Background: an optimization exercise with open tools, aiming at small area. Do not read the settings as production practice.
At most, simulation tests tie the RTL to the original design; equivalence was not proved.
The series may have gaps, and a smaller design here may also do less where the tests do not look.
For run 2, only the layout was checked, not whether the RTL still works.

--- design/flow/run.sh ---
#!/bin/bash
# synth_recipe.tcl (not shown) runs the flow's synth.tcl, then flattens the netlist and writes it again
# the make line also repeats each setting of config.mk as NAME=value (left out here)
make -C /OpenROAD-flow-scripts/flow DESIGN_CONFIG=/design/flow/config.mk WORK_HOME=/design/flow/orfs CLKGATE_MAP_FILE= SYNTH_SCRIPT=/design/flow/synth_recipe.tcl finish
--- design/flow/config.mk ---
export PLATFORM = sky130hd
export DESIGN_NAME = calendar_clock
export DESIGN_NICKNAME = calendar_clock
export VERILOG_FILES = /design/flow/design.v
export SDC_FILE = /design/flow/constraint.sdc
export NUM_CORES = 4
export LEC_CHECK = 0
export ABC_AREA = 1
export CAP_MARGIN = 20
export CORE_MARGIN = 2
export CORE_UTILIZATION = 40
export PLACE_DENSITY = 0.6
export SLEW_MARGIN = 20
--- design/flow/design.v ---
module Counter10(Q, nCR, EN, CP);
    input CP, nCR, EN;
    output [3:0]	Q;
    reg    [3:0] 	Q;
    always @(posedge CP or negedge nCR)
    begin
      if(~nCR)    Q <= 4'b0000;          
      else if(~EN)  Q <= Q;                
      else if(Q == 4'b1001)  Q <= 4'b0000; 
      else 	Q <= Q + 1'b1;        
    end
endmodule 
module Counter6(Q, nCR, EN, CP);
    input CP, nCR, EN;
    output [3:0] Q;
    reg    [3:0] Q;
    always @(posedge CP or negedge nCR)
    begin
      if(~nCR)  Q <= 4'b0000;    
      else if(~EN)  Q <= Q;      
      else if(Q == 4'b0101) Q <= 4'b0000;
      else 	Q <= Q + 1'b1;       
    end
endmodule 
module Counter60(Cnt, nCR, EN, CP);
    input CP, nCR, EN;
    output wire [7:0] Cnt;        
    wire  ENP;                  
   Counter10 UC0 (Cnt[3:0], nCR, EN, CP);   
   Counter6  UC1 (Cnt[7:4], nCR, ENP, CP);  
   assign  ENP = (Cnt[3:0]==4'h9) &EN;  
endmodule 
module Counter24 (CntH, CntL, nCR, EN, CP);
input CP, nCR, EN;   
output [3:0] CntH, CntL;   
reg [3:0] CntH, CntL;   
      always @(posedge CP or negedge nCR) 
      begin
      if(~nCR)     {CntH, CntL} <= 8'h00;      
      else if(~EN) {CntH, CntL} <= {CntH, CntL};  
	else if ((CntH>2)||(CntL>9)||((CntH==2)&&(CntL>=3)))
  		{CntH, CntL} <= 8'h00;   
	else if ((CntH==2)&&(CntL<3))        
		begin  CntH <= CntH;  CntL <= CntL + 1'b1; end
      	else if (CntL==9)      
		begin  CntH <= CntH + 1'b1;  CntL <= 4'b0000; end
	else                 
		begin  CntH <= CntH;  CntL <= CntL + 1'b1; end
	end
endmodule
module Top_Clock (pulse_day, Hour, Minute, Second, clk, tick, nCR, AdjMinKey, AdjHrKey);
    input  clk, tick, nCR, AdjHrKey, AdjMinKey;
    output [7:0] Hour, Minute, Second;
    output pulse_day;
    wire [7:0] Hour, Minute, Second;
    wire MinEN, HrEN;
    Counter60 UT1(Second, nCR, tick, clk);
    Counter60 UT2(Minute, nCR, MinEN, clk);
    Counter24 UT3(Hour[7:4], Hour[3:0], nCR, HrEN, clk);
    assign MinEN = tick & (AdjMinKey | (Second == 8'h59));
    assign HrEN  = tick & (AdjHrKey  | ({Minute, Second} == 16'h5959));
    assign pulse_day = ({Hour, Minute, Second} == 24'h235959) ? 1'b1 : 1'b0;
endmodule
module wannianli(clk, nCR, tick, pulse_day, day_add, month_add, year_add,
                 day_bcd, month_bcd, year_bcd, runnian, xqj);
    input  clk, nCR, tick;
    input  pulse_day, day_add, month_add, year_add;
    output reg [7:0]  day_bcd;
    output reg [7:0]  month_bcd;
    output reg [15:0] year_bcd;
    output runnian;
    output [2:0] xqj;
    reg [4:0]  day;
    reg [3:0]  month;
    reg [13:0] year;
    wire leap = ((year % 4 == 0) && (year % 100 != 0)) || (year % 400 == 0);
    assign runnian = leap;
    reg [4:0] mlen;
    always @* begin
        if (month == 1 || month == 3 || month == 5 || month == 7 || month == 8 || month == 10 || month == 12)
            mlen = 5'd31;
        else if (month == 4 || month == 6 || month == 9 || month == 11)
            mlen = 5'd30;
        else if (month == 2 && leap)
            mlen = 5'd29;
        else
            mlen = 5'd28;
    end
    wire [4:0]  day_next   = (day >= mlen) ? 5'd1 : day + 5'd1;
    wire [3:0]  month_next = (month >= 12) ? 4'd1 : month + 4'd1;
    wire [13:0] year_next  = (year >= 9999) ? 14'd1 : year + 14'd1;
    wire pulse_month = pulse_day && (day == mlen);
    wire pulse_year  = pulse_month && (month == 4'd12);
    always @(posedge clk or negedge nCR) begin
        if (!nCR) begin
            day   <= 5'd12;
            month <= 4'd12;
            year  <= 14'd2023;
        end else if (tick) begin
            if (pulse_day)      day <= day_next;
            else if (day_add)   day <= day_next;
            if (pulse_month)    month <= month_next;
            else if (month_add) month <= month_next;
            if (pulse_year)     year <= year_next;
            else if (year_add)  year <= year_next;
        end
    end
    integer i, j, n;
    always @* begin
        day_bcd = 8'b0;
        for (i = 4; i >= 0; i = i - 1) begin
            if (day_bcd[3:0] >= 5) day_bcd[3:0] = day_bcd[3:0] + 3;
            if (day_bcd[7:4] >= 5) day_bcd[7:4] = day_bcd[7:4] + 3;
            day_bcd = day_bcd << 1;
            day_bcd[0] = day[i];
        end
    end
    always @* begin
        month_bcd = 8'b0;
        for (j = 3; j >= 0; j = j - 1) begin
            if (month_bcd[3:0] >= 5) month_bcd[3:0] = month_bcd[3:0] + 3;
            month_bcd = month_bcd << 1;
            month_bcd[0] = month[j];
        end
    end
    always @* begin
        year_bcd = 16'b0;
        for (n = 13; n >= 0; n = n - 1) begin
            if (year_bcd[3:0]   >= 5) year_bcd[3:0]   = year_bcd[3:0]   + 3;
            if (year_bcd[7:4]   >= 5) year_bcd[7:4]   = year_bcd[7:4]   + 3;
            if (year_bcd[11:8]  >= 5) year_bcd[11:8]  = year_bcd[11:8]  + 3;
            if (year_bcd[15:12] >= 5) year_bcd[15:12] = year_bcd[15:12] + 3;
            year_bcd = year_bcd << 1;
            year_bcd[0] = year[n];
        end
    end
    reg [13:0] y;
    reg [4:0]  m;
    reg [6:0]  k;
    reg [6:0]  p;
    reg [9:0]  s;
    reg [2:0]  h;
    always @* begin
        if (month == 1 || month == 2) begin
            m = {1'b0, month} + 5'd12;
            y = year - 14'd1;
        end else begin
            m = {1'b0, month};
            y = year;
        end
        k = y % 100;
        p = y / 100;
        s = day + (13 * (m + 1)) / 5 + k + k / 4 + p / 4 + 5 * p;
        h = s % 7;
    end
    assign xqj = (h == 3'd0) ? 3'd6 : h - 3'd1;
endmodule
module calendar_clock (
    input         clk,
    input         rst_n,
    input         tick,
    input         adj_min,
    input         adj_hr,
    input         day_add,
    input         month_add,
    input         year_add,
    input         set_min,
    input         set_hr,
    input         bell_en,
    output [7:0]  hour,
    output [7:0]  minute,
    output [7:0]  second,
    output [7:0]  day,
    output [7:0]  month,
    output [15:0] year,
    output        leap,
    output [2:0]  weekday,
    output        pulse_day,
    output [7:0]  alarm_hr,
    output [7:0]  alarm_min,
    output        alarm,
    output        chime
);
    Top_Clock U1 (.pulse_day(pulse_day), .Hour(hour), .Minute(minute), .Second(second),
                  .clk(clk), .tick(tick), .nCR(rst_n), .AdjMinKey(adj_min), .AdjHrKey(adj_hr));
    wannianli U4 (.clk(clk), .nCR(rst_n), .tick(tick), .pulse_day(pulse_day),
                  .day_add(day_add), .month_add(month_add), .year_add(year_add),
                  .day_bcd(day), .month_bcd(month), .year_bcd(year),
                  .runnian(leap), .xqj(weekday));
    Counter60 SU1 (alarm_min, rst_n, tick & set_min, clk);
    Counter24 SU2 (alarm_hr[7:4], alarm_hr[3:0], rst_n, tick & set_hr, clk);
    assign alarm = bell_en & (alarm_hr == hour) & (alarm_min == minute);
    assign chime = (minute == 8'h59) & ((second == 8'h55) | (second == 8'h59));
endmodule
--- design/flow/constraint.sdc ---
create_clock -name core_clock -period 24.0 [get_ports {clk}]
set_input_delay 4.8000 -clock core_clock [delete_from_list [all_inputs] [get_ports {clk}]]
set_output_delay 4.8000 -clock core_clock [all_outputs]
set_load 0.01 [all_outputs]
==> flow_summary.toml, run 1 <==
[finish]
instances_no_fill = 2822
regMostFlops = "U4.year"
drive_gt1_share_pct = 10.0
diodes = 0
largest_register_ffs = 14
post-route-util_pct = 44.9
area_delta_synth_final_pct = 10.8
final_cell_mix = "549 x nand2_1, 404 x inv_1, 194 x nor2_1, 154 x nand3_1, 138 x ha_1"
layout.nets = 2536
largest_registers = "U4.year x14, U4.day x5"
design_area_sq_um = 15900
final_common_cell = "nand2_1"

[timing]
fin_skew_ns = 0.00898
finalHoldViolations = 0
timing.setup.tns_ns = 0
worst_hold_slack_ns = 0.504
finalWorstSetupSlack_ns = 1.78
worst_slew_pin_slew_ns = 0.842
final_max_slew_viol_count = 0
period_needed_ns = 22.22
slew_headroom_pct = 43.9
max_freq_mhz = 45.0
setup_violations = 0
post-route-period-util_pct = 92.6

[die]
fp.dieW_um = 193
start_util_pct = 40.5
die_h_um = 193
die_area_sq_um = 37400
num_rows = 69
io_pins = 90
core_area_sq_um = 35500

[route]
drt_pre_antenna_iters = 5
ant_nets = 0
vias_per_cell = 5.00
wl_per_cell_um = 12.8
drc = 0
first_iter_violations = 692

[place]
postPlaceCellArea_sq_um = 15500
place_ws_ns = 1.58
gp_congestion = 0.862
placed_cells = 2805
port_buffers = 84
dp_hpwl_um = 29700

[outcome]
status = "finished clean"

[grt]
antenna_found_initial = 0
grt.total_usage_pct = 18.9
grt_max_degree = 64
first_global_vias = 13300
grt_pass1_wl_um = 61500
grt_overflow = 0

[logic_synthesis]
synth-simple-area-share_pct = 40.7
synthMuxAreaShare_pct = 0
synthArstFlopShare_pct = 100
synth_top_family_by_area = "simple AND/OR/NAND/NOR gates"
netlist_instances = 2284
synth_flop_cell = "dfrtp_1"
seq_area_frac_synth_pct = 11.1
ys_seq_elements = 63
synthAdderAreaFrac_pct = 16.3
yosysTopAreaCellShare_pct = 14.4
synth_edf_count = 0
synth-xor-area-share_pct = 7.25
synth_area_leaders = "nand2_1 14%, ha_1 12%, inv_1 11%"
postSynthAreaPerCell_sq_um = 6.29
synth_cell_types = 66
synth_top_cell_by_area = "nand2_1"
synth_compound_area_share_pct = 11.6
synth.cell_area_sq_um = 14400
synth_common_cells = "552 x nand2_1, 405 x inv_1, 196 x nor2_1"
synthMostInstantiatedCell = "nand2_1"
synth_warnings = 4

[critical_path]
cp_slowest_cell = "dfstp_2"
timing.rr.start = "U4.year[1]$_DFFE_PN1P_"
worst_setup_path_start_kind = "flop"
path_max_fanout = 12
critPathTopFamily = "simple AND/OR/NAND/NOR gates"
end_kind = "output port"
crit_start = "U4.month[2]$_DFFE_PN1P_"
crit_path_max_incr_delay_ns = 0.64
cp.arrival_ns = 17.42
crit_type = "reg -> out"
critPathBufInv = 19
cp_common_cell = "nand2_1"

[hold_path]
min_from = "U1.UT1.UC1.Q[0]$_DFFE_PN0P_"
min_path_type = "reg -> reg"

[clocking]
htree_levels = 3
cts_tree = "built"
cts_root_buffer = "clkbuf_16"
clkLatencyLatePin_ns = 0.33
cts_sinks = 63
clk_pin_slew_worst_paths_ns = 0.06
cts_buffer_depth = 2
cts_made_buffers = 9
cts_setup_buffers = 0
hold_buffers = 0
cts_resized = 0

[job]
drv_cap = 0
-- run 1: cell type report --
cell class | count | area, sq um | share of cell area [%]
clock inverters | 6 | 61.3 | 0.385
clock buffers | 10 | 229 | 1.44
inverters | 426 | 1600 | 10.1
flip-flops and latches | 63 | 1590 | 10.0
repair buffers | 87 | 858 | 5.39
multi-input cells | 1769 | 11000 | 69.1
well taps | 461 | 577 | 3.62
-- run 1: routing by layer --
layer / track usage [%] / part of all wire, % / routed length [um] / vias to the layer above
li1: - / - / - / 7454
met2: 32.4 / 46 / 16500 / 233
met3: 1.97 / 4.1 / 1460 / 34
met4: 4.01 / 1.7 / 601 / 0
met5: 0 / 0 / 0 / -
met1: 25.8 / 49 / 17500 / 6392
-- run 1: path summary, 6_finish.rpt --
path	end	slack, ns	cells after the start
worst min register to register	U1.UT1.UC1.Q[0]$_DFFE_PN0P_	0.50	1
worst min-delay path	U1.UT1.UC1.Q[0]$_DFFE_PN0P_	0.50	1
worst max-delay path	weekday[2]	1.78	115
min in group asynchronous	SU2.CntH[3]$_DFFE_PN0P_	4.65	2
worst max register to register	U4.year[12]$_DFFE_PN0P_	14.69	60
max in group asynchronous	U4.year[12]$_DFFE_PN0P_	18.79	2
### Signal wires on met1, run 1

Scale bar: 50 um. Cells faint in the background.
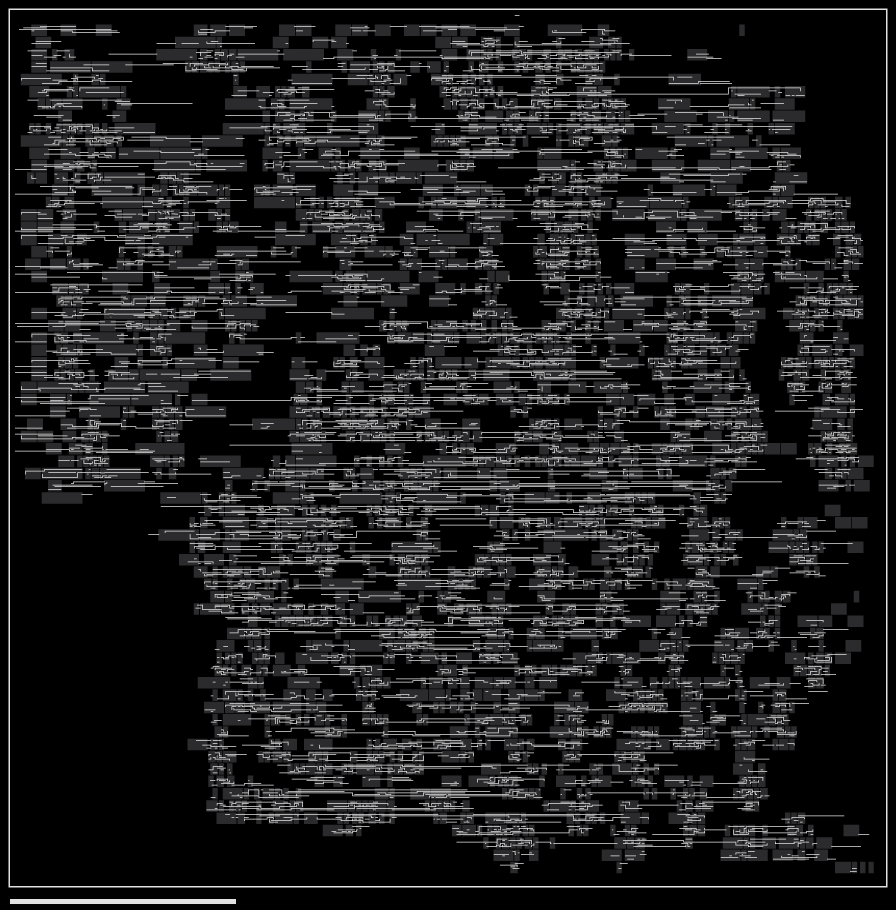
The longest straight run is 62.1 um. The layer holds 49% of the routed length. The wires run mostly horizontal. The layer carries 17500 um of wire.

### Met2 routing, run 1

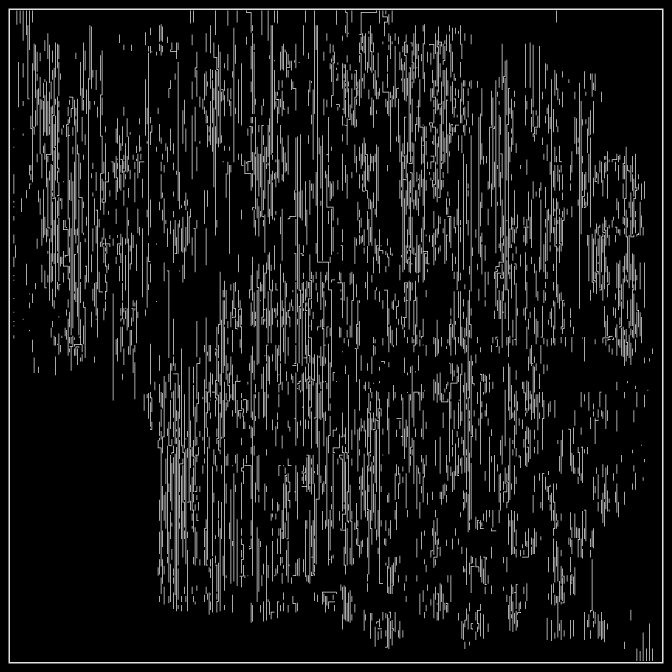
The layer holds 46% of the routed length. The wires run mostly vertical. The layer carries 16500 um of wire. The longest straight run is 70.2 um.
WL final: 36000 um
vias: 14100
met2 Track Usage GR: 32.4%

### The metal 3 layer, run 1

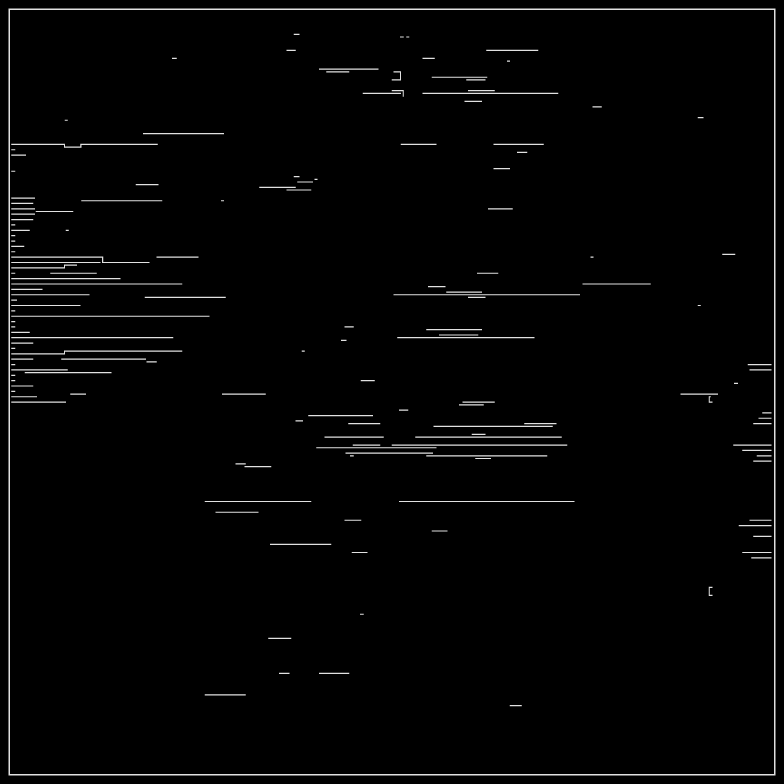
The longest straight run is 49.9 um. The layer carries 1460 um of wire.

--- run 2 (changed files replaced; the others as in run 1) ---
==> design/flow/design.v <==
module calendar_clock (
    input         clk,
    input         rst_n,
    input         tick,
    input         adj_min,
    input         adj_hr,
    input         day_add,
    input         month_add,
    input         year_add,
    input         set_min,
    input         set_hr,
    input         bell_en,
    output [7:0]  hour,
    output [7:0]  minute,
    output [7:0]  second,
    output [7:0]  day,
    output [7:0]  month,
    output [15:0] year,
    output        leap,
    output [2:0]  weekday,
    output        pulse_day,
    output [7:0]  alarm_hr,
    output [7:0]  alarm_min,
    output        alarm,
    output        chime
);
    function [3:0] inc10(input [3:0] u);
        inc10 = {u[3] ^ (u[0] & (u[3] | (u[1] & u[2]))),
                 u[2] ^ (u[0] & u[1]),
                 u[1] ^ (u[0] & ~u[3]),
                 ~u[0]};
    endfunction
    function [2:0] inc6(input [2:0] t);
        inc6 = {t[2] ^ (t[0] & (t[1] | t[2])),
                t[1] ^ (t[0] & ~t[2]),
                ~t[0]};
    endfunction
    function is9(input [3:0] u);
        is9 = u[3] & u[0];
    endfunction
    function is5(input [2:0] t);
        is5 = t[2] & t[0];
    endfunction
    reg [2:0] s_t, m_t, am_t;
    reg [3:0] s_u, m_u, am_u;
    reg [1:0] h_t, ah_t, d_t;
    reg [3:0] h_u, ah_u, d_u;
    reg [3:0] mo;                  
    reg [3:0] y3, y2, y1, y0;      
    wire s59   = is5(s_t) & is9(s_u);
    wire m59   = is5(m_t) & is9(m_u);
    wire h23   = h_t[1] & h_u[1] & h_u[0];
    wire ah23  = ah_t[1] & ah_u[1] & ah_u[0];
    assign pulse_day = h23 & m59 & s59;
    wire feb  = ~mo[3] & ~mo[2] & mo[1] & ~mo[0];
    wire l31  = mo[3] ^ mo[0];
    wire l30  = ~l31 & ~feb;
    wire l29  = feb & leap;
    wire l28  = feb & ~leap;
    wire dt3  = d_t[1] & d_t[0];
    wire dt2  = d_t[1] & ~d_t[0];
    wire day_ge = dt3 ? (~l31 | d_u[0]) : (dt2 & (l29 ? is9(d_u) : l28 & d_u[3]));
    wire day_eq = (l31 & dt3 & d_u[0]) | (l30 & dt3 & ~d_u[0]) |
                  (l29 & dt2 & is9(d_u)) | (l28 & dt2 & d_u[3] & ~d_u[0]);
    wire pulse_month = pulse_day & day_eq;
    wire pulse_year  = pulse_month & mo[3] & mo[2];
    wire y9999 = is9(y3) & is9(y2) & is9(y1) & is9(y0);
    wire en_min = tick & (adj_min | s59);
    wire en_hr  = tick & (adj_hr | (m59 & s59));
    wire en_day = tick & (pulse_day | day_add);
    wire en_mon = tick & (pulse_month | month_add);
    wire en_yr  = tick & (pulse_year | year_add);
    always @(posedge clk or negedge rst_n) begin
        if (!rst_n) begin
            s_t <= 3'd0; s_u <= 4'd0;
            m_t <= 3'd0; m_u <= 4'd0;
            h_t <= 2'd0; h_u <= 4'd0;
            am_t <= 3'd0; am_u <= 4'd0;
            ah_t <= 2'd0; ah_u <= 4'd0;
            d_t <= 2'd1; d_u <= 4'd2;
            mo  <= 4'd12;
            y3 <= 4'd2; y2 <= 4'd0; y1 <= 4'd2; y0 <= 4'd3;
        end else begin
            if (tick) begin
                s_u <= inc10(s_u);
                if (is9(s_u)) s_t <= inc6(s_t);
            end
            if (en_min) begin
                m_u <= inc10(m_u);
                if (is9(m_u)) m_t <= inc6(m_t);
            end
            if (en_hr) begin
                if (h23) begin
                    h_t <= 2'd0; h_u <= 4'd0;
                end else begin
                    h_u <= inc10(h_u);
                    if (is9(h_u)) h_t <= h_t + 2'd1;
                end
            end
            if (tick & set_min) begin
                am_u <= inc10(am_u);
                if (is9(am_u)) am_t <= inc6(am_t);
            end
            if (tick & set_hr) begin
                if (ah23) begin
                    ah_t <= 2'd0; ah_u <= 4'd0;
                end else begin
                    ah_u <= inc10(ah_u);
                    if (is9(ah_u)) ah_t <= ah_t + 2'd1;
                end
            end
            if (en_day) begin
                if (day_ge) begin
                    d_t <= 2'd0; d_u <= 4'd1;
                end else begin
                    d_u <= inc10(d_u);
                    if (is9(d_u)) d_t <= d_t + 2'd1;
                end
            end
            if (en_mon)
                mo <= (mo[3] & mo[2]) ? 4'd1 : mo + 4'd1;
            if (en_yr) begin
                y0 <= y9999 ? 4'd1 : inc10(y0);
                if (is9(y0)) y1 <= inc10(y1);
                if (is9(y0) & is9(y1)) y2 <= inc10(y2);
                if (is9(y0) & is9(y1) & is9(y2)) y3 <= inc10(y3);
            end
        end
    end
    assign second    = {1'b0, s_t, s_u};
    assign minute    = {1'b0, m_t, m_u};
    assign hour      = {2'b0, h_t, h_u};
    assign alarm_min = {1'b0, am_t, am_u};
    assign alarm_hr  = {2'b0, ah_t, ah_u};
    assign day       = {2'b0, d_t, d_u};
    wire mo_ten = mo[3] & (mo[2] | mo[1]);
    assign month     = {3'b0, mo_ten, mo[3] & ~mo_ten, mo[2] & ~mo_ten,
                        mo_ten ? mo[2] : mo[1], mo[0]};
    assign year      = {y3, y2, y1, y0};
    wire k4 = ~y0[0] & (y0[1] ~^ y1[0]);      
    wire j4 = ~y2[0] & (y2[1] ~^ y3[0]);      
    wire kz = (y1 == 4'd0) & (y0 == 4'd0);
    assign leap = k4 & (~kz | j4);
    assign alarm = bell_en & (alarm_hr == hour) & (alarm_min == minute);
    assign chime = m59 & is5(s_t) & s_u[0] & (s_u[3] | (s_u[2] & ~s_u[1]));
    reg [2:0] am;
    always @* begin
        case (mo)
            4'd1:  am = leap ? 3'd5 : 3'd6;
            4'd2:  am = leap ? 3'd1 : 3'd2;
            4'd3:  am = 3'd2;
            4'd4:  am = 3'd5;
            4'd5:  am = 3'd0;
            4'd6:  am = 3'd3;
            4'd7:  am = 3'd5;
            4'd8:  am = 3'd1;
            4'd9:  am = 3'd4;
            4'd10: am = 3'd6;
            4'd11: am = 3'd2;
            default: am = 3'd4;
        endcase
    end
    wire [4:0] k2 = {y1, 1'b0} + {1'b0, y0};       
    wire [4:0] j2 = {y3, 1'b0} + {1'b0, y2};
    wire [7:0] wsum = {6'd0, d_t} * 8'd3 + d_u + am
                    + y1 * 8'd5 + y0 + k2[4:2]
                    + y3 * 8'd3 + y2 * 8'd5 + j2[4:2];
    wire [4:0] f1 = wsum[7:6] + wsum[5:3] + wsum[2:0];
    wire [3:0] f2 = f1[4:3] + f1[2:0];
    wire [2:0] f3 = f2[3] + f2[2:0];
    assign weekday = (f3 == 3'd7) ? 3'd0 : f3;
endmodule
==> flow_summary.toml, run 2 <==
[outcome]
status = "finished clean"

[logic_synthesis]
synthArstFlopShare_pct = 100
synth_edf_count = 0
synth_compound_area_share_pct = 7.92
synthAdderAreaFrac_pct = 26.6
synth_warnings = 1
synth_top_family_by_area = "adder cells"
yosysTopAreaCellShare_pct = 23.8
synth_area_leaders = "dfrtp_1 24%, fa_1 15%, ha_1 12%"
synth.cell_area_sq_um = 5350
synthMuxAreaShare_pct = 0
postSynthAreaPerCell_sq_um = 8.31
seq_area_frac_synth_pct = 27.8
synth-simple-area-share_pct = 18.0
netlist_instances = 644
synth_top_cell_by_area = "dfrtp_1"
synth-xor-area-share_pct = 7.03
synth_common_cells = "135 x inv_1, 119 x nand2_1, 51 x dfrtp_1"
synth_flop_cell = "dfrtp_1"
synthMostInstantiatedCell = "inv_1"
ys_seq_elements = 59
synth_cell_types = 40

[grt]
grt_busiest_layer = "met2"
met3_usage_pct = 4.04
grt_overflow = 0
first_global_vias = 4320
grt_pass1_wl_um = 20200
grt.total_usage_pct = 17.8
globalRouteMet2Util_pct = 30.5
antenna_found_initial = 0
grt_max_degree = 60

[timing]
period_needed_ns = 14.11
rsz0062_at_grt = "no"
fin_skew_ns = 0.00767
post-route-period-util_pct = 58.8
slew_headroom_pct = 48.4
finalHoldViolations = 0
timing.setup.tns_ns = 0
setup_violations = 0
worst_slew_pin_slew_ns = 0.775
max_freq_mhz = 70.9
final_max_slew_viol_count = 0

[finish]
diodes = 0
post-route-util_pct = 49.6
design_area_sq_um = 6510
final_cell_mix = "135 x inv_1, 119 x nand2_1, 76 x clkdlybuf4s50_1, 51 x dfrtp_1, 50 x ha_1"
area_delta_synth_final_pct = 21.6
drive_gt1_share_pct = 4.95
instances_no_fill = 904
final_common_cell = "inv_1"
layout.nets = 824

[critical_path]
crit_path_max_incr_delay_ns = 0.56
cp.required_ns = 19.20
r2r_setup_slack_ns = 21.79
cp_slowest_cell = "dfrtp_1"
cp-endpoint = "weekday[1]"
timing.rr.start = "d_t[1]$_DFFE_PN0P_"
crit_type = "reg -> out"
r2r_cells = 10
cp.arrival_ns = 9.31
worst_setup_path_start_kind = "flop"
crit_start = "y1[0]$_DFFE_PN0P_"
path_max_fanout = 11
end_kind = "output port"
cp_common_cell = "inv_1"
r2r-end = "y3[0]$_DFFE_PN0P_"

[clocking]
cts_sinks = 59
cts_made_buffers = 9
cts_tree = "built"
hold_buffers = 0
cts_resized = 0
cts_setup_buffers = 0
cts_buffer_depth = 2
clkLatencyLatePin_ns = 0.34
cts_root_buffer = "clkbuf_16"
clk_pin_slew_worst_paths_ns = 0.06
htree_levels = 3

[die]
die_h_um = 120
core_area_sq_um = 13100
num_rows = 42
io_pins = 90
die_area_sq_um = 14300
start_util_pct = 40.8
fp.dieW_um = 120

[route]
first_iter_violations = 237
vias_per_cell = 4.87
ant_nets = 0
drc = 0
drt_pre_antenna_iters = 4

[hold_path]
hold_end = "s_t[1]$_DFFE_PN0P_"
min_from = "s_t[1]$_DFFE_PN0P_"
hold_depth = 1
min_path_type = "reg -> reg"

[place]
port_buffers = 77
postPlaceCellArea_sq_um = 6240
placed_cells = 888
gp_congestion = 0.840
dp_hpwl_um = 9450

[job]
drv_cap = 0
-- run 2: final cells by class --
cell class                      count  area [sq um]
Multi-Input combinational cell    437          3240
Fill cell                        1276          6630
Clock inverter                      4          27.5
Tap cell                          176           220
Sequential cell                    59          1490
Inverter                          137           514
Clock buffer                       12           246
Timing Repair Buffer               79           781
-- run 2: through the flow --
stage          hold WS (ns)  worst slack, ns
2_1_floorplan         0.517            11.06
3_3_place_gp          0.488            10.45
3_5_place_dp          0.513            10.25
4_1_cts               0.524             9.86
5_1_grt               0.537             9.29
6_report              0.514             9.89
-- run 2: critical path, delay by kind of cell (launching register included) --
kind	cells	cell delay, ns
AO/OA/AOI/OAI	5	0.79
XOR/XNOR	3	0.53
adder cells (fa/ha/maj)	15	5.41
buffers and inverters	11	1.05
flip-flops	1	0.56
AND/OR/NAND/NOR	4	0.62
### Met4 routing, run 2

Cells faint in the background.
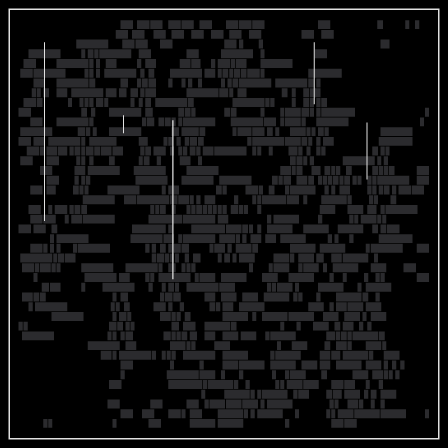
The wires run mostly vertical. The layer carries 131 um of wire. The layer holds 1.1% of the routed length. The longest straight run is 49.6 um.
WL final: 12000 um
vias: 4398

### Wires after detailed routing, run 2

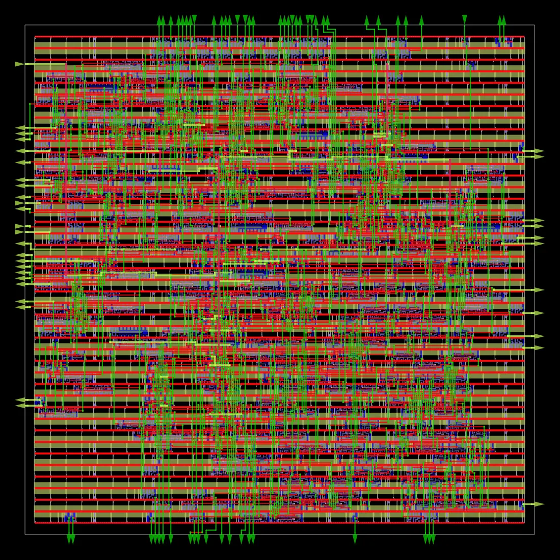
routed wl met3: 411 um
WL met1: 5430 um
Top Layer Used: met4
met2 wire len: 6030 um
drt wl/cell: 13.3 um

### Signal wires on met1, run 2

Scale bar: 20 um. Cells faint in the background.
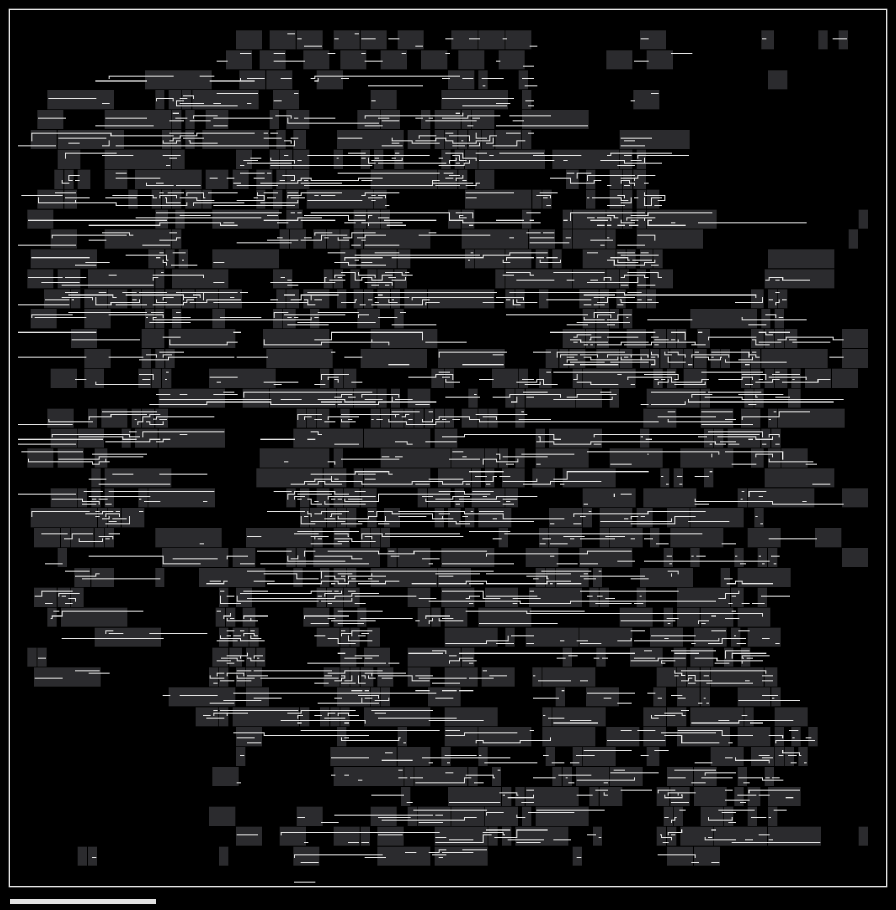
The layer carries 5430 um of wire. The wires run mostly horizontal. The layer holds 45% of the routed length. The longest straight run is 33.6 um.
grt met1 use: 22.4%

### Met2 routing, run 2

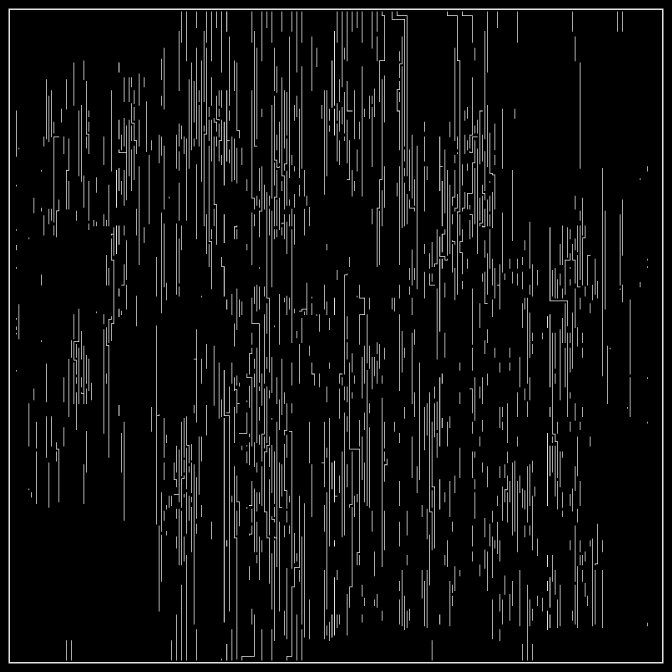
698 nets have wire on it. The layer holds 50% of the routed length.

### The metal 3 layer, run 2

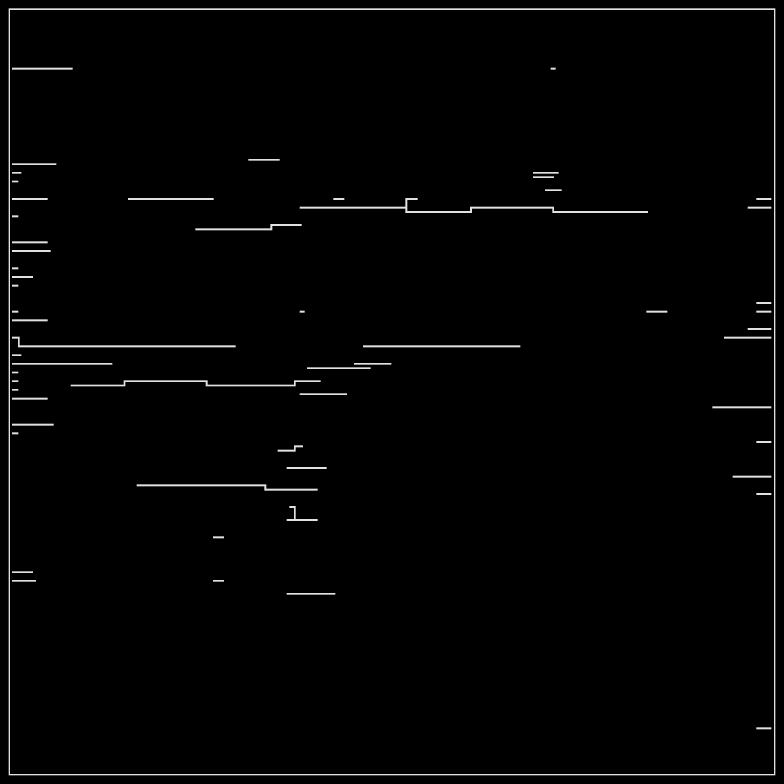

==> run 3: changes to the inputs <==
--- a/design/flow/design.v
+++ b/design/flow/design.v
@@ -144,29 +144,66 @@
     assign alarm = bell_en & (alarm_hr == hour) & (alarm_min == minute);
     assign chime = m59 & is5(s_t) & s_u[0] & (s_u[3] | (s_u[2] & ~s_u[1]));
-    reg [2:0] am;
+    weekday_calc U_wd (.dt(d_t), .du(d_u), .mo(mo), .leap(leap),
+                       .y3(y3), .y2(y2), .y1(y1), .y0(y0), .weekday(weekday));
+endmodule
+module weekday_calc (
+    input  [1:0] dt,
+    input  [3:0] du,
+    input  [3:0] mo,
+    input        leap,
+    input  [3:0] y3, y2, y1, y0,
+    output [2:0] weekday
+);
+    wire [2:0] t1 = {du[2], du[1] | (du[3] & du[0]), du[0] ^ du[3]};         
+    wire [2:0] t2 = {dt[1] & ~dt[0], dt[1] | dt[0], dt[0] & ~dt[1]};         
+    wire [2:0] t3 = {y1[1] | (y1[3] & y1[0]), y1[0] ^ y1[3], y1[2]};         
+    reg  [2:0] t4;                                                           
+    always @* begin
+        case ({y1[0], y0})
+            5'd0:  t4 = 3'd0; 5'd1:  t4 = 3'd1; 5'd2:  t4 = 3'd2; 5'd3:  t4 = 3'd3;
+            5'd4:  t4 = 3'd5; 5'd5:  t4 = 3'd6; 5'd6:  t4 = 3'd0; 5'd7:  t4 = 3'd1;
+            5'd8:  t4 = 3'd3; 5'd9:  t4 = 3'd4;
+            5'd16: t4 = 3'd3; 5'd17: t4 = 3'd4; 5'd18: t4 = 3'd6; 5'd19: t4 = 3'd0;
+            5'd20: t4 = 3'd1; 5'd21: t4 = 3'd2; 5'd22: t4 = 3'd4; 5'd23: t4 = 3'd5;
+            5'd24: t4 = 3'd6; 5'd25: t4 = 3'd0;
+            default: t4 = 3'bxxx;
+        endcase
+    end
+    wire [1:0] rj = {y2[1] ^ y3[0], y2[0]};
+    wire [2:0] t6 = {rj[0] & ~rj[1], rj[1] & ~rj[0], rj[0] | rj[1]};         
+    reg  [2:0] t7;
     always @* begin
         case (mo)
-            4'd1:  am = leap ? 3'd5 : 3'd6;
-            4'd2:  am = leap ? 3'd1 : 3'd2;
-            4'd3:  am = 3'd2;
-            4'd4:  am = 3'd5;
-            4'd5:  am = 3'd0;
-            4'd6:  am = 3'd3;
-            4'd7:  am = 3'd5;
-            4'd8:  am = 3'd1;
-            4'd9:  am = 3'd4;
-            4'd10: am = 3'd6;
-            4'd11: am = 3'd2;
-            default: am = 3'd4;
+            4'd1:  t7 = leap ? 3'd5 : 3'd6;
+            4'd2:  t7 = leap ? 3'd1 : 3'd2;
+            4'd3:  t7 = 3'd2;
+            4'd4:  t7 = 3'd5;
+            4'd5:  t7 = 3'd0;
+            4'd6:  t7 = 3'd3;
+            4'd7:  t7 = 3'd5;
+            4'd8:  t7 = 3'd1;
+            4'd9:  t7 = 3'd4;
+            4'd10: t7 = 3'd6;
+            4'd11: t7 = 3'd2;
+            4'd12: t7 = 3'd4;
+            default: t7 = 3'bxxx;
         endcase
     end
-    wire [4:0] k2 = {y1, 1'b0} + {1'b0, y0};       
-    wire [4:0] j2 = {y3, 1'b0} + {1'b0, y2};
-    wire [7:0] wsum = {6'd0, d_t} * 8'd3 + d_u + am
-                    + y1 * 8'd5 + y0 + k2[4:2]
-                    + y3 * 8'd3 + y2 * 8'd5 + j2[4:2];
-    wire [4:0] f1 = wsum[7:6] + wsum[5:3] + wsum[2:0];
-    wire [3:0] f2 = f1[4:3] + f1[2:0];
-    wire [2:0] f3 = f2[3] + f2[2:0];
-    assign weekday = (f3 == 3'd7) ? 3'd0 : f3;
+    function [1:0] fa(input a, input b, input c);    
+        fa = {(a & b) | (a & c) | (b & c), a ^ b ^ c};
+    endfunction
+    wire [1:0] a0 = fa(t1[0], t2[0], t3[0]), b0 = fa(t4[0], t6[0], t7[0]);
+    wire [1:0] a1 = fa(t1[1], t2[1], t3[1]), b1 = fa(t4[1], t6[1], t7[1]);
+    wire [1:0] a2 = fa(t1[2], t2[2], t3[2]), b2 = fa(t4[2], t6[2], t7[2]);
+    wire [1:0] c0 = fa(a0[0], b0[0], a2[1]);
+    wire [1:0] c1 = fa(a1[0], b1[0], a0[1]);
+    wire [1:0] c2 = fa(a2[0], b2[0], a1[1]);
+    wire [1:0] e0 = fa(c0[0], b2[1], c2[1]);
+    wire [1:0] e1 = fa(c1[0], b0[1], c0[1]);
+    wire [1:0] e2 = fa(c2[0], b1[1], c1[1]);
+    wire [2:0] x = {e2[0], e1[0], e0[0]};
+    wire [2:0] y = {e1[1], e0[1], e2[1]};
+    wire [3:0] s = x + y;
+    wire [2:0] r = s[2:0] + s[3];
+    assign weekday = (r == 3'd7) ? 3'd0 : r;
 endmodule
--- a/design/flow/config.mk
+++ b/design/flow/config.mk
@@ -10,4 +10,5 @@
 export CORE_MARGIN = 2
 export CORE_UTILIZATION = 40
+export CTS_BUF_LIST = sky130_fd_sc_hd__clkbuf_2 sky130_fd_sc_hd__clkbuf_4
 export PLACE_DENSITY = 0.6
 export SLEW_MARGIN = 20
### The metal 3 layer, run 3

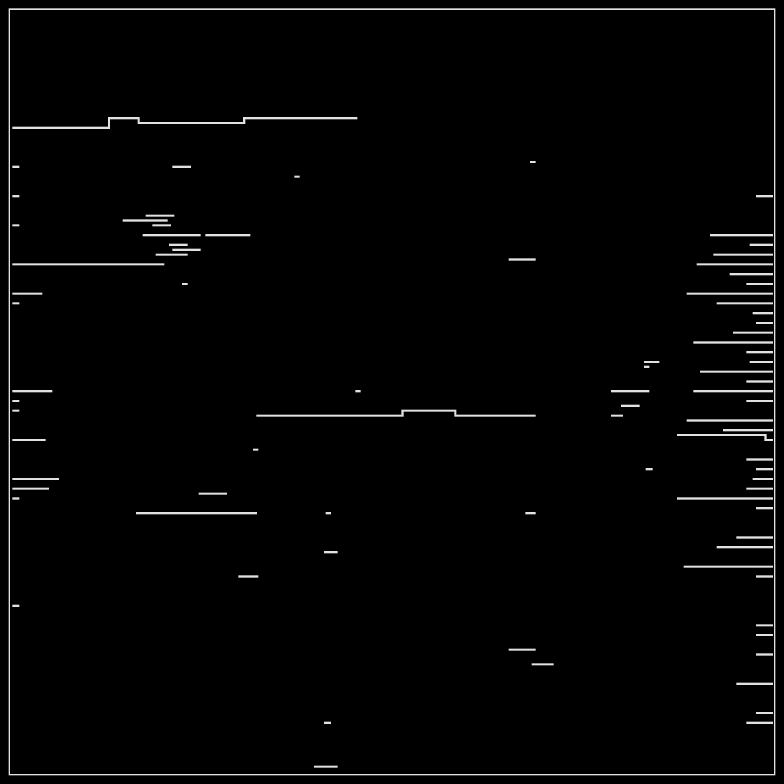
73 nets have wire on it. The wires run mostly horizontal. The layer carries 449 um of wire. The longest straight run is 20.9 um. The layer holds 4.5% of the routed length.
M3 GR Usage: 3.62%
vias: 3727
WL final: 9980 um

### Wires after detailed routing, run 3

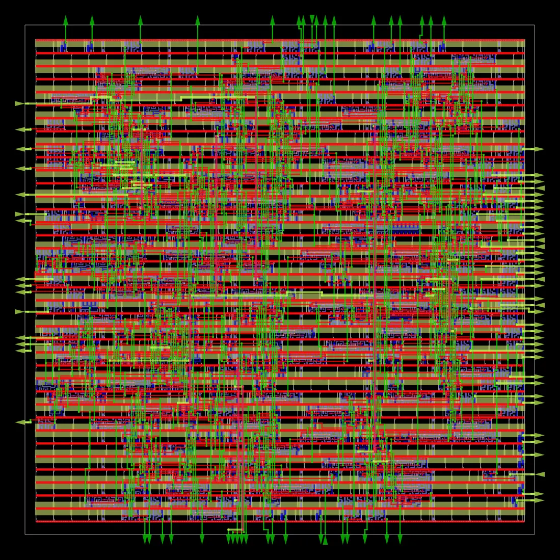
drt wl/cell: 13.2 um
WL met1: 4510 um
met2 wire len: 4770 um
routed wl met3: 448 um

==> flow_summary.toml, run 3 <==
[outcome]
status = "finished clean"

[die]
n_tap_cell = 136
num_rows = 37
die_area_sq_um = 11300
start_util_pct = 40.9
core_area_sq_um = 10300
io_pins = 90
die_h_um = 107

[critical_path]
end_kind = "output port"
critPathBufInv = 2
crit_type = "in -> out"
r2r_cells = 14
timing.rr.start = "y0[0]$_DFFE_PN1P_"
r2r_setup_slack_ns = 21.81
cp.required_ns = 19.20
crit_path_max_incr_delay_ns = 0.53
worst_setup_path_start_kind = "primary input"
cp.arrival_ns = 6.27
cp_slowest_cell = "clkdlybuf4s50_1"
path_max_fanout = 1

[grt]
grt_busiest_layer = "met2"
grt_max_degree = 60
antenna_found_initial = 0
globalRouteMet2Util_pct = 31.0
grt.total_usage_pct = 18.6
grt_overflow = 0
grt_pass1_wl_um = 16600

[finish]
top_area_cell_class = "multi-input combinational cells"
clock_buffer_count = 9
multi_input_area_sq_um = 2240
design_area_sq_um = 5180
regArea_sq_um = 1490
multi_input_cells = 369
multi_input_area_share_pct = 43.2
buffers = 79
final_cell_mix = "109 x nand2_1, 91 x inv_1, 76 x clkdlybuf4s50_1, 51 x dfrtp_1, 41 x nor2_1"
seq_share_pct = 28.7
diodes = 0
seq_cells = 59
final_common_cell = "nand2_1"
layout.nets = 662
drive_gt1_share_pct = 7.88
area_delta_synth_final_pct = 23.3
clk_share_pct = 2.63
inverters = 99

[clocking]
cts_tree = "built"
cts_resized = 0
cts_buffer_depth = 2
cts_made_buffers = 9
htree_levels = 3
cts_sinks = 59
clk_pin_slew_worst_paths_ns = 0.11
cts_setup_buffers = 0
cts_root_buffer = "clkbuf_4"
clkLatencyLatePin_ns = 0.43
hold_buffers = 0

[route]
vias_per_cell = 4.92
ant_nets = 0
drc = 0
routed.top_layer = "met4"
first_iter_violations = 142

[logic_synthesis]
synthMuxAreaShare_pct = 0
synth_flop_cell = "dfrtp_1"
synth.cell_area_sq_um = 4210
synth_top_cell_by_area = "dfrtp_1"
netlist_instances = 537
synthAdderAreaFrac_pct = 12.4
synth_cell_types = 45
synth_edf_count = 0
synth_top_family_by_area = "simple AND/OR/NAND/NOR gates"
synthArstFlopShare_pct = 100
ys_seq_elements = 59
synthMostInstantiatedCell = "nand2_1"
yosysTopAreaCellShare_pct = 30.3
synth-xor-area-share_pct = 5.42
seq_area_frac_synth_pct = 35.3
synth-simple-area-share_pct = 23.3
synth_compound_area_share_pct = 11.0
postSynthAreaPerCell_sq_um = 7.83

[hold_path]
hold_end = "y3[1]$_DFFE_PN1P_"
hold_depth = 2

[job]
drv_cap = 0

[place]
gp_congestion = 0.903
dp_hpwl_um = 7490
port_buffers = 77

[timing]
slew_headroom_pct = 48.7
setup_violations = 0
timing.setup.tns_ns = 0
period_needed_ns = 11.07
finalHoldViolations = 0
rsz0062_at_grt = "no"
post-route-period-util_pct = 46.1
final_max_slew_viol_count = 0
### Met4 routing, run 3

Cells faint in the background.
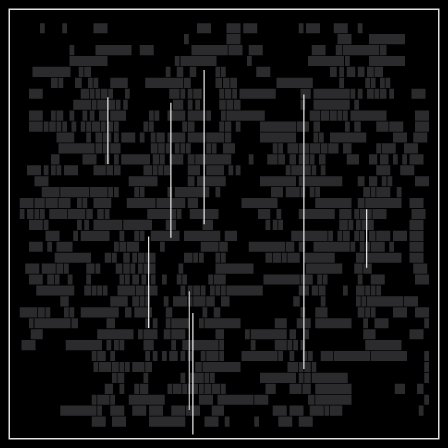
The longest straight run is 68.0 um. The wires run mostly vertical. The layer holds 2.5% of the routed length. 6 nets have wire on it. The layer carries 252 um of wire.

### Signal wires on met1, run 3

Scale bar: 20 um. Cells faint in the background.
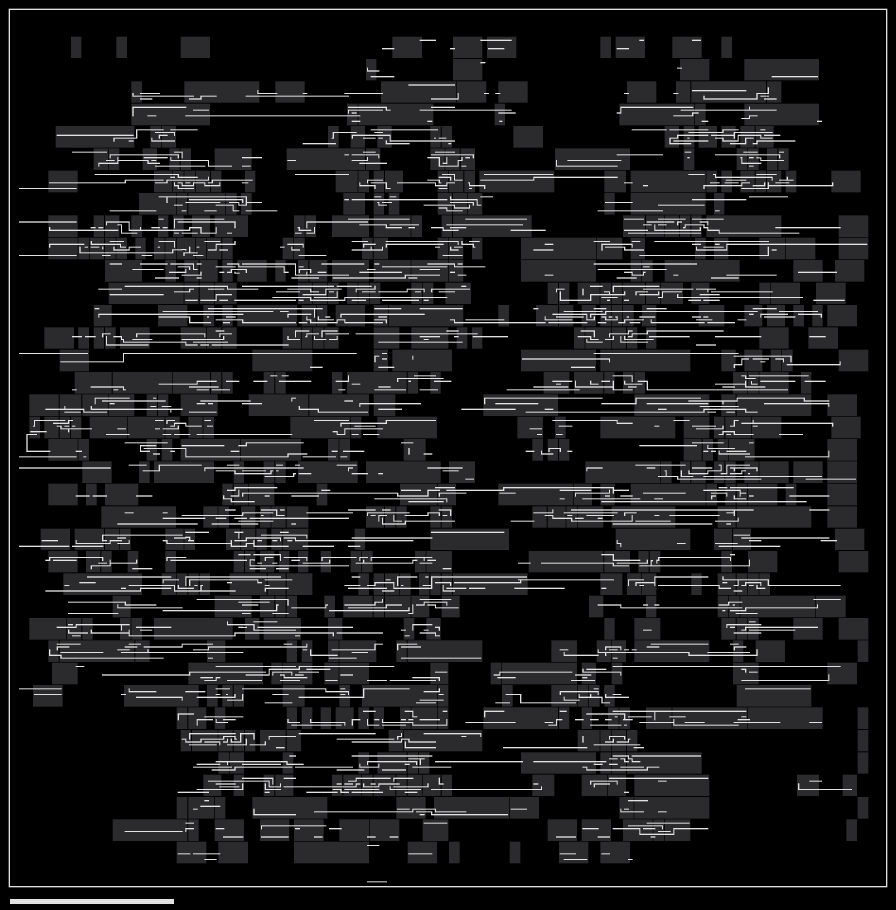
The layer holds 45% of the routed length. The longest straight run is 28.3 um. The wires run mostly horizontal. 566 nets have wire on it.

-- run 3: stage by stage --
| stage | hold WS, ns | util (%) | std cells | setup slack, ns |
|---|---|---|---|---|
| after global routing | 0.539 | 50.5 | 758 | 12.84 |
| final | 0.511 | 50.5 | 758 | 12.93 |
| after global placement | 0.485 | 49.1 | 742 | 12.93 |
| after detailed placement | 0.495 | 49.1 | 742 | 12.92 |
| after floorplan | 0.493 | - | 548 | 13.89 |
| after CTS | 0.514 | 50.5 | 758 | 12.91 |
-- run 3: cells by family after synthesis --
kind of cell / count (synthesis)
buffers and inverters: 120
xor gates and xnor gates: 26
and+or+nand+nor: 216
AOI/OAI and AO/OA: 81
DFF: 59
adders and majority gates: 34
other: 1
-- run 3: how the worst max path moves through the flow --
stage | from | end | slack (ns) | cells past startpoint
6_report | bell_en | alarm | 12.93 | 6
5_1_grt | bell_en | alarm | 12.84 | 6
4_1_cts | bell_en | alarm | 12.91 | 6
3_5_place_dp | bell_en | alarm | 12.92 | 6
3_3_place_gp | bell_en | alarm | 12.93 | 6
2_1_floorplan | bell_en | alarm | 13.89 | 4
==> run 4: changes to the inputs <==
==> design/flow/flow/run.sh (new file) <==
#!/bin/bash
# Own flow: the standard synthesis, then the combinational logic between the
# (unchanged) registers is re-mapped by ABC for area, then the standard
# layout, with the port buffers made from the smallest buffer cell.
set -euo pipefail
W=$(pwd)
F=$W/flow
R=$W/orfs/results/$FLOW_PLATFORM/calendar_clock/base
LIB=$FLOW_HOME/platforms/$FLOW_PLATFORM/lib/sky130_fd_sc_hd__tt_025C_1v80.lib
export BUFFER_PORTS_ARGS="-buffer_cell sky130_fd_sc_hd__buf_1"

bash standard.sh synth > $W/standard_synth.log 2>&1

cp $R/1_2_yosys.v $W/synth_standard.v
DU=$(sed -n '/DONT_USE_CELLS/,/^$/p' $FLOW_HOME/platforms/$FLOW_PLATFORM/config.mk | grep -o 'sky130_fd_sc_hd__[a-z0-9_]*' | sed 's/^/-dont_use /' | tr '\n' ' ')
cat > $W/remap.ys <<EOY
read_liberty -ignore_miss_func $LIB
read_verilog $W/synth_standard.v
hierarchy -top $FLOW_TOP
blackbox sky130_fd_sc_hd__df*
flatten
rename -hide w:* i:* o:* %u %d
opt_clean
tee -o $W/remap_stat_before.txt stat -liberty $LIB
abc -liberty $LIB -script $F/remap.abc $DU
opt_clean -purge
hilomap -hicell sky130_fd_sc_hd__conb_1 HI -locell sky130_fd_sc_hd__conb_1 LO
splitnets
opt_clean -purge
hierarchy -top $FLOW_TOP
tee -o $W/remap_stat_after.txt stat -liberty $LIB
write_verilog -noattr -nohex -nodec $W/synth_remap.v
EOY
yosys -s $W/remap.ys > $W/remap.log 2>&1

# Prove the re-mapped netlist equal to the standard one (same registers,
# internal nets hidden); keep the standard netlist if the proof fails.
cat > $W/remap_eq.ys <<EOY
read_liberty -ignore_miss_func $LIB
read_verilog $W/synth_standard.v
rename $FLOW_TOP gold
read_verilog $W/synth_remap.v
rename $FLOW_TOP gate
flatten gold gate
rename -hide gold/w:* gold/i:* gold/o:* %u %d
rename -hide gate/w:* gate/i:* gate/o:* %u %d
opt_clean
async2sync
equiv_make gold gate eq
hierarchy -top eq
equiv_simple -seq 2
equiv_induct -seq 2
equiv_status -assert
EOY
if yosys -s $W/remap_eq.ys > $W/remap_eq.log 2>&1; then
  cp $W/synth_remap.v $R/1_2_yosys.v
  touch $R/1_2_yosys.v
else
  echo "re-mapped netlist not proven equal; keeping the standard netlist" >> $W/remap_eq.log
fi

bash standard.sh > $W/standard_layout.log 2>&1
==> design/flow/flow/remap.abc (new file) <==
strash
&get -n
&deepsyn -T 30
&put
dch -f
amap
==> design/flow/standard.sh (new file) <==
#!/bin/bash
# synth_recipe.tcl (not shown) runs the flow's synth.tcl, then flattens the netlist and writes it again
# the make line also repeats each setting of config.mk as NAME=value (left out here)
make -C /OpenROAD-flow-scripts/flow DESIGN_CONFIG=/design/flow/config.mk WORK_HOME=/design/flow/orfs CLKGATE_MAP_FILE= SYNTH_SCRIPT=/design/flow/synth_recipe.tcl "${@:-finish}"
removed: design/flow/run.sh
### Clock routing, run 4

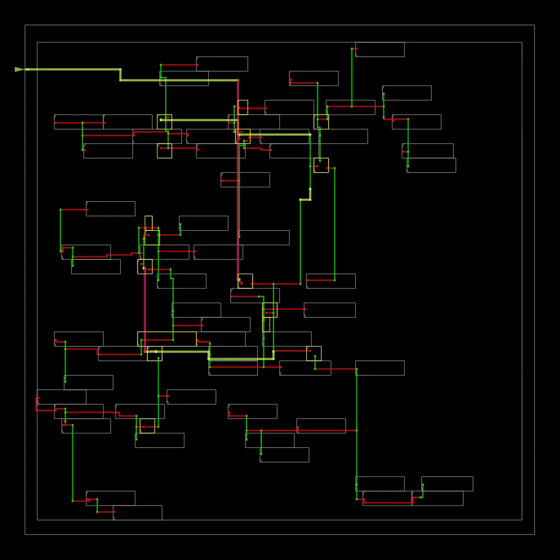
clk_skew: 0.0220 ns
worst skew pair latency: 0.39 ns
num sequential: 59
number of clock buffers in the layout: 12
TritonCTS Buffers: 9

### The metal 3 layer, run 4

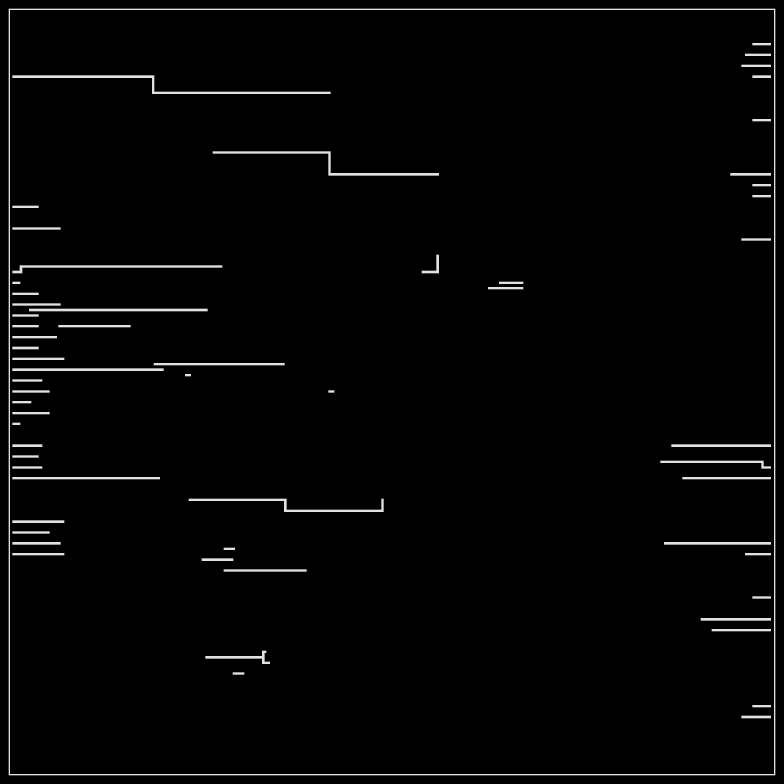
The longest straight run is 25.1 um. The layer holds 5.3% of the routed length. The layer carries 434 um of wire. 55 nets have wire on it. The wires run mostly horizontal.

### Met2 routing, run 4

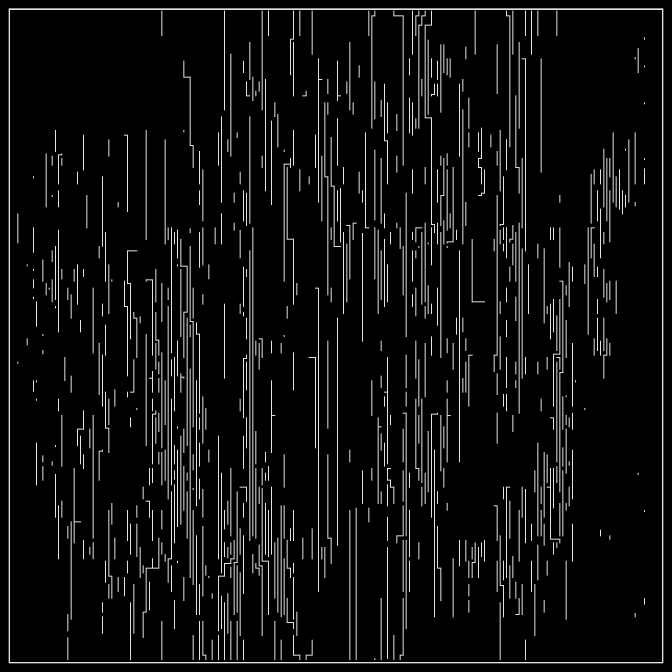
485 nets have wire on it. The longest straight run is 45.2 um. The wires run mostly vertical. The layer holds 48% of the routed length. The layer carries 3950 um of wire.
vias: 3328
WL final: 8150 um
met2 Track Usage GR: 33.1%

### Signal wires on met1, run 4

Scale bar: 20 um. Cells faint in the background.
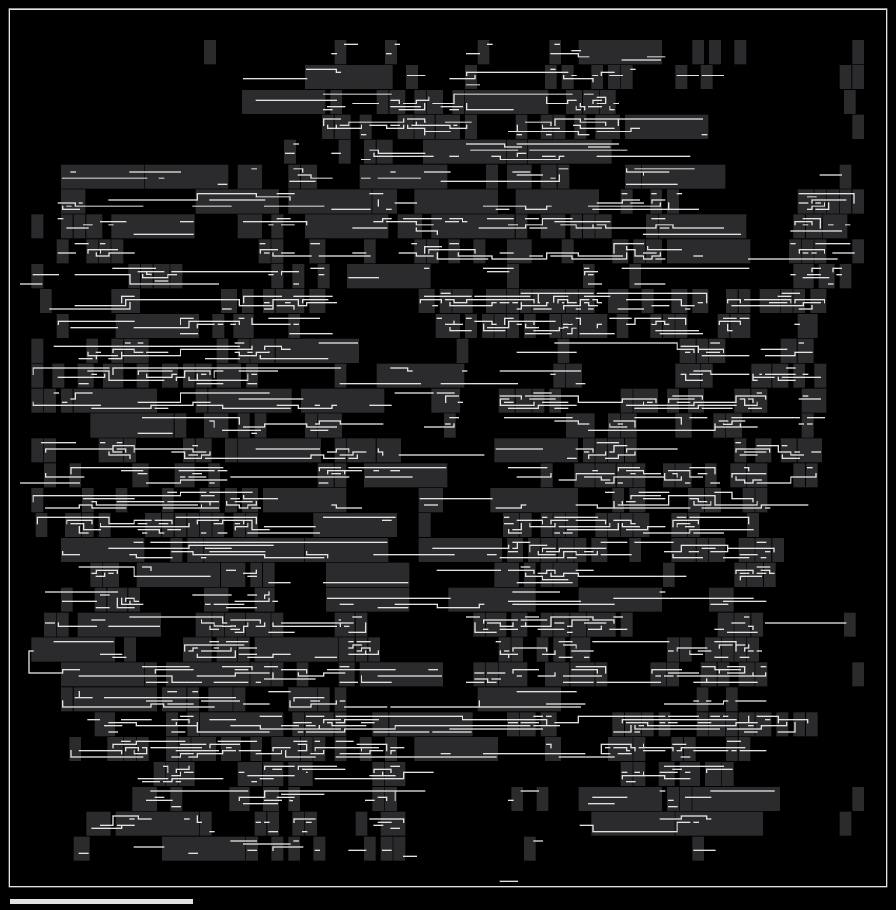
The wires run mostly horizontal. The layer holds 45% of the routed length. The layer carries 3700 um of wire. 480 nets have wire on it. The longest straight run is 25.8 um.
grt met1 use: 24.4%

==> flow_summary.toml, run 4 <==
[outcome]
status = "finished clean"

[timing]
rsz0062_at_grt = "no"
post-route-period-util_pct = 43.9
setup_violations = 0
worst_hold_slack_ns = 0.510
timing.setup.tns_ns = 0
worst_slew_pin_slew_ns = 0.736
finalWorstSetupSlack_ns = 13.45
slew_headroom_pct = 50.9
max_freq_mhz = 94.8
finalHoldViolations = 0
period_needed_ns = 10.55
final_max_slew_viol_count = 0

[logic_synthesis]
synth.cell_area_sq_um = 3370
synth_warnings = 2
netlist_instances = 460
postSynthAreaPerCell_sq_um = 7.32

[finish]
nonClkBufAreaFrac_pct = 7.58
drive_gt1_share_pct = 4.33
clk_share_pct = 3.38
inverters = 59
seq_share_pct = 37.8
top_area_cell_class = "multi-input combinational cells"
post-route-util_pct = 48.0
final_cell_mix = "120 x nor2_1, 76 x buf_1, 61 x clkinv_1, 51 x dfrtp_1, 40 x nand2_1"
fill_cells = 879
regArea_sq_um = 1490
area_delta_synth_final_pct = 16.7
multi_input_cells = 342
buffers = 78
layout.nets = 560
design_area_sq_um = 3930
instances_no_fill = 659
diodes = 0
final_common_cell = "nor2_1"
multi_input_area_sq_um = 1660
multi_input_area_share_pct = 42.2

[route]
ant_nets = 0
vias_per_cell = 5.05
first_iter_violations = 150
drt_pre_antenna_iters = 5
drc = 0
wl_per_cell_um = 12.4

[critical_path]
critPathTopFamily = "simple AND/OR/NAND/NOR gates"
cp.arrival_ns = 5.75
cp_common_cell = "buf_1"
crit_type = "in -> out"
end_kind = "output port"
crit_path_max_incr_delay_ns = 0.39
cp.required_ns = 19.20
cp_slowest_cell = "or4_1"
worst_setup_path_start_kind = "primary input"
cp_cell_sequence = "buf_1 > o21ai_0 > or4_1 > nor4_1 > buf_1"
critPathBufInv = 2
path_max_fanout = 1

[clocking]
clk_pin_slew_worst_paths_ns = 0.09
cts_sinks = 59
cts_root_buffer = "clkbuf_4"
cts_resized = 0
hold_buffers = 0
cts_setup_buffers = 0
htree_levels = 3
cts_buffer_depth = 2
cts_tree = "built"

[die]
num_rows = 33
start_util_pct = 41.2
core_area_sq_um = 8180
io_pins = 90
die_area_sq_um = 9160
fp.dieW_um = 95.7
n_tap_cell = 105
die_h_um = 95.7

[hold_path]
min_path_type = "reg -> reg"

[place]
port_buffers = 77
dp_hpwl_um = 6490
place_ws_ns = 13.45
postPlaceCellArea_sq_um = 3790
gp_congestion = 0.819
placed_cells = 643

[grt]
grt_overflow = 0
grt_pass1_wl_um = 13800
grt.total_usage_pct = 19.4
antenna_found_initial = 0
grt_max_degree = 60
first_global_vias = 3098

[job]
drv_cap = 0
run 4: routing by layer:
metal / track usage (%) / up-vias / wire length, um
met5: 0 / - / 0
met4: 5.60 / 0 / 68
li1: - / 1751 / -
met3: 4.70 / 6 / 434
met1: 24.4 / 1498 / 3700
met2: 33.1 / 73 / 3950
run 4: final timing paths:
| check | slack [ns] | cells after the start | endpoint | startpoint |
|---|---|---|---|---|
| worst max-delay path | 13.45 | 5 | alarm | bell_en |
| worst min-delay path | 0.51 | 1 | s_t[1]$_DFFE_PN0P_ | s_t[1]$_DFFE_PN0P_ |
| worst max register to register | 20.09 | 16 | y0[0]$_DFFE_PN1P_ | s_u[0]$_DFFE_PN0P_ |
| worst min register to register | 0.51 | 1 | s_t[1]$_DFFE_PN0P_ | s_t[1]$_DFFE_PN0P_ |
| max in group asynchronous | 18.95 | 2 | y0[2]$_DFFE_PN0P_ | rst_n |
| min in group asynchronous | 4.55 | 2 | ah_u[0]$_DFFE_PN0P_ | rst_n |
==> run 5: changes to the inputs <==
--- a/design/flow/design.v
+++ b/design/flow/design.v
@@ -144,66 +144,29 @@
     assign alarm = bell_en & (alarm_hr == hour) & (alarm_min == minute);
     assign chime = m59 & is5(s_t) & s_u[0] & (s_u[3] | (s_u[2] & ~s_u[1]));
-    weekday_calc U_wd (.dt(d_t), .du(d_u), .mo(mo), .leap(leap),
-                       .y3(y3), .y2(y2), .y1(y1), .y0(y0), .weekday(weekday));
+    reg [2:0] wd;
+    assign weekday = wd;
+    wire [2:0] dd = ~en_day ? 3'd0 :
+                    ~day_ge ? 3'd1 :
+                    d_t[0] ? {1'b1, ~d_u[0], d_u[0]} : {2'b00, ~d_u[0]};
+    wire y99   = is9(y1) & is9(y0);
+    wire k3    = y0[0] & (y0[1] ^ y1[0]);           
+    wire j3    = y2[0] & (y2[1] ^ y3[0]);           
+    wire leap1 = k3 & (~y99 | j3);
+    wire lnew  = en_yr ? (leap1 & ~y9999) : leap;
+    wire janfeb = ~mo[3] & ~mo[2] & ~(mo[1] & mo[0]);
+    wire dec   = mo[3] & mo[2];
+    wire [1:0] dm = ~en_mon ? 2'd0 :
+                    feb ? {1'b0, lnew} :
+                    dec ? {~lnew, lnew} :
+                    l31 ? 2'd3 : 2'd2;
+    wire [1:0] dy = ~en_yr ? 2'd0 :
+                    y9999 ? 2'd3 :
+                    {janfeb ? leap : leap1, ~(janfeb ? leap : leap1)};
+    wire [4:0] wsum = wd + dd + dm + dy;
+    wire [3:0] wf1  = wsum[4:3] + wsum[2:0];
+    wire [2:0] wf2  = wf1[3] + wf1[2:0];
+    wire [2:0] wd_next = (wf2 == 3'd7) ? 3'd0 : wf2;
+    always @(posedge clk or negedge rst_n)
+        if (!rst_n) wd <= 3'd2;         
+        else        wd <= wd_next;
 endmodule
-module weekday_calc (
-    input  [1:0] dt,
-    input  [3:0] du,
-    input  [3:0] mo,
-    input        leap,
-    input  [3:0] y3, y2, y1, y0,
-    output [2:0] weekday
-);
-    wire [2:0] t1 = {du[2], du[1] | (du[3] & du[0]), du[0] ^ du[3]};         
-    wire [2:0] t2 = {dt[1] & ~dt[0], dt[1] | dt[0], dt[0] & ~dt[1]};         
-    wire [2:0] t3 = {y1[1] | (y1[3] & y1[0]), y1[0] ^ y1[3], y1[2]};         
-    reg  [2:0] t4;                                                           
-    always @* begin
-        case ({y1[0], y0})
-            5'd0:  t4 = 3'd0; 5'd1:  t4 = 3'd1; 5'd2:  t4 = 3'd2; 5'd3:  t4 = 3'd3;
-            5'd4:  t4 = 3'd5; 5'd5:  t4 = 3'd6; 5'd6:  t4 = 3'd0; 5'd7:  t4 = 3'd1;
-            5'd8:  t4 = 3'd3; 5'd9:  t4 = 3'd4;
-            5'd16: t4 = 3'd3; 5'd17: t4 = 3'd4; 5'd18: t4 = 3'd6; 5'd19: t4 = 3'd0;
-            5'd20: t4 = 3'd1; 5'd21: t4 = 3'd2; 5'd22: t4 = 3'd4; 5'd23: t4 = 3'd5;
-            5'd24: t4 = 3'd6; 5'd25: t4 = 3'd0;
-            default: t4 = 3'bxxx;
-        endcase
-    end
-    wire [1:0] rj = {y2[1] ^ y3[0], y2[0]};
-    wire [2:0] t6 = {rj[0] & ~rj[1], rj[1] & ~rj[0], rj[0] | rj[1]};         
-    reg  [2:0] t7;
-    always @* begin
-        case (mo)
-            4'd1:  t7 = leap ? 3'd5 : 3'd6;
-            4'd2:  t7 = leap ? 3'd1 : 3'd2;
-            4'd3:  t7 = 3'd2;
-            4'd4:  t7 = 3'd5;
-            4'd5:  t7 = 3'd0;
-            4'd6:  t7 = 3'd3;
-            4'd7:  t7 = 3'd5;
-            4'd8:  t7 = 3'd1;
-            4'd9:  t7 = 3'd4;
-            4'd10: t7 = 3'd6;
-            4'd11: t7 = 3'd2;
-            4'd12: t7 = 3'd4;
-            default: t7 = 3'bxxx;
-        endcase
-    end
-    function [1:0] fa(input a, input b, input c);    
-        fa = {(a & b) | (a & c) | (b & c), a ^ b ^ c};
-    endfunction
-    wire [1:0] a0 = fa(t1[0], t2[0], t3[0]), b0 = fa(t4[0], t6[0], t7[0]);
-    wire [1:0] a1 = fa(t1[1], t2[1], t3[1]), b1 = fa(t4[1], t6[1], t7[1]);
-    wire [1:0] a2 = fa(t1[2], t2[2], t3[2]), b2 = fa(t4[2], t6[2], t7[2]);
-    wire [1:0] c0 = fa(a0[0], b0[0], a2[1]);
-    wire [1:0] c1 = fa(a1[0], b1[0], a0[1]);
-    wire [1:0] c2 = fa(a2[0], b2[0], a1[1]);
-    wire [1:0] e0 = fa(c0[0], b2[1], c2[1]);
-    wire [1:0] e1 = fa(c1[0], b0[1], c0[1]);
-    wire [1:0] e2 = fa(c2[0], b1[1], c1[1]);
-    wire [2:0] x = {e2[0], e1[0], e0[0]};
-    wire [2:0] y = {e1[1], e0[1], e2[1]};
-    wire [3:0] s = x + y;
-    wire [2:0] r = s[2:0] + s[3];
-    assign weekday = (r == 3'd7) ? 3'd0 : r;
-endmodule
--- a/design/flow/config.mk
+++ b/design/flow/config.mk
@@ -11,4 +11,6 @@
 export CORE_UTILIZATION = 40
 export CTS_BUF_LIST = sky130_fd_sc_hd__clkbuf_2 sky130_fd_sc_hd__clkbuf_4
+export CTS_CLUSTER_DIAMETER = 100
+export CTS_CLUSTER_SIZE = 30
 export PLACE_DENSITY = 0.6
 export SLEW_MARGIN = 20
==> flow_summary.toml, run 5 <==
[outcome]
status = "finished clean"

[timing]
timing.setup.tns_ns = 0
max_freq_mhz = 95.1
finalHoldViolations = 0
worst_hold_slack_ns = 0.507
slew_headroom_pct = 47.0
post-route-period-util_pct = 43.8
final_max_slew_viol_count = 0
rsz0062_at_grt = "no"
setup_violations = 0
worst_slew_pin_slew_ns = 0.795
period_needed_ns = 10.52

[clocking]
htree_levels = 3
hold_buffers = 0
cts_resized = 0
cts_setup_buffers = 0
cts_tree = "built"
cts_made_buffers = 9
cts_buffer_depth = 2
clk_pin_slew_worst_paths_ns = 0.09

[critical_path]
end_kind = "output port"
r2r-end = "wd[1]$_DFF_PN1_"
timing.rr.start = "m_t[2]$_DFFE_PN0P_"
cp-endpoint = "alarm"
crit_start = "bell_en"
crit_type = "in -> out"
cp.required_ns = 19.20
cp.arrival_ns = 5.72
r2r_setup_slack_ns = 19.26
r2r_cells = 23
path_max_fanout = 1

[route]
drt_pre_antenna_iters = 4
first_iter_violations = 120
ant_nets = 0
wl_um = 7620
vias_per_cell = 4.91
drc = 0

[die]
io_pins = 90
fp.dieW_um = 93.5
die_area_sq_um = 8740
start_util_pct = 41.4
core_area_sq_um = 7730

[finish]
diodes = 0
drive_gt1_share_pct = 5.13
design_area_sq_um = 3760
final_cell_mix = "90 x nor2_1, 76 x buf_1, 63 x clkinv_1, 53 x dfrtp_1, 39 x a21oi_1"
area_delta_synth_final_pct = 17.5
post-route-util_pct = 48.7
instances_no_fill = 609
final_common_cell = "nor2_1"
fill_cells = 803

[logic_synthesis]
synth_warnings = 1
netlist_instances = 413
synth.cell_area_sq_um = 3200

[place]
port_buffers = 77
placed_cells = 593
gp_congestion = 0.886
postPlaceCellArea_sq_um = 3630

[grt]
grt_pass1_wl_um = 12900
antenna_found_initial = 0
first_global_vias = 2730
grt_max_degree = 63
grt_overflow = 0

[hold_path]
hold_depth = 2
min_path_type = "reg -> reg"
min_from = "d_t[0]$_DFFE_PN1P_"

[job]
drv_cap = 0
## run 5: per-stage QoR
step                      setup slack, ns
after floorplan                     13.54
after global placement              13.48
after detailed placement            13.47
after CTS                           13.47
after global routing                13.35
final                               13.48
## run 5: area by class of cell
| class | instances | area, sq um | share of cell area (%) |
|---|---|---|---|
| flip-flops and latches | 62 | 1560 | 41.5 |
| clock buffers | 13 | 97.6 | 2.59 |
| clock inverters | 3 | 38.8 | 1.03 |
| well taps | 102 | 128 | 3.39 |
| repair buffers | 78 | 298 | 7.91 |
| multi-input cells | 289 | 1410 | 37.4 |
| inverters | 62 | 233 | 6.18 |
## run 5: worst max-delay path: stages
cell	delay (ns)
buf_1	0.06
o21ai_0	0.06
or4_1	0.40
nor4_1	0.22
buf_1	0.18
## run 5: layer usage
metal	vias up	part of all wire, %	global-route usage (%)
met5	-	0	0
met4	0	0.72	5.51
met3	4	4.9	4.67
met2	64	43	27.4
met1	1343	52	27.4
li1	1580	-	-
### Wires after detailed routing, run 5

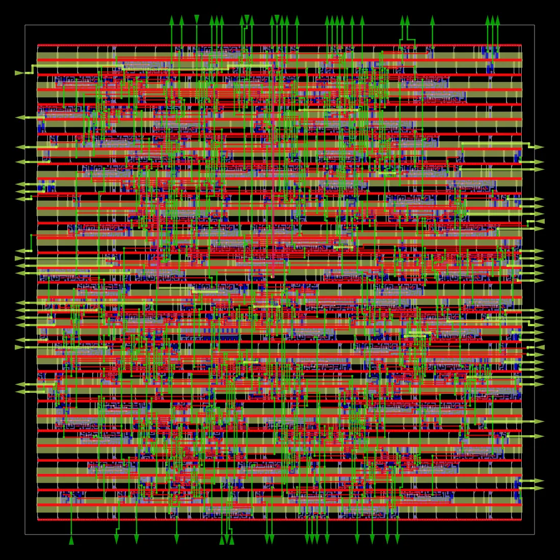
drt wl/cell: 12.5 um
WL met1: 3940 um
vias: 2991
Overall Global Routing Usage: 18.7%

### The metal 3 layer, run 5

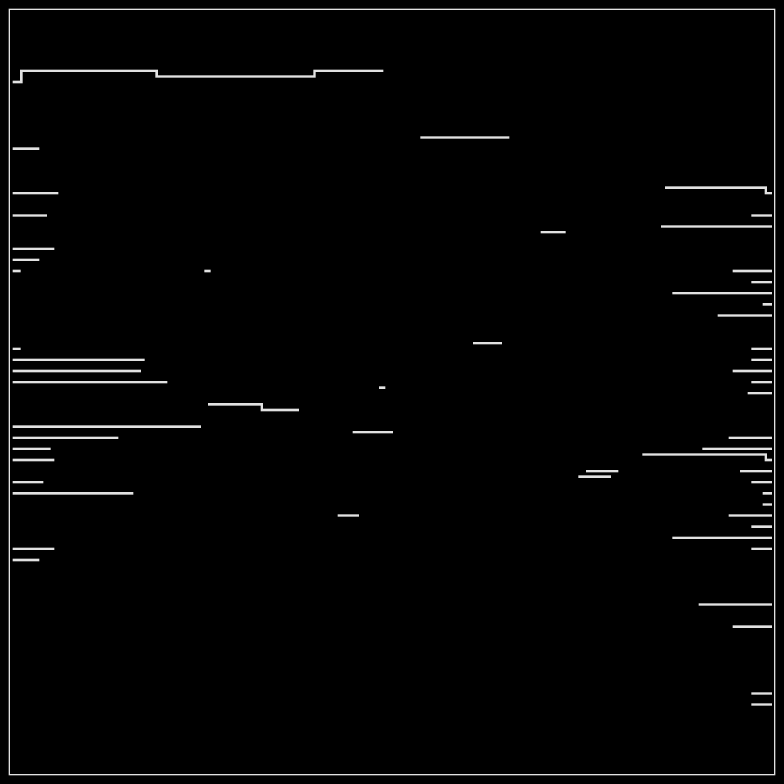
55 nets have wire on it. The layer carries 377 um of wire. The longest straight run is 22.8 um. The wires run mostly horizontal. The layer holds 4.9% of the routed length.

### Clock routing, run 5

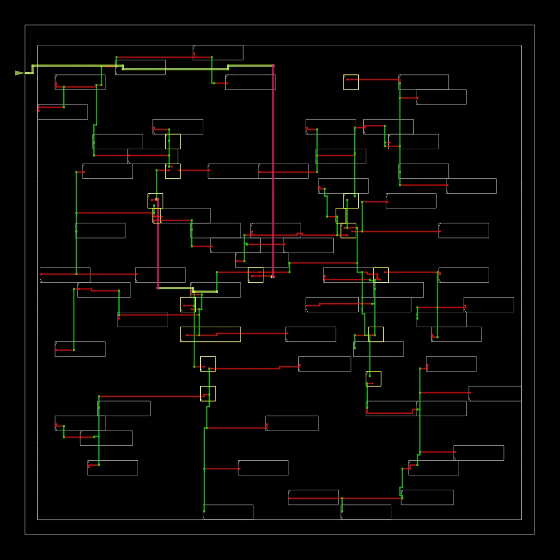
clk_skew: 0.0164 ns
clk sinks: 62
number of clock buffers in the layout: 13
num sequential: 62

### Signal wires on met1, run 5

Scale bar: 20 um. Cells faint in the background.
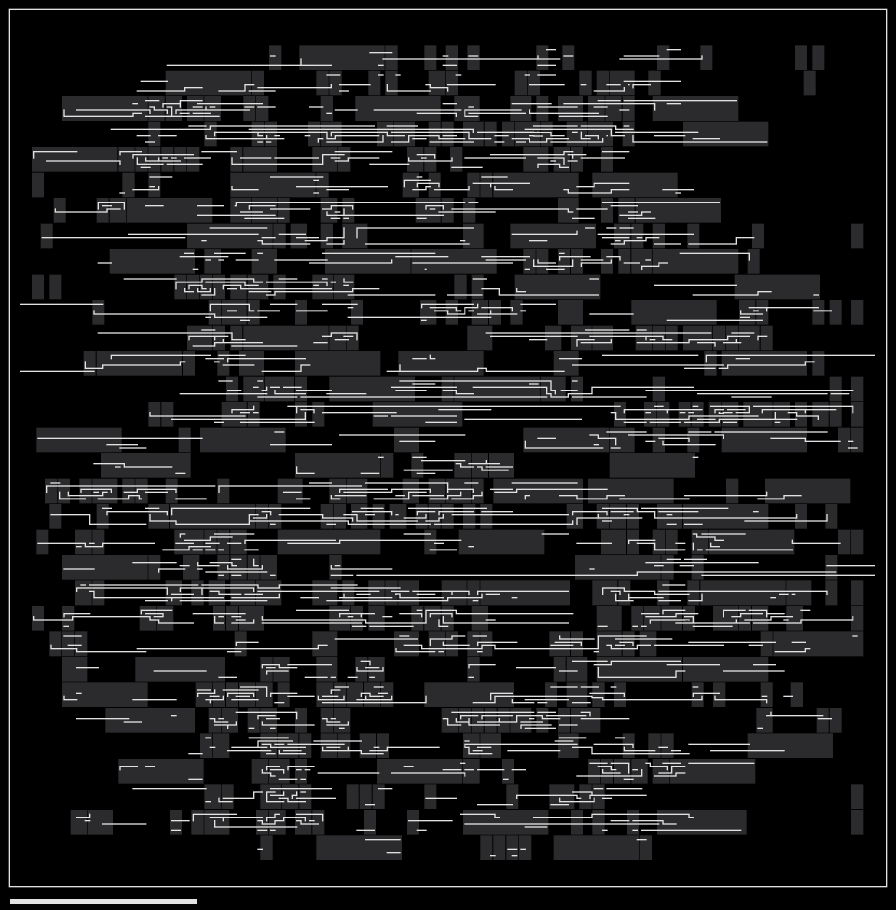
433 nets have wire on it. The layer carries 3940 um of wire. The wires run mostly horizontal.

==> run 6: changes to the inputs <==
--- a/design/flow/config.mk
+++ b/design/flow/config.mk
@@ -11,6 +11,4 @@
 export CORE_UTILIZATION = 40
 export CTS_BUF_LIST = sky130_fd_sc_hd__clkbuf_2 sky130_fd_sc_hd__clkbuf_4
-export CTS_CLUSTER_DIAMETER = 100
-export CTS_CLUSTER_SIZE = 30
 export PLACE_DENSITY = 0.6
 export SLEW_MARGIN = 20
==> flow_summary.toml, run 6 <==
[critical_path]
cp-endpoint = "alarm"
path_max_fanout = 1
worst_setup_path_start_kind = "primary input"
cp_slowest_cell = "or4_1"
crit_path_max_incr_delay_ns = 0.40
cp_common_cell = "buf_1"
cp.required_ns = 19.20
end_kind = "output port"
r2r-end = "wd[1]$_DFF_PN1_"
timing.rr.start = "m_t[2]$_DFFE_PN0P_"
crit_start = "bell_en"
r2r_cells = 23
cp_cell_sequence = "buf_1 > o21ai_0 > or4_1 > nor4_1 > buf_1"
cp.arrival_ns = 5.72
r2r_setup_slack_ns = 19.26
crit_type = "in -> out"

[logic_synthesis]
synth_warnings = 1
netlist_instances = 413
synth.cell_area_sq_um = 3200
postSynthAreaPerCell_sq_um = 7.75

[finish]
final_cell_mix = "90 x nor2_1, 76 x buf_1, 63 x clkinv_1, 53 x dfrtp_1, 39 x a21oi_1"
final_common_cell = "nor2_1"
instances_no_fill = 609
seq_cells = 62
regArea_sq_um = 1560
multi_input_cells = 289
area_delta_synth_final_pct = 17.5
layout.nets = 513
design_area_sq_um = 3760
drive_gt1_share_pct = 5.13
clk_share_pct = 3.62
multi_input_area_share_pct = 37.4
buffers = 78
nonClkBufAreaFrac_pct = 7.91
seq_share_pct = 41.5
fill_cells = 803
post-route-util_pct = 48.7
inverters = 62
clock_buffer_count = 13
diodes = 0
top_area_cell_class = "registers"
multi_input_area_sq_um = 1410

[timing]
slew_headroom_pct = 47.0
max_freq_mhz = 95.1
timing.setup.tns_ns = 0
worst_slew_pin_slew_ns = 0.795
period_needed_ns = 10.52
fin_skew_ns = 0.0164
finalWorstSetupSlack_ns = 13.48
worst_hold_slack_ns = 0.507
setup_violations = 0
post-route-period-util_pct = 43.8
rsz0062_at_grt = "no"
finalHoldViolations = 0
final_max_slew_viol_count = 0

[clocking]
cts_made_buffers = 9
cts_root_buffer = "clkbuf_4"
cts_tree = "built"
cts_buffer_depth = 2
hold_buffers = 0
cts_resized = 0
clk_pin_slew_worst_paths_ns = 0.09
cts_sinks = 62
clkLatencyLatePin_ns = 0.38
cts_setup_buffers = 0
htree_levels = 3

[place]
port_buffers = 77
placed_cells = 593
gp_congestion = 0.886
dp_hpwl_um = 5820
postPlaceCellArea_sq_um = 3630
place_ws_ns = 13.47

[hold_path]
hold_depth = 2
min_path_type = "reg -> reg"

[die]
die_h_um = 93.5
fp.dieW_um = 93.5
core_area_sq_um = 7730
die_area_sq_um = 8740
start_util_pct = 41.4
io_pins = 90
num_rows = 32
n_tap_cell = 102

[grt]
grt.total_usage_pct = 18.7
grt_max_degree = 63
grt_overflow = 0
antenna_found_initial = 0
first_global_vias = 2730
grt_pass1_wl_um = 12900

[outcome]
status = "finished clean"

[route]
drc = 0
ant_nets = 0
drt_pre_antenna_iters = 4
vias_per_cell = 4.91
wl_per_cell_um = 12.5
first_iter_violations = 120
num_vias = 2991

[job]
drv_cap = 0
==> run 6: cell counts in the layout (fill, tap and decap cells not counted) <==
Identical to the previous run, type by type.
==> run 6: worst min-delay path by stage <==
stage	endpoint	start	slack (ns)
2_1_floorplan	d_t[0]$_DFFE_PN1P_	d_t[0]$_DFFE_PN1P_	0.50
3_3_place_gp	y3[1]$_DFFE_PN1P_	y3[1]$_DFFE_PN1P_	0.49
3_5_place_dp	d_t[0]$_DFFE_PN1P_	d_t[0]$_DFFE_PN1P_	0.49
4_1_cts	d_t[0]$_DFFE_PN1P_	d_t[0]$_DFFE_PN1P_	0.51
5_1_grt	d_t[0]$_DFFE_PN1P_	d_t[0]$_DFFE_PN1P_	0.53
6_report	d_t[0]$_DFFE_PN1P_	d_t[0]$_DFFE_PN1P_	0.51
==> run 6: routing by layer <==
layer / track usage, % / wire (um) / up-vias
met1: 27.4 / 3940 / 1343
li1: - / - / 1580
met2: 27.4 / 3250 / 64
met3: 4.67 / 376 / 4
met4: 5.51 / 55 / 0
met5: 0 / 0 / -
==> run 6: worst max-delay path: cells and delay by family <==
kind | cells | cell delay (ns)
AOI/OAI and AO/OA | 1 | 0.06
and+or+nand+nor | 2 | 0.62
buffers and inverters | 2 | 0.24
### Met2 routing, run 6

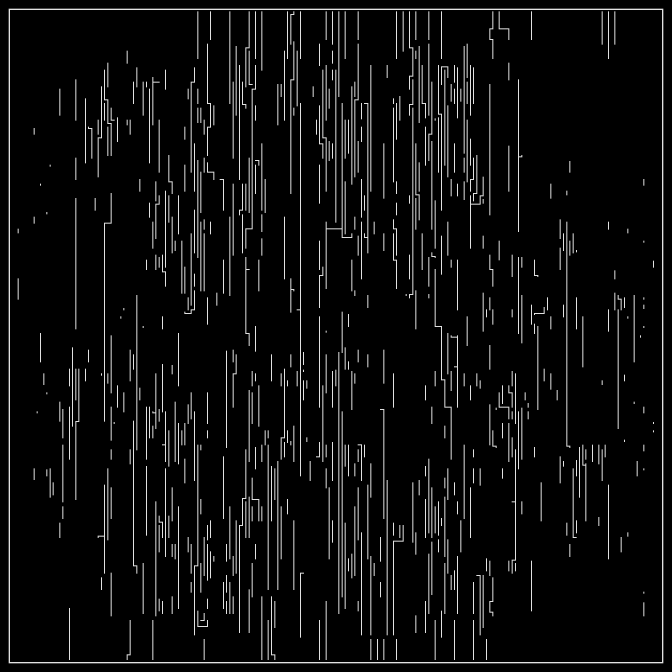
The layer carries 3250 um of wire. The wires run mostly vertical. The layer holds 43% of the routed length. The longest straight run is 53.4 um. 435 nets have wire on it.
met2 Track Usage GR: 27.4%
WL final: 7620 um

### Signal wires by layer, run 6

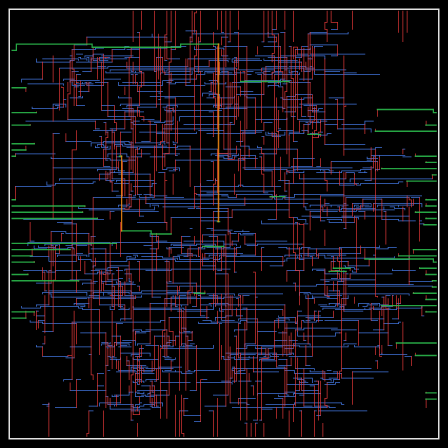
Green stands for metal 3, wire length 377 um. Red stands for metal 2, wire length 3250 um. Blue stands for metal 1, wire length 3940 um. Orange stands for metal 4, wire length 55.1 um.

==> run 7: changes to the inputs <==
--- a/design/flow/config.mk
+++ b/design/flow/config.mk
@@ -10,5 +10,7 @@
 export CORE_MARGIN = 2
 export CORE_UTILIZATION = 40
-export CTS_BUF_LIST = sky130_fd_sc_hd__clkbuf_2 sky130_fd_sc_hd__clkbuf_4
+export CTS_BUF_LIST = sky130_fd_sc_hd__clkbuf_4 sky130_fd_sc_hd__clkbuf_8
+export CTS_CLUSTER_DIAMETER = 300
+export CTS_CLUSTER_SIZE = 64
 export PLACE_DENSITY = 0.6
 export SLEW_MARGIN = 20
### Wires after detailed routing, run 7

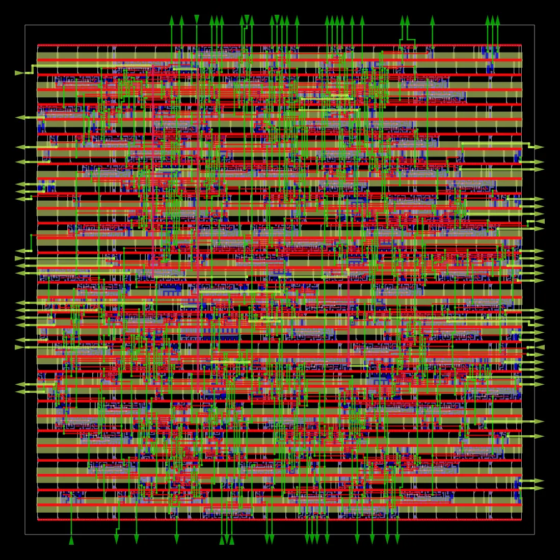
drt wl/cell: 12.7 um
WL met1: 3870 um
Overall Global Routing Usage: 19.0%

### Signal wires by layer, run 7

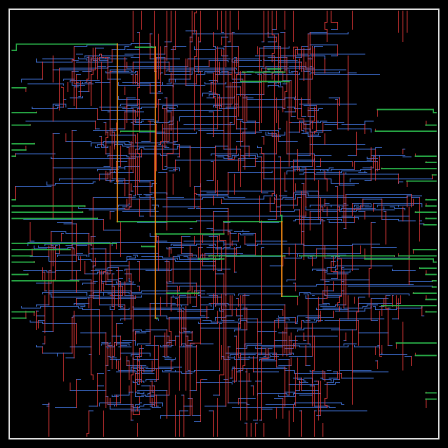
Orange stands for metal 4, wire length 114 um. Red stands for metal 2, wire length 3270 um. Green stands for metal 3, wire length 448 um. Blue stands for metal 1, wire length 3870 um.
WL final: 7710 um
vias: 3006

==> flow_summary.toml, run 7 <==
[place]
port_buffers = 77
placed_cells = 593
postPlaceCellArea_sq_um = 3630
gp_congestion = 0.886
dp_hpwl_um = 5820

[clocking]
cts_setup_buffers = 0
cts_root_buffer = "clkbuf_8"
cts_made_buffers = 9
clk_pin_slew_worst_paths_ns = 0.06
cts_sinks = 62
hold_buffers = 0
htree_levels = 3
cts_buffer_depth = 2
cts_tree = "built"
cts_resized = 0

[grt]
grt_busiest_layer = "met2"
met3_usage_pct = 4.67
grtUsageMet1_pct = 27.4
first_global_vias = 2734
grt_pass1_wl_um = 13000
grt_overflow = 0
antenna_found_initial = 0
grt_max_degree = 63

[finish]
diodes = 0
layout.nets = 513
instances_no_fill = 609
design_area_sq_um = 3830
final_common_cell = "nor2_1"
drive_gt1_share_pct = 5.33
fill_cells = 796
post-route-util_pct = 49.6
area_delta_synth_final_pct = 19.6

[route]
drc = 0
wl_met2_um = 3270
vias_per_cell = 4.94
first_iter_violations = 121
wl_met3_um = 447
ant_nets = 0
drt_pre_antenna_iters = 4
routed.top_layer = "met4"

[timing]
finalHoldViolations = 0
post-route-period-util_pct = 43.8
max_freq_mhz = 95.0
timing.setup.tns_ns = 0
rsz0062_at_grt = "no"
finalWorstSetupSlack_ns = 13.48
slew_headroom_pct = 46.8
final_max_slew_viol_count = 0
worst_slew_pin_slew_ns = 0.798
period_needed_ns = 10.52
worst_hold_slack_ns = 0.502
setup_violations = 0

[critical_path]
cp.required_ns = 19.20
path_max_fanout = 1
r2r_setup_slack_ns = 19.28
end_kind = "output port"
cp.arrival_ns = 5.72
crit_type = "in -> out"
worst_setup_path_start_kind = "primary input"

[die]
num_rows = 32
io_pins = 90
fp.dieW_um = 93.5
die_h_um = 93.5
die_area_sq_um = 8740
core_area_sq_um = 7730
start_util_pct = 41.4

[hold_path]
min_path_type = "reg -> reg"

[outcome]
status = "finished clean"

[logic_synthesis]
postSynthAreaPerCell_sq_um = 7.75
netlist_instances = 413
synth.cell_area_sq_um = 3200

[job]
drv_cap = 0
### Met2 routing, run 7

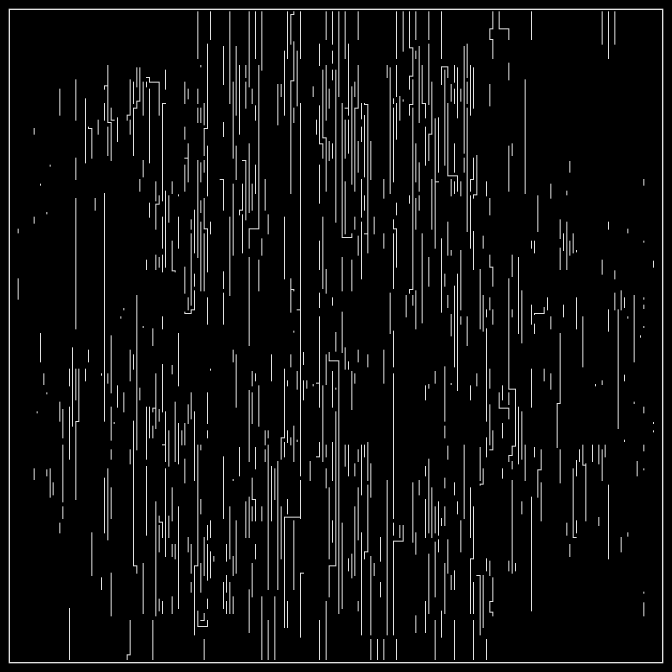
434 nets have wire on it. The layer carries 3270 um of wire. The longest straight run is 53.4 um.
met2 Track Usage GR: 27.7%

### Clock routing, run 7

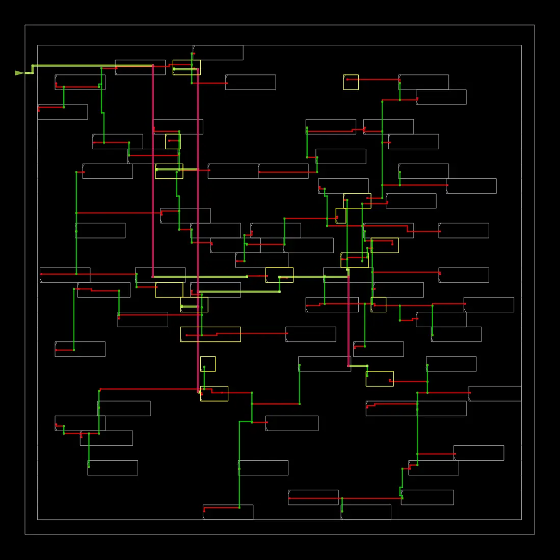
worst skew pair latency: 0.34 ns
clk_skew: 0.00841 ns
number of clock buffers in the layout: 14

[run 7: layout make-up]
type                       count  area [sq um]  area share, %
clock inverter                 2          35.0          0.915
sequential                    62          1560           40.8
multi-input combinational    289          1410           36.7
inverter                      62           233           6.08
clock buffer                  14           168           4.38
timing repair buffer          78           298           7.78
tap                          102           128           3.33
[run 7: final timing paths]
kind | from | cells after the start | end
max in group asynchronous | rst_n | 2 | mo[1]$_DFFE_PN0P_
hold / removal | d_t[0]$_DFFE_PN1P_ | 2 | d_t[0]$_DFFE_PN1P_
setup reg to reg | m_t[2]$_DFFE_PN0P_ | 23 | wd[1]$_DFF_PN1_
setup / recovery | bell_en | 5 | alarm
min in group asynchronous | rst_n | 2 | wd[2]$_DFF_PN0_
hold reg to reg | d_t[0]$_DFFE_PN1P_ | 2 | d_t[0]$_DFFE_PN1P_
[run 7: critical path: stages]
cell and delay (ns):
buf_1 0.06, o21ai_0 0.06, or4_1 0.40, nor4_1 0.22, buf_1 0.18
==> run 8: changes to the inputs <==
==> design/flow/flow/run.sh (replaced) <==
#!/bin/bash
# Own flow: the standard synthesis; then the combinational logic between the
# (unchanged) registers is re-mapped by ABC for area with a few scripts, and
# the smallest result that is proven equal to the standard netlist is kept;
# then the standard layout, with port buffers of the smallest buffer cell
# and, if flow/cts_args.txt exists, those clock tree options.
set -euo pipefail
W=$(pwd)
F=$W/flow
R=$W/orfs/results/$FLOW_PLATFORM/calendar_clock/base
LIB=$FLOW_HOME/platforms/$FLOW_PLATFORM/lib/sky130_fd_sc_hd__tt_025C_1v80.lib
export BUFFER_PORTS_ARGS="-buffer_cell sky130_fd_sc_hd__buf_1"
if [[ -f $F/cts_args.txt ]]; then
  export CTS_ARGS="$(cat $F/cts_args.txt)"
fi

bash standard.sh synth > $W/standard_synth.log 2>&1
cp $R/1_2_yosys.v $W/synth_standard.v

DU=$(sed -n '/DONT_USE_CELLS/,/^$/p' $FLOW_HOME/platforms/$FLOW_PLATFORM/config.mk | grep -o 'sky130_fd_sc_hd__[a-z0-9_]*' | sed 's/^/-dont_use /' | tr '\n' ' ')

remap() {   # remap N: re-map with flow/remapN.abc into synth_remapN.v
  local n=$1
  cat > $W/remap$n.ys <<EOY
read_liberty -ignore_miss_func $LIB
read_verilog $W/synth_standard.v
hierarchy -top $FLOW_TOP
blackbox sky130_fd_sc_hd__df*
flatten
rename -hide w:* i:* o:* %u %d
opt_clean
abc -liberty $LIB -script $F/remap$n.abc $DU
opt_clean -purge
hilomap -hicell sky130_fd_sc_hd__conb_1 HI -locell sky130_fd_sc_hd__conb_1 LO
splitnets
opt_clean -purge
hierarchy -top $FLOW_TOP
tee -o $W/remap${n}_stat.txt stat -liberty $LIB
write_verilog -noattr -nohex -nodec $W/synth_remap$n.v
EOY
  yosys -s $W/remap$n.ys > $W/remap$n.log 2>&1 || true
}

equal() {   # equal FILE: prove FILE equal to the standard netlist
  local n=$1
  cat > $W/remap${n}_eq.ys <<EOY
read_liberty -ignore_miss_func $LIB
read_verilog $W/synth_standard.v
rename $FLOW_TOP gold
read_verilog $W/synth_remap$n.v
rename $FLOW_TOP gate
flatten gold gate
rename -hide gold/w:* gold/i:* gold/o:* %u %d
rename -hide gate/w:* gate/i:* gate/o:* %u %d
opt_clean
async2sync
equiv_make gold gate eq
hierarchy -top eq
equiv_simple -seq 2
equiv_induct -seq 2
equiv_status -assert
EOY
  yosys -s $W/remap${n}_eq.ys > $W/remap${n}_eq.log 2>&1
}

N=$(ls $F/remap*.abc | wc -l)
for n in $(seq 1 $N); do remap $n & done
wait
: > $W/remap_choice.txt
for n in $(seq 1 $N); do
  a=$(grep -s 'Chip area' $W/remap${n}_stat.txt | awk '{print $NF}' || true)
  [[ -n "$a" && -f $W/synth_remap$n.v ]] && echo "$a $n" >> $W/remap_choice.txt
done
chosen=""
for n in $(sort -g $W/remap_choice.txt | awk '{print $2}'); do
  if equal $n; then chosen=$n; break; fi
done
if [[ -n "$chosen" ]]; then
  echo "chosen: remap$chosen" >> $W/remap_choice.txt
  cp $W/synth_remap$chosen.v $R/1_2_yosys.v
  touch $R/1_2_yosys.v
else
  echo "none proven equal; keeping the standard netlist" >> $W/remap_choice.txt
fi

bash standard.sh > $W/standard_layout.log 2>&1
==> design/flow/flow/cts_args.txt (new file) <==
-sink_clustering_enable -repair_clock_nets -dont_use_dummy_load -sink_clustering_size 32 -sink_clustering_max_diameter 400 -buf_list {sky130_fd_sc_hd__clkbuf_4 sky130_fd_sc_hd__clkbuf_8}
==> design/flow/flow/remap1.abc (new file) <==
strash
&get -n
&deepsyn -T 20
&put
dch -f
amap
strash
&get -n
&deepsyn -T 20
&put
dch -f
amap
==> design/flow/flow/remap2.abc (new file) <==
strash
&get -n
&deepsyn -T 20
&put
dch -f
amap
mfs3 -a
strash
&get -n
&deepsyn -T 20
&put
dch -f
amap
==> design/flow/flow/remap3.abc (new file) <==
strash
&get -n
&deepsyn -T 20
&put
dch -f
amap
strash
&get -n
&deepsyn -T 20
&put
dch -f
amap
strash
&get -n
&deepsyn -T 20
&put
dch -f
amap
==> design/flow/flow/remap4.abc (new file) <==
strash
&get -n
&deepsyn -T 60
&put
dch -f
amap
--- a/design/flow/config.mk
+++ b/design/flow/config.mk
@@ -10,7 +10,5 @@
 export CORE_MARGIN = 2
 export CORE_UTILIZATION = 40
-export CTS_BUF_LIST = sky130_fd_sc_hd__clkbuf_4 sky130_fd_sc_hd__clkbuf_8
-export CTS_CLUSTER_DIAMETER = 300
-export CTS_CLUSTER_SIZE = 64
+export CTS_BUF_LIST = sky130_fd_sc_hd__clkbuf_2 sky130_fd_sc_hd__clkbuf_4
 export PLACE_DENSITY = 0.6
 export SLEW_MARGIN = 20
removed: design/flow/flow/remap.abc
### Met2 routing, run 8

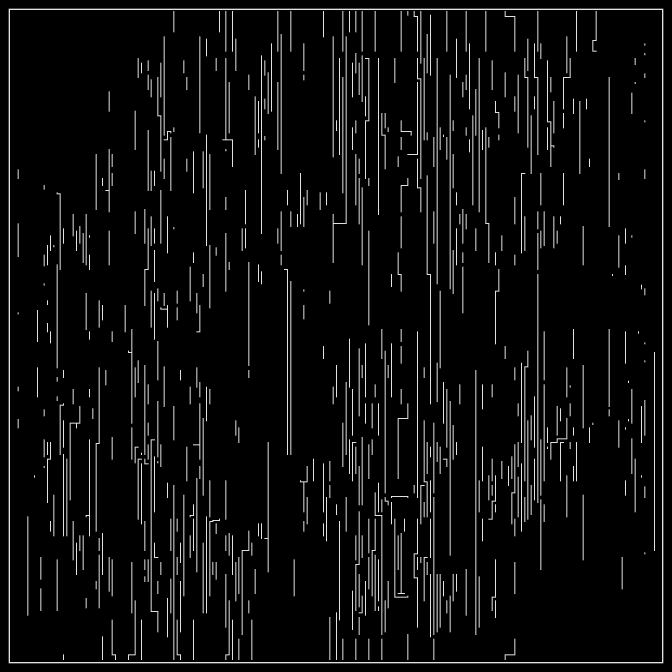
The layer carries 3190 um of wire. The wires run mostly vertical. The longest straight run is 37.4 um. The layer holds 44% of the routed length. 412 nets have wire on it.
met2 Track Usage GR: 27.1%
WL final: 7260 um
vias: 2903

### Signal wires on met1, run 8

Scale bar: 20 um. Cells faint in the background.
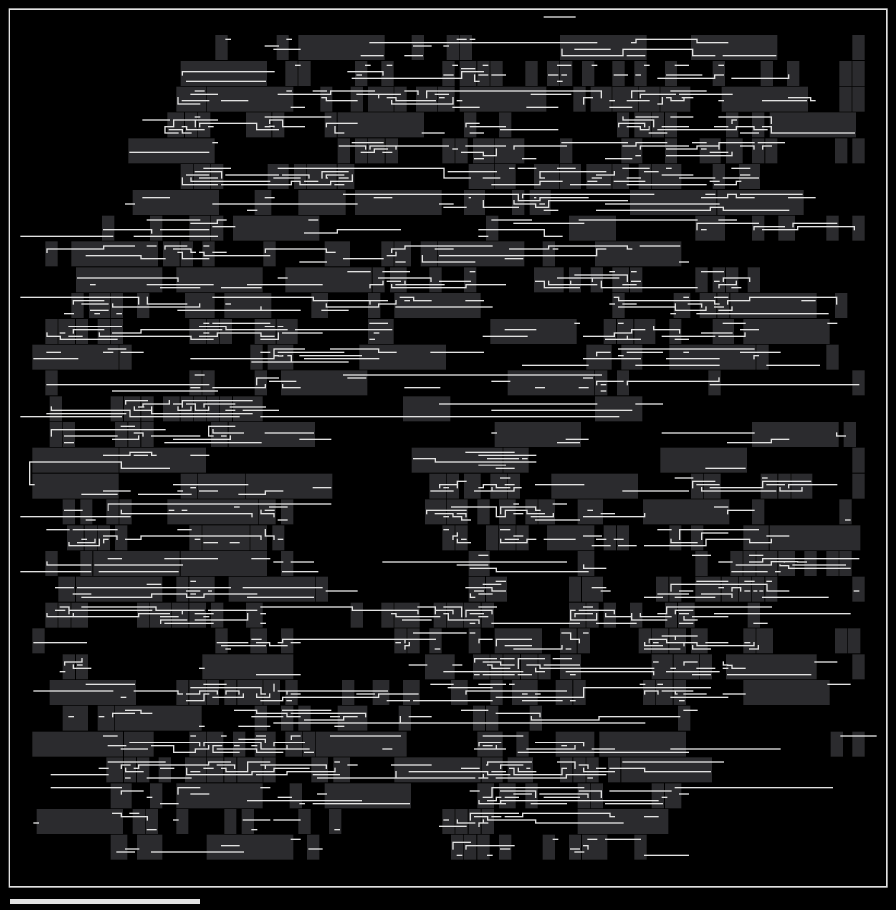
The layer carries 3650 um of wire. The layer holds 50% of the routed length. The wires run mostly horizontal.

### Wires after detailed routing, run 8

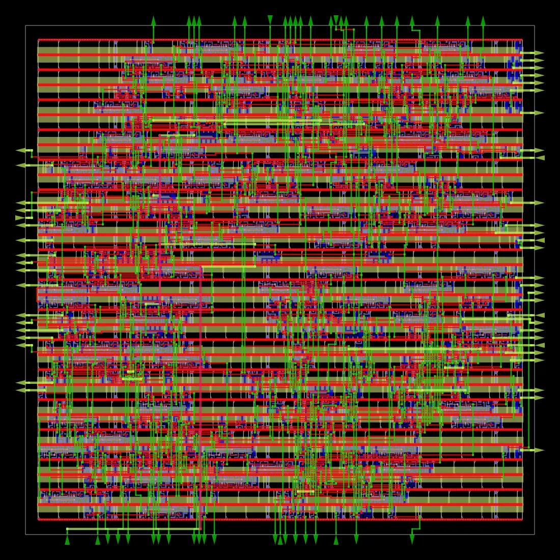
drt wl/cell: 12.6 um
routed wl met3: 333 um

### Signal wires by layer, run 8

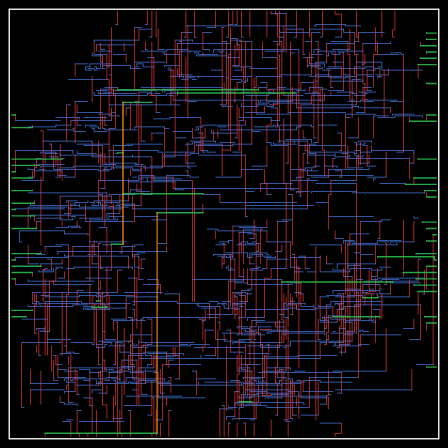
Blue stands for metal 1, wire length 3650 um. Red stands for metal 2, wire length 3190 um. Orange stands for metal 4, wire length 78.2 um. Green stands for metal 3, wire length 334 um.

==> flow_summary.toml, run 8 <==
[logic_synthesis]
netlist_instances = 388
synth_warnings = 1
synth.cell_area_sq_um = 3120
postSynthAreaPerCell_sq_um = 8.05

[die]
die_area_sq_um = 8530
die_h_um = 92.4
fp.dieW_um = 92.4
start_util_pct = 40.8
core_area_sq_um = 7650
num_rows = 32
io_pins = 90

[timing]
fin_skew_ns = 0.0118
max_freq_mhz = 94.1
final_max_slew_viol_count = 0
slew_headroom_pct = 46.8
timing.setup.tns_ns = 0
period_needed_ns = 10.63
finalWorstSetupSlack_ns = 13.37
finalHoldViolations = 0
setup_violations = 0
rsz0062_at_grt = "no"
worst_slew_pin_slew_ns = 0.797
post-route-period-util_pct = 44.3
worst_hold_slack_ns = 0.492

[clocking]
cts_resized = 0
cts_root_buffer = "clkbuf_8"
clk_pin_slew_worst_paths_ns = 0.06
cts_tree = "built"
hold_buffers = 0
cts_made_buffers = 9
cts_setup_buffers = 0
htree_levels = 3
cts_buffer_depth = 2
cts_sinks = 62
clkLatencyLatePin_ns = 0.32

[finish]
post-route-util_pct = 48.0
final_cell_mix = "79 x nor2_1, 76 x buf_1, 53 x clkinv_1, 53 x dfrtp_1, 35 x nand2_1"
final_common_cell = "nor2_1"
multi_input_area_sq_um = 1360
layout.nets = 488
instances_no_fill = 577
design_area_sq_um = 3670
diodes = 0
area_delta_synth_final_pct = 17.6
drive_gt1_share_pct = 4.21
regArea_sq_um = 1560
fill_cells = 796

[hold_path]
min_path_type = "reg -> reg"

[grt]
grt_max_degree = 63
first_global_vias = 2676
grt_pass1_wl_um = 12300
met3_usage_pct = 3.34
grtUsageMet1_pct = 26.3
antenna_found_initial = 0
grt.total_usage_pct = 18.1
grt_overflow = 0
grt_busiest_layer = "met2"

[place]
place_ws_ns = 13.38
postPlaceCellArea_sq_um = 3550
placed_cells = 568
gp_congestion = 0.872
dp_hpwl_um = 5500
port_buffers = 77

[critical_path]
cp.required_ns = 19.20
cp.arrival_ns = 5.83
cp_cell_sequence = "buf_1 > o21ai_0 > or4_1 > nor4_1 > buf_1"
end_kind = "output port"
cp_slowest_cell = "or4_1"
crit_path_max_incr_delay_ns = 0.41
crit_type = "in -> out"
cp_common_cell = "buf_1"
path_max_fanout = 1
worst_setup_path_start_kind = "primary input"

[outcome]
status = "finished clean"

[route]
drt_pre_antenna_iters = 4
ant_nets = 0
drc = 0
first_iter_violations = 81
vias_per_cell = 5.03

[job]
drv_cap = 0
[run 8: worst paths after layout]
path	startpoint	end	slack [ns]	cells after the start
worst min-delay path	y1[2]$_DFFE_PN0P_	y1[2]$_DFFE_PN0P_	0.49	1
max in group asynchronous	rst_n	d_t[1]$_DFFE_PN0P_	18.82	2
worst max-delay path	bell_en	alarm	13.37	5
min in group asynchronous	rst_n	y0[3]$_DFFE_PN0P_	4.64	2
worst min register to register	y1[2]$_DFFE_PN0P_	y1[2]$_DFFE_PN0P_	0.49	1
worst max register to register	m_t[2]$_DFFE_PN0P_	wd[1]$_DFF_PN1_	18.57	29
[run 8: worst max-delay path, delay by kind of cell]
family / cells / cell delay, ns
simple gates: 2 / 0.67
compound gates: 1 / 0.10
buf+inv: 2 / 0.25
[run 8: layout make-up]
| type | instances | share of cell area [%] |
|---|---|---|
| clock buffer | 9 | 3.37 |
| inverter | 53 | 5.42 |
| multi-input combinational | 273 | 37.1 |
| sequential | 62 | 42.6 |
| tap | 102 | 3.48 |
| timing repair buffer | 78 | 8.11 |
[run 8: routing by layer]
metal / vias to the layer above / part of all wire, %
met3: 6 / 4.6
met5: - / 0
met2: 69 / 44
li1: 1509 / -
met1: 1319 / 50
met4: 0 / 1.1
==> run 9: changes to the inputs <==
==> design/flow/flow/cts_args.txt (replaced) <==
-sink_clustering_enable -repair_clock_nets -dont_use_dummy_load -sink_clustering_size 32 -sink_clustering_max_diameter 500 -sink_clustering_levels 1 -buf_list {sky130_fd_sc_hd__clkbuf_4}
### Met2 routing, run 9

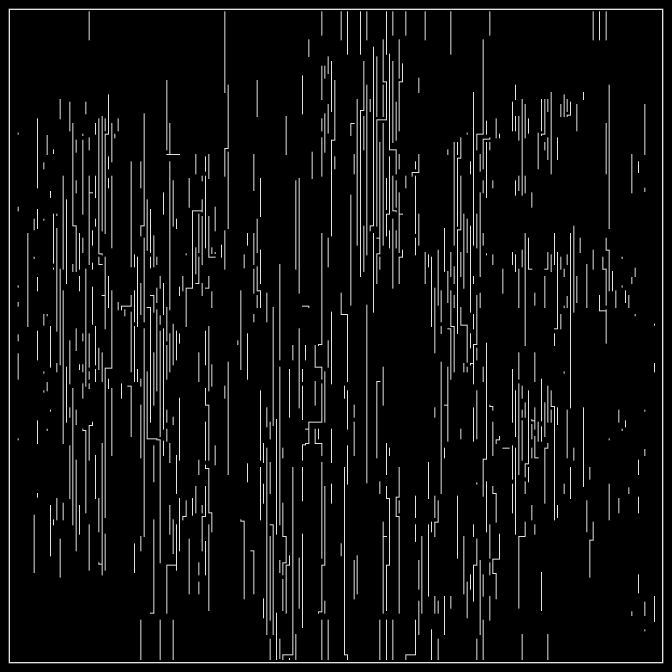
The layer holds 47% of the routed length. The layer carries 3510 um of wire. The wires run mostly vertical.
vias: 2948
met2 Track Usage GR: 30.6%
WL final: 7410 um

### Wires after detailed routing, run 9

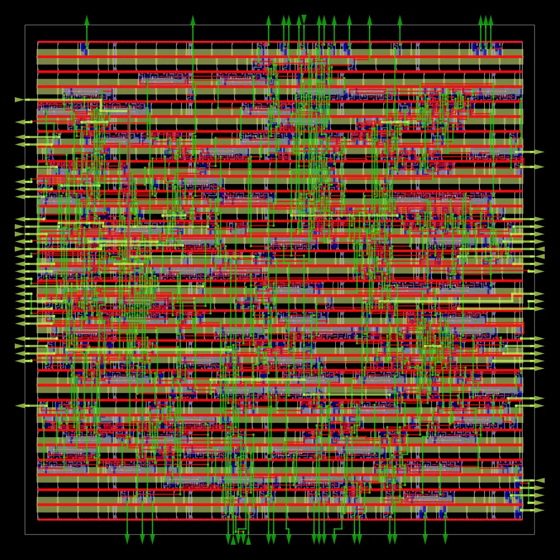
drt wl/cell: 12.6 um
met2 wire len: 3510 um

==> flow_summary.toml, run 9 <==
[critical_path]
crit_start = "bell_en"
path_max_fanout = 1
critPathTopFamily = "simple AND/OR/NAND/NOR gates"
worst_setup_path_start_kind = "primary input"
timing.rr.start = "y3[0]$_DFFE_PN0P_"
end_kind = "output port"
cp_slowest_cell = "or4_1"
cp.required_ns = 19.20
critPathBufInv = 2
cp_cell_sequence = "buf_1 > o21ai_0 > or4_1 > nor4b_1 > buf_1"
cp_common_cell = "buf_1"
cp.arrival_ns = 5.81
crit_path_max_incr_delay_ns = 0.40
crit_type = "in -> out"

[logic_synthesis]
postSynthAreaPerCell_sq_um = 7.93
netlist_instances = 398
synth.cell_area_sq_um = 3160
synth_warnings = 1

[clocking]
cts_resized = 0
cts_root_buffer = "clkbuf_4"
cts_tree = "built"
cts_sinks = 62
htree_levels = 3
cts_buffer_depth = 2
cts_setup_buffers = 0
cts_made_buffers = 9
clk_pin_slew_worst_paths_ns = 0.10
hold_buffers = 0

[finish]
diodes = 0
design_area_sq_um = 3650
drive_gt1_share_pct = 4.12
layout.nets = 498
final_cell_mix = "84 x nor2_1, 76 x buf_1, 54 x clkinv_1, 53 x dfrtp_1, 37 x nand2_1"
instances_no_fill = 587
fill_cells = 819
area_delta_synth_final_pct = 15.6
final_common_cell = "nor2_1"

[job]
drv_cap = 0

[grt]
grt.total_usage_pct = 18.6
grt_max_degree = 63
met3_usage_pct = 6.51
grt_overflow = 0
antenna_found_initial = 0
grt_pass1_wl_um = 12600
first_global_vias = 2767
grtUsageMet1_pct = 23.7
grt_busiest_layer = "met2"

[hold_path]
min_from = "mo[2]$_DFFE_PN1P_"
min_path_type = "reg -> reg"

[place]
placed_cells = 578
gp_congestion = 0.850
postPlaceCellArea_sq_um = 3580
port_buffers = 77
dp_hpwl_um = 5660

[die]
die_area_sq_um = 8620
die_h_um = 92.8
core_area_sq_um = 7690
start_util_pct = 41.1
num_rows = 32
fp.dieW_um = 92.8
io_pins = 90

[timing]
period_needed_ns = 10.61
finalHoldViolations = 0
slew_headroom_pct = 46.4
rsz0062_at_grt = "no"
worst_slew_pin_slew_ns = 0.803
final_max_slew_viol_count = 0
max_freq_mhz = 94.3
timing.setup.tns_ns = 0
setup_violations = 0
post-route-period-util_pct = 44.2

[route]
vias_per_cell = 5.02
drc = 0
wl_met3_um = 477
routed.top_layer = "met4"
ant_nets = 0
wl_met1_um = 3390
drt_pre_antenna_iters = 4
first_iter_violations = 132

[outcome]
status = "finished clean"
### Clock routing, run 9

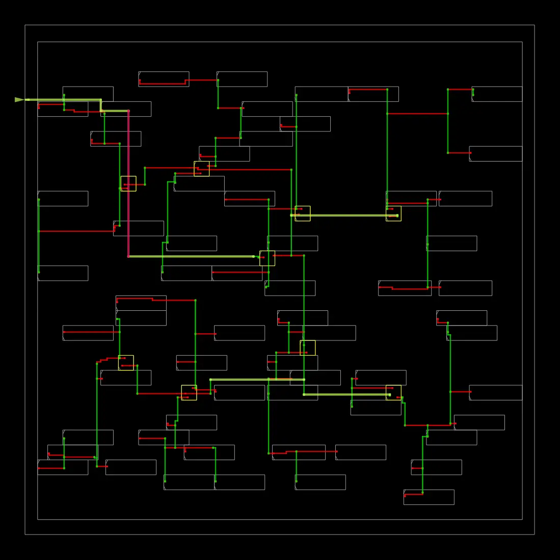
number of clock buffers in the layout: 9
clk_skew: 0.0223 ns
worst skew pair latency: 0.38 ns

### The metal 3 layer, run 9

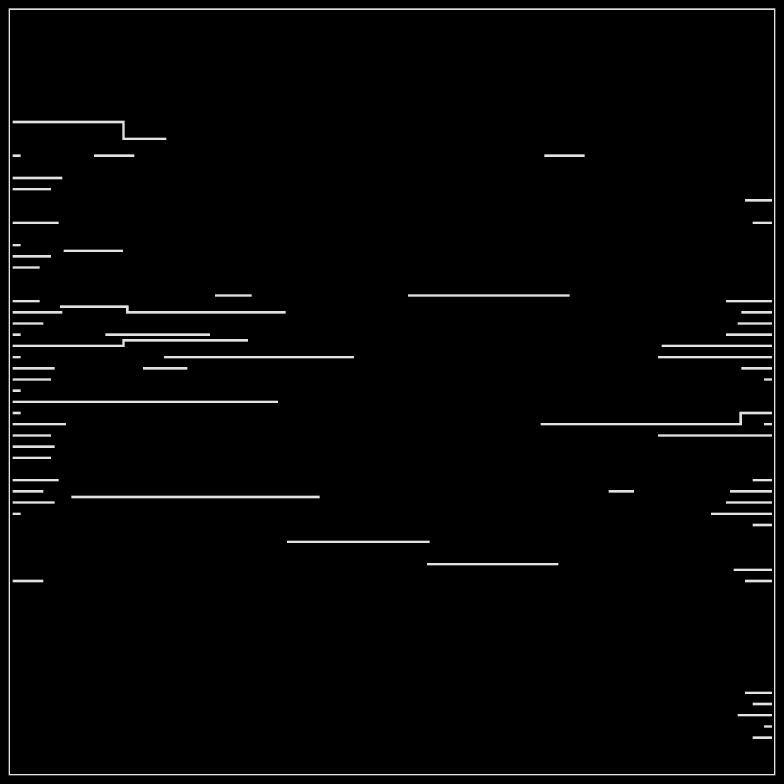
The longest straight run is 32.0 um. The wires run mostly horizontal. The layer carries 478 um of wire. 63 nets have wire on it. The layer holds 6.5% of the routed length.

==> run 9: worst paths after layout <==
check	end	slack, ns	depth (start not counted)
min in group asynchronous	y2[0]$_DFFE_PN0P_	4.57	2
min reg2reg	mo[2]$_DFFE_PN1P_	0.52	2
max reg2reg	wd[2]$_DFF_PN0_	18.57	28
min	mo[2]$_DFFE_PN1P_	0.52	2
max in group asynchronous	d_t[1]$_DFFE_PN0P_	18.88	2
max	alarm	13.39	5
==> run 9: layout make-up <==
| type | count | area [sq um] | share of cell area, % |
|---|---|---|---|
| Tap cell | 102 | 128 | 3.50 |
| Sequential cell | 62 | 1560 | 42.8 |
| Timing Repair Buffer | 78 | 298 | 8.16 |
| Clock buffer | 9 | 67.6 | 1.85 |
| Inverter | 54 | 203 | 5.55 |
| Multi-Input combinational cell | 282 | 1390 | 38.1 |
==> run 9: metrics by stage <==
step	hold WS, ns	util (%)	setup WS (ns)
floorplan	0.495	-	13.51
global placement	0.507	46.6	13.46
detailed placement	0.507	46.6	13.40
CTS	0.523	47.5	13.39
global route	0.542	47.5	13.31
finish	0.520	47.5	13.39

## Gallery

Clock routing.
image #1
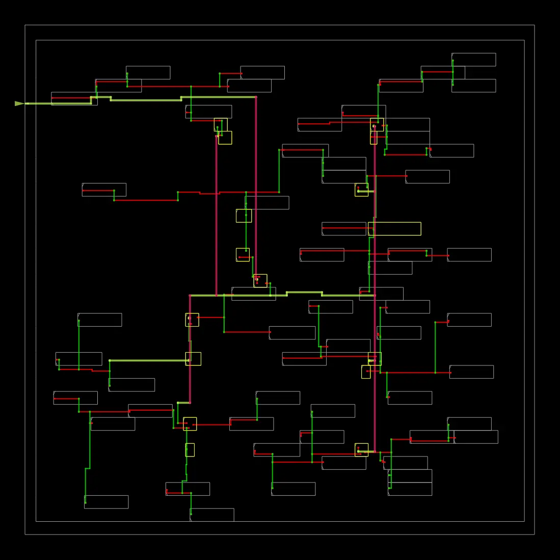
image #2
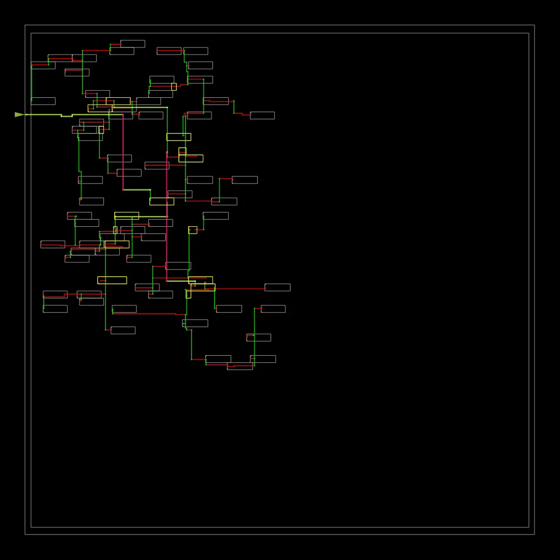
image #3
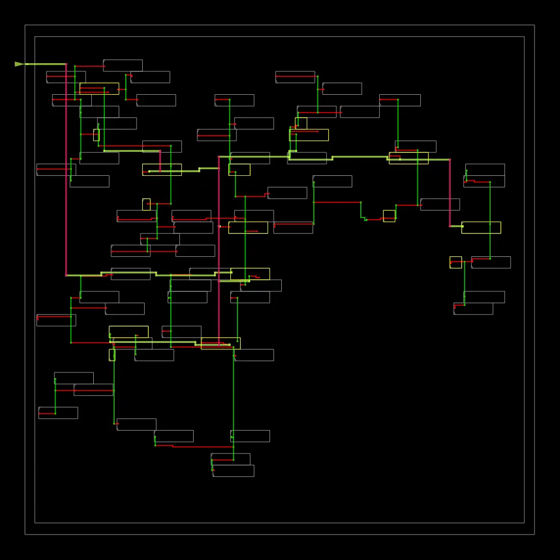
image #4
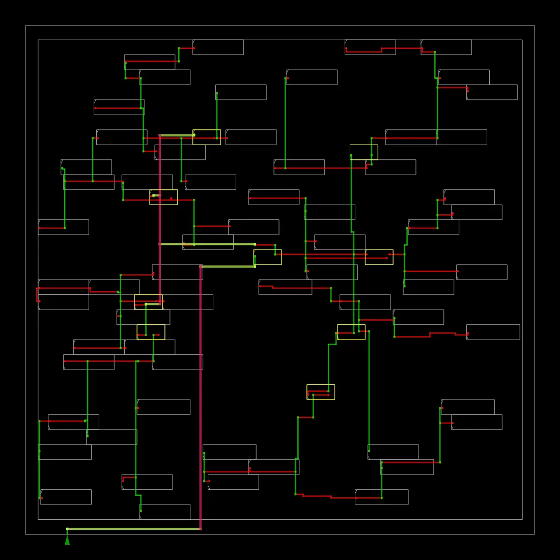
- image #2 = run 1
- image #1 = run 3
- image #4 = run 8
- image #3 = run 2

separate check: timing with driven ports:
In the flow no input, the clock included, has a driving cell. The finished layouts below were timed again as built, in two steps.
Step 1 (the two cells are an assumption about what drives the block):
set clk [get_ports {clk}]
set_driving_cell -lib_cell sky130_fd_sc_hd__clkbuf_16 $clk
set_driving_cell -lib_cell sky130_fd_sc_hd__buf_2 [delete_from_list [all_inputs] $clk]
Step 2 also shifts input and output timing later by t, the mid clock arrival at the registers, as if the neighbouring blocks saw the same clock.
Three values: ideal ports, drivers, drivers and shift; two values: the first two.
| run | t (ns) | setup slack, ns | worst setup path at the end | clock arrival spread, ns | pins driven straight from the clock port |
|---|---|---|---|---|---|
| run 1 | 0.358 | 1.780 / 1.744 / 2.103 | register to output | 0.009 / 0.009 | 1 |
| run 2 | 0.371 | 9.890 / 9.853 / 10.224 | register to output | 0.008 / 0.007 | 1 |
| run 3 | 0.454 | 12.927 / 12.901 / 12.901 | input to output | 0.008 / 0.007 | 1 |
| run 4 | 0.407 | 13.454 / 13.433 / 13.433 | input to output | 0.022 / 0.022 | 1 |
| run 5 | 0.401 | 13.480 / 13.457 / 13.457 | input to output | 0.018 / 0.017 | 1 |
| run 6 | 0.401 | 13.480 / 13.457 / 13.457 | input to output | 0.018 / 0.017 | 1 |
| run 7 | 0.361 | 13.478 / 13.455 / 13.455 | input to output | 0.009 / 0.009 | 1 |
| run 8 | 0.346 | 13.371 / 13.346 / 13.346 | input to output | 0.014 / 0.014 | 1 |
| run 9 | 0.400 | 13.391 / 13.367 / 13.367 | input to output | 0.022 / 0.023 | 1 |
After both steps every run listed still meets setup and hold. The setup slack of run 3, which loses most, moves by -0.026 ns with the drivers and by -0.026 ns with both steps.
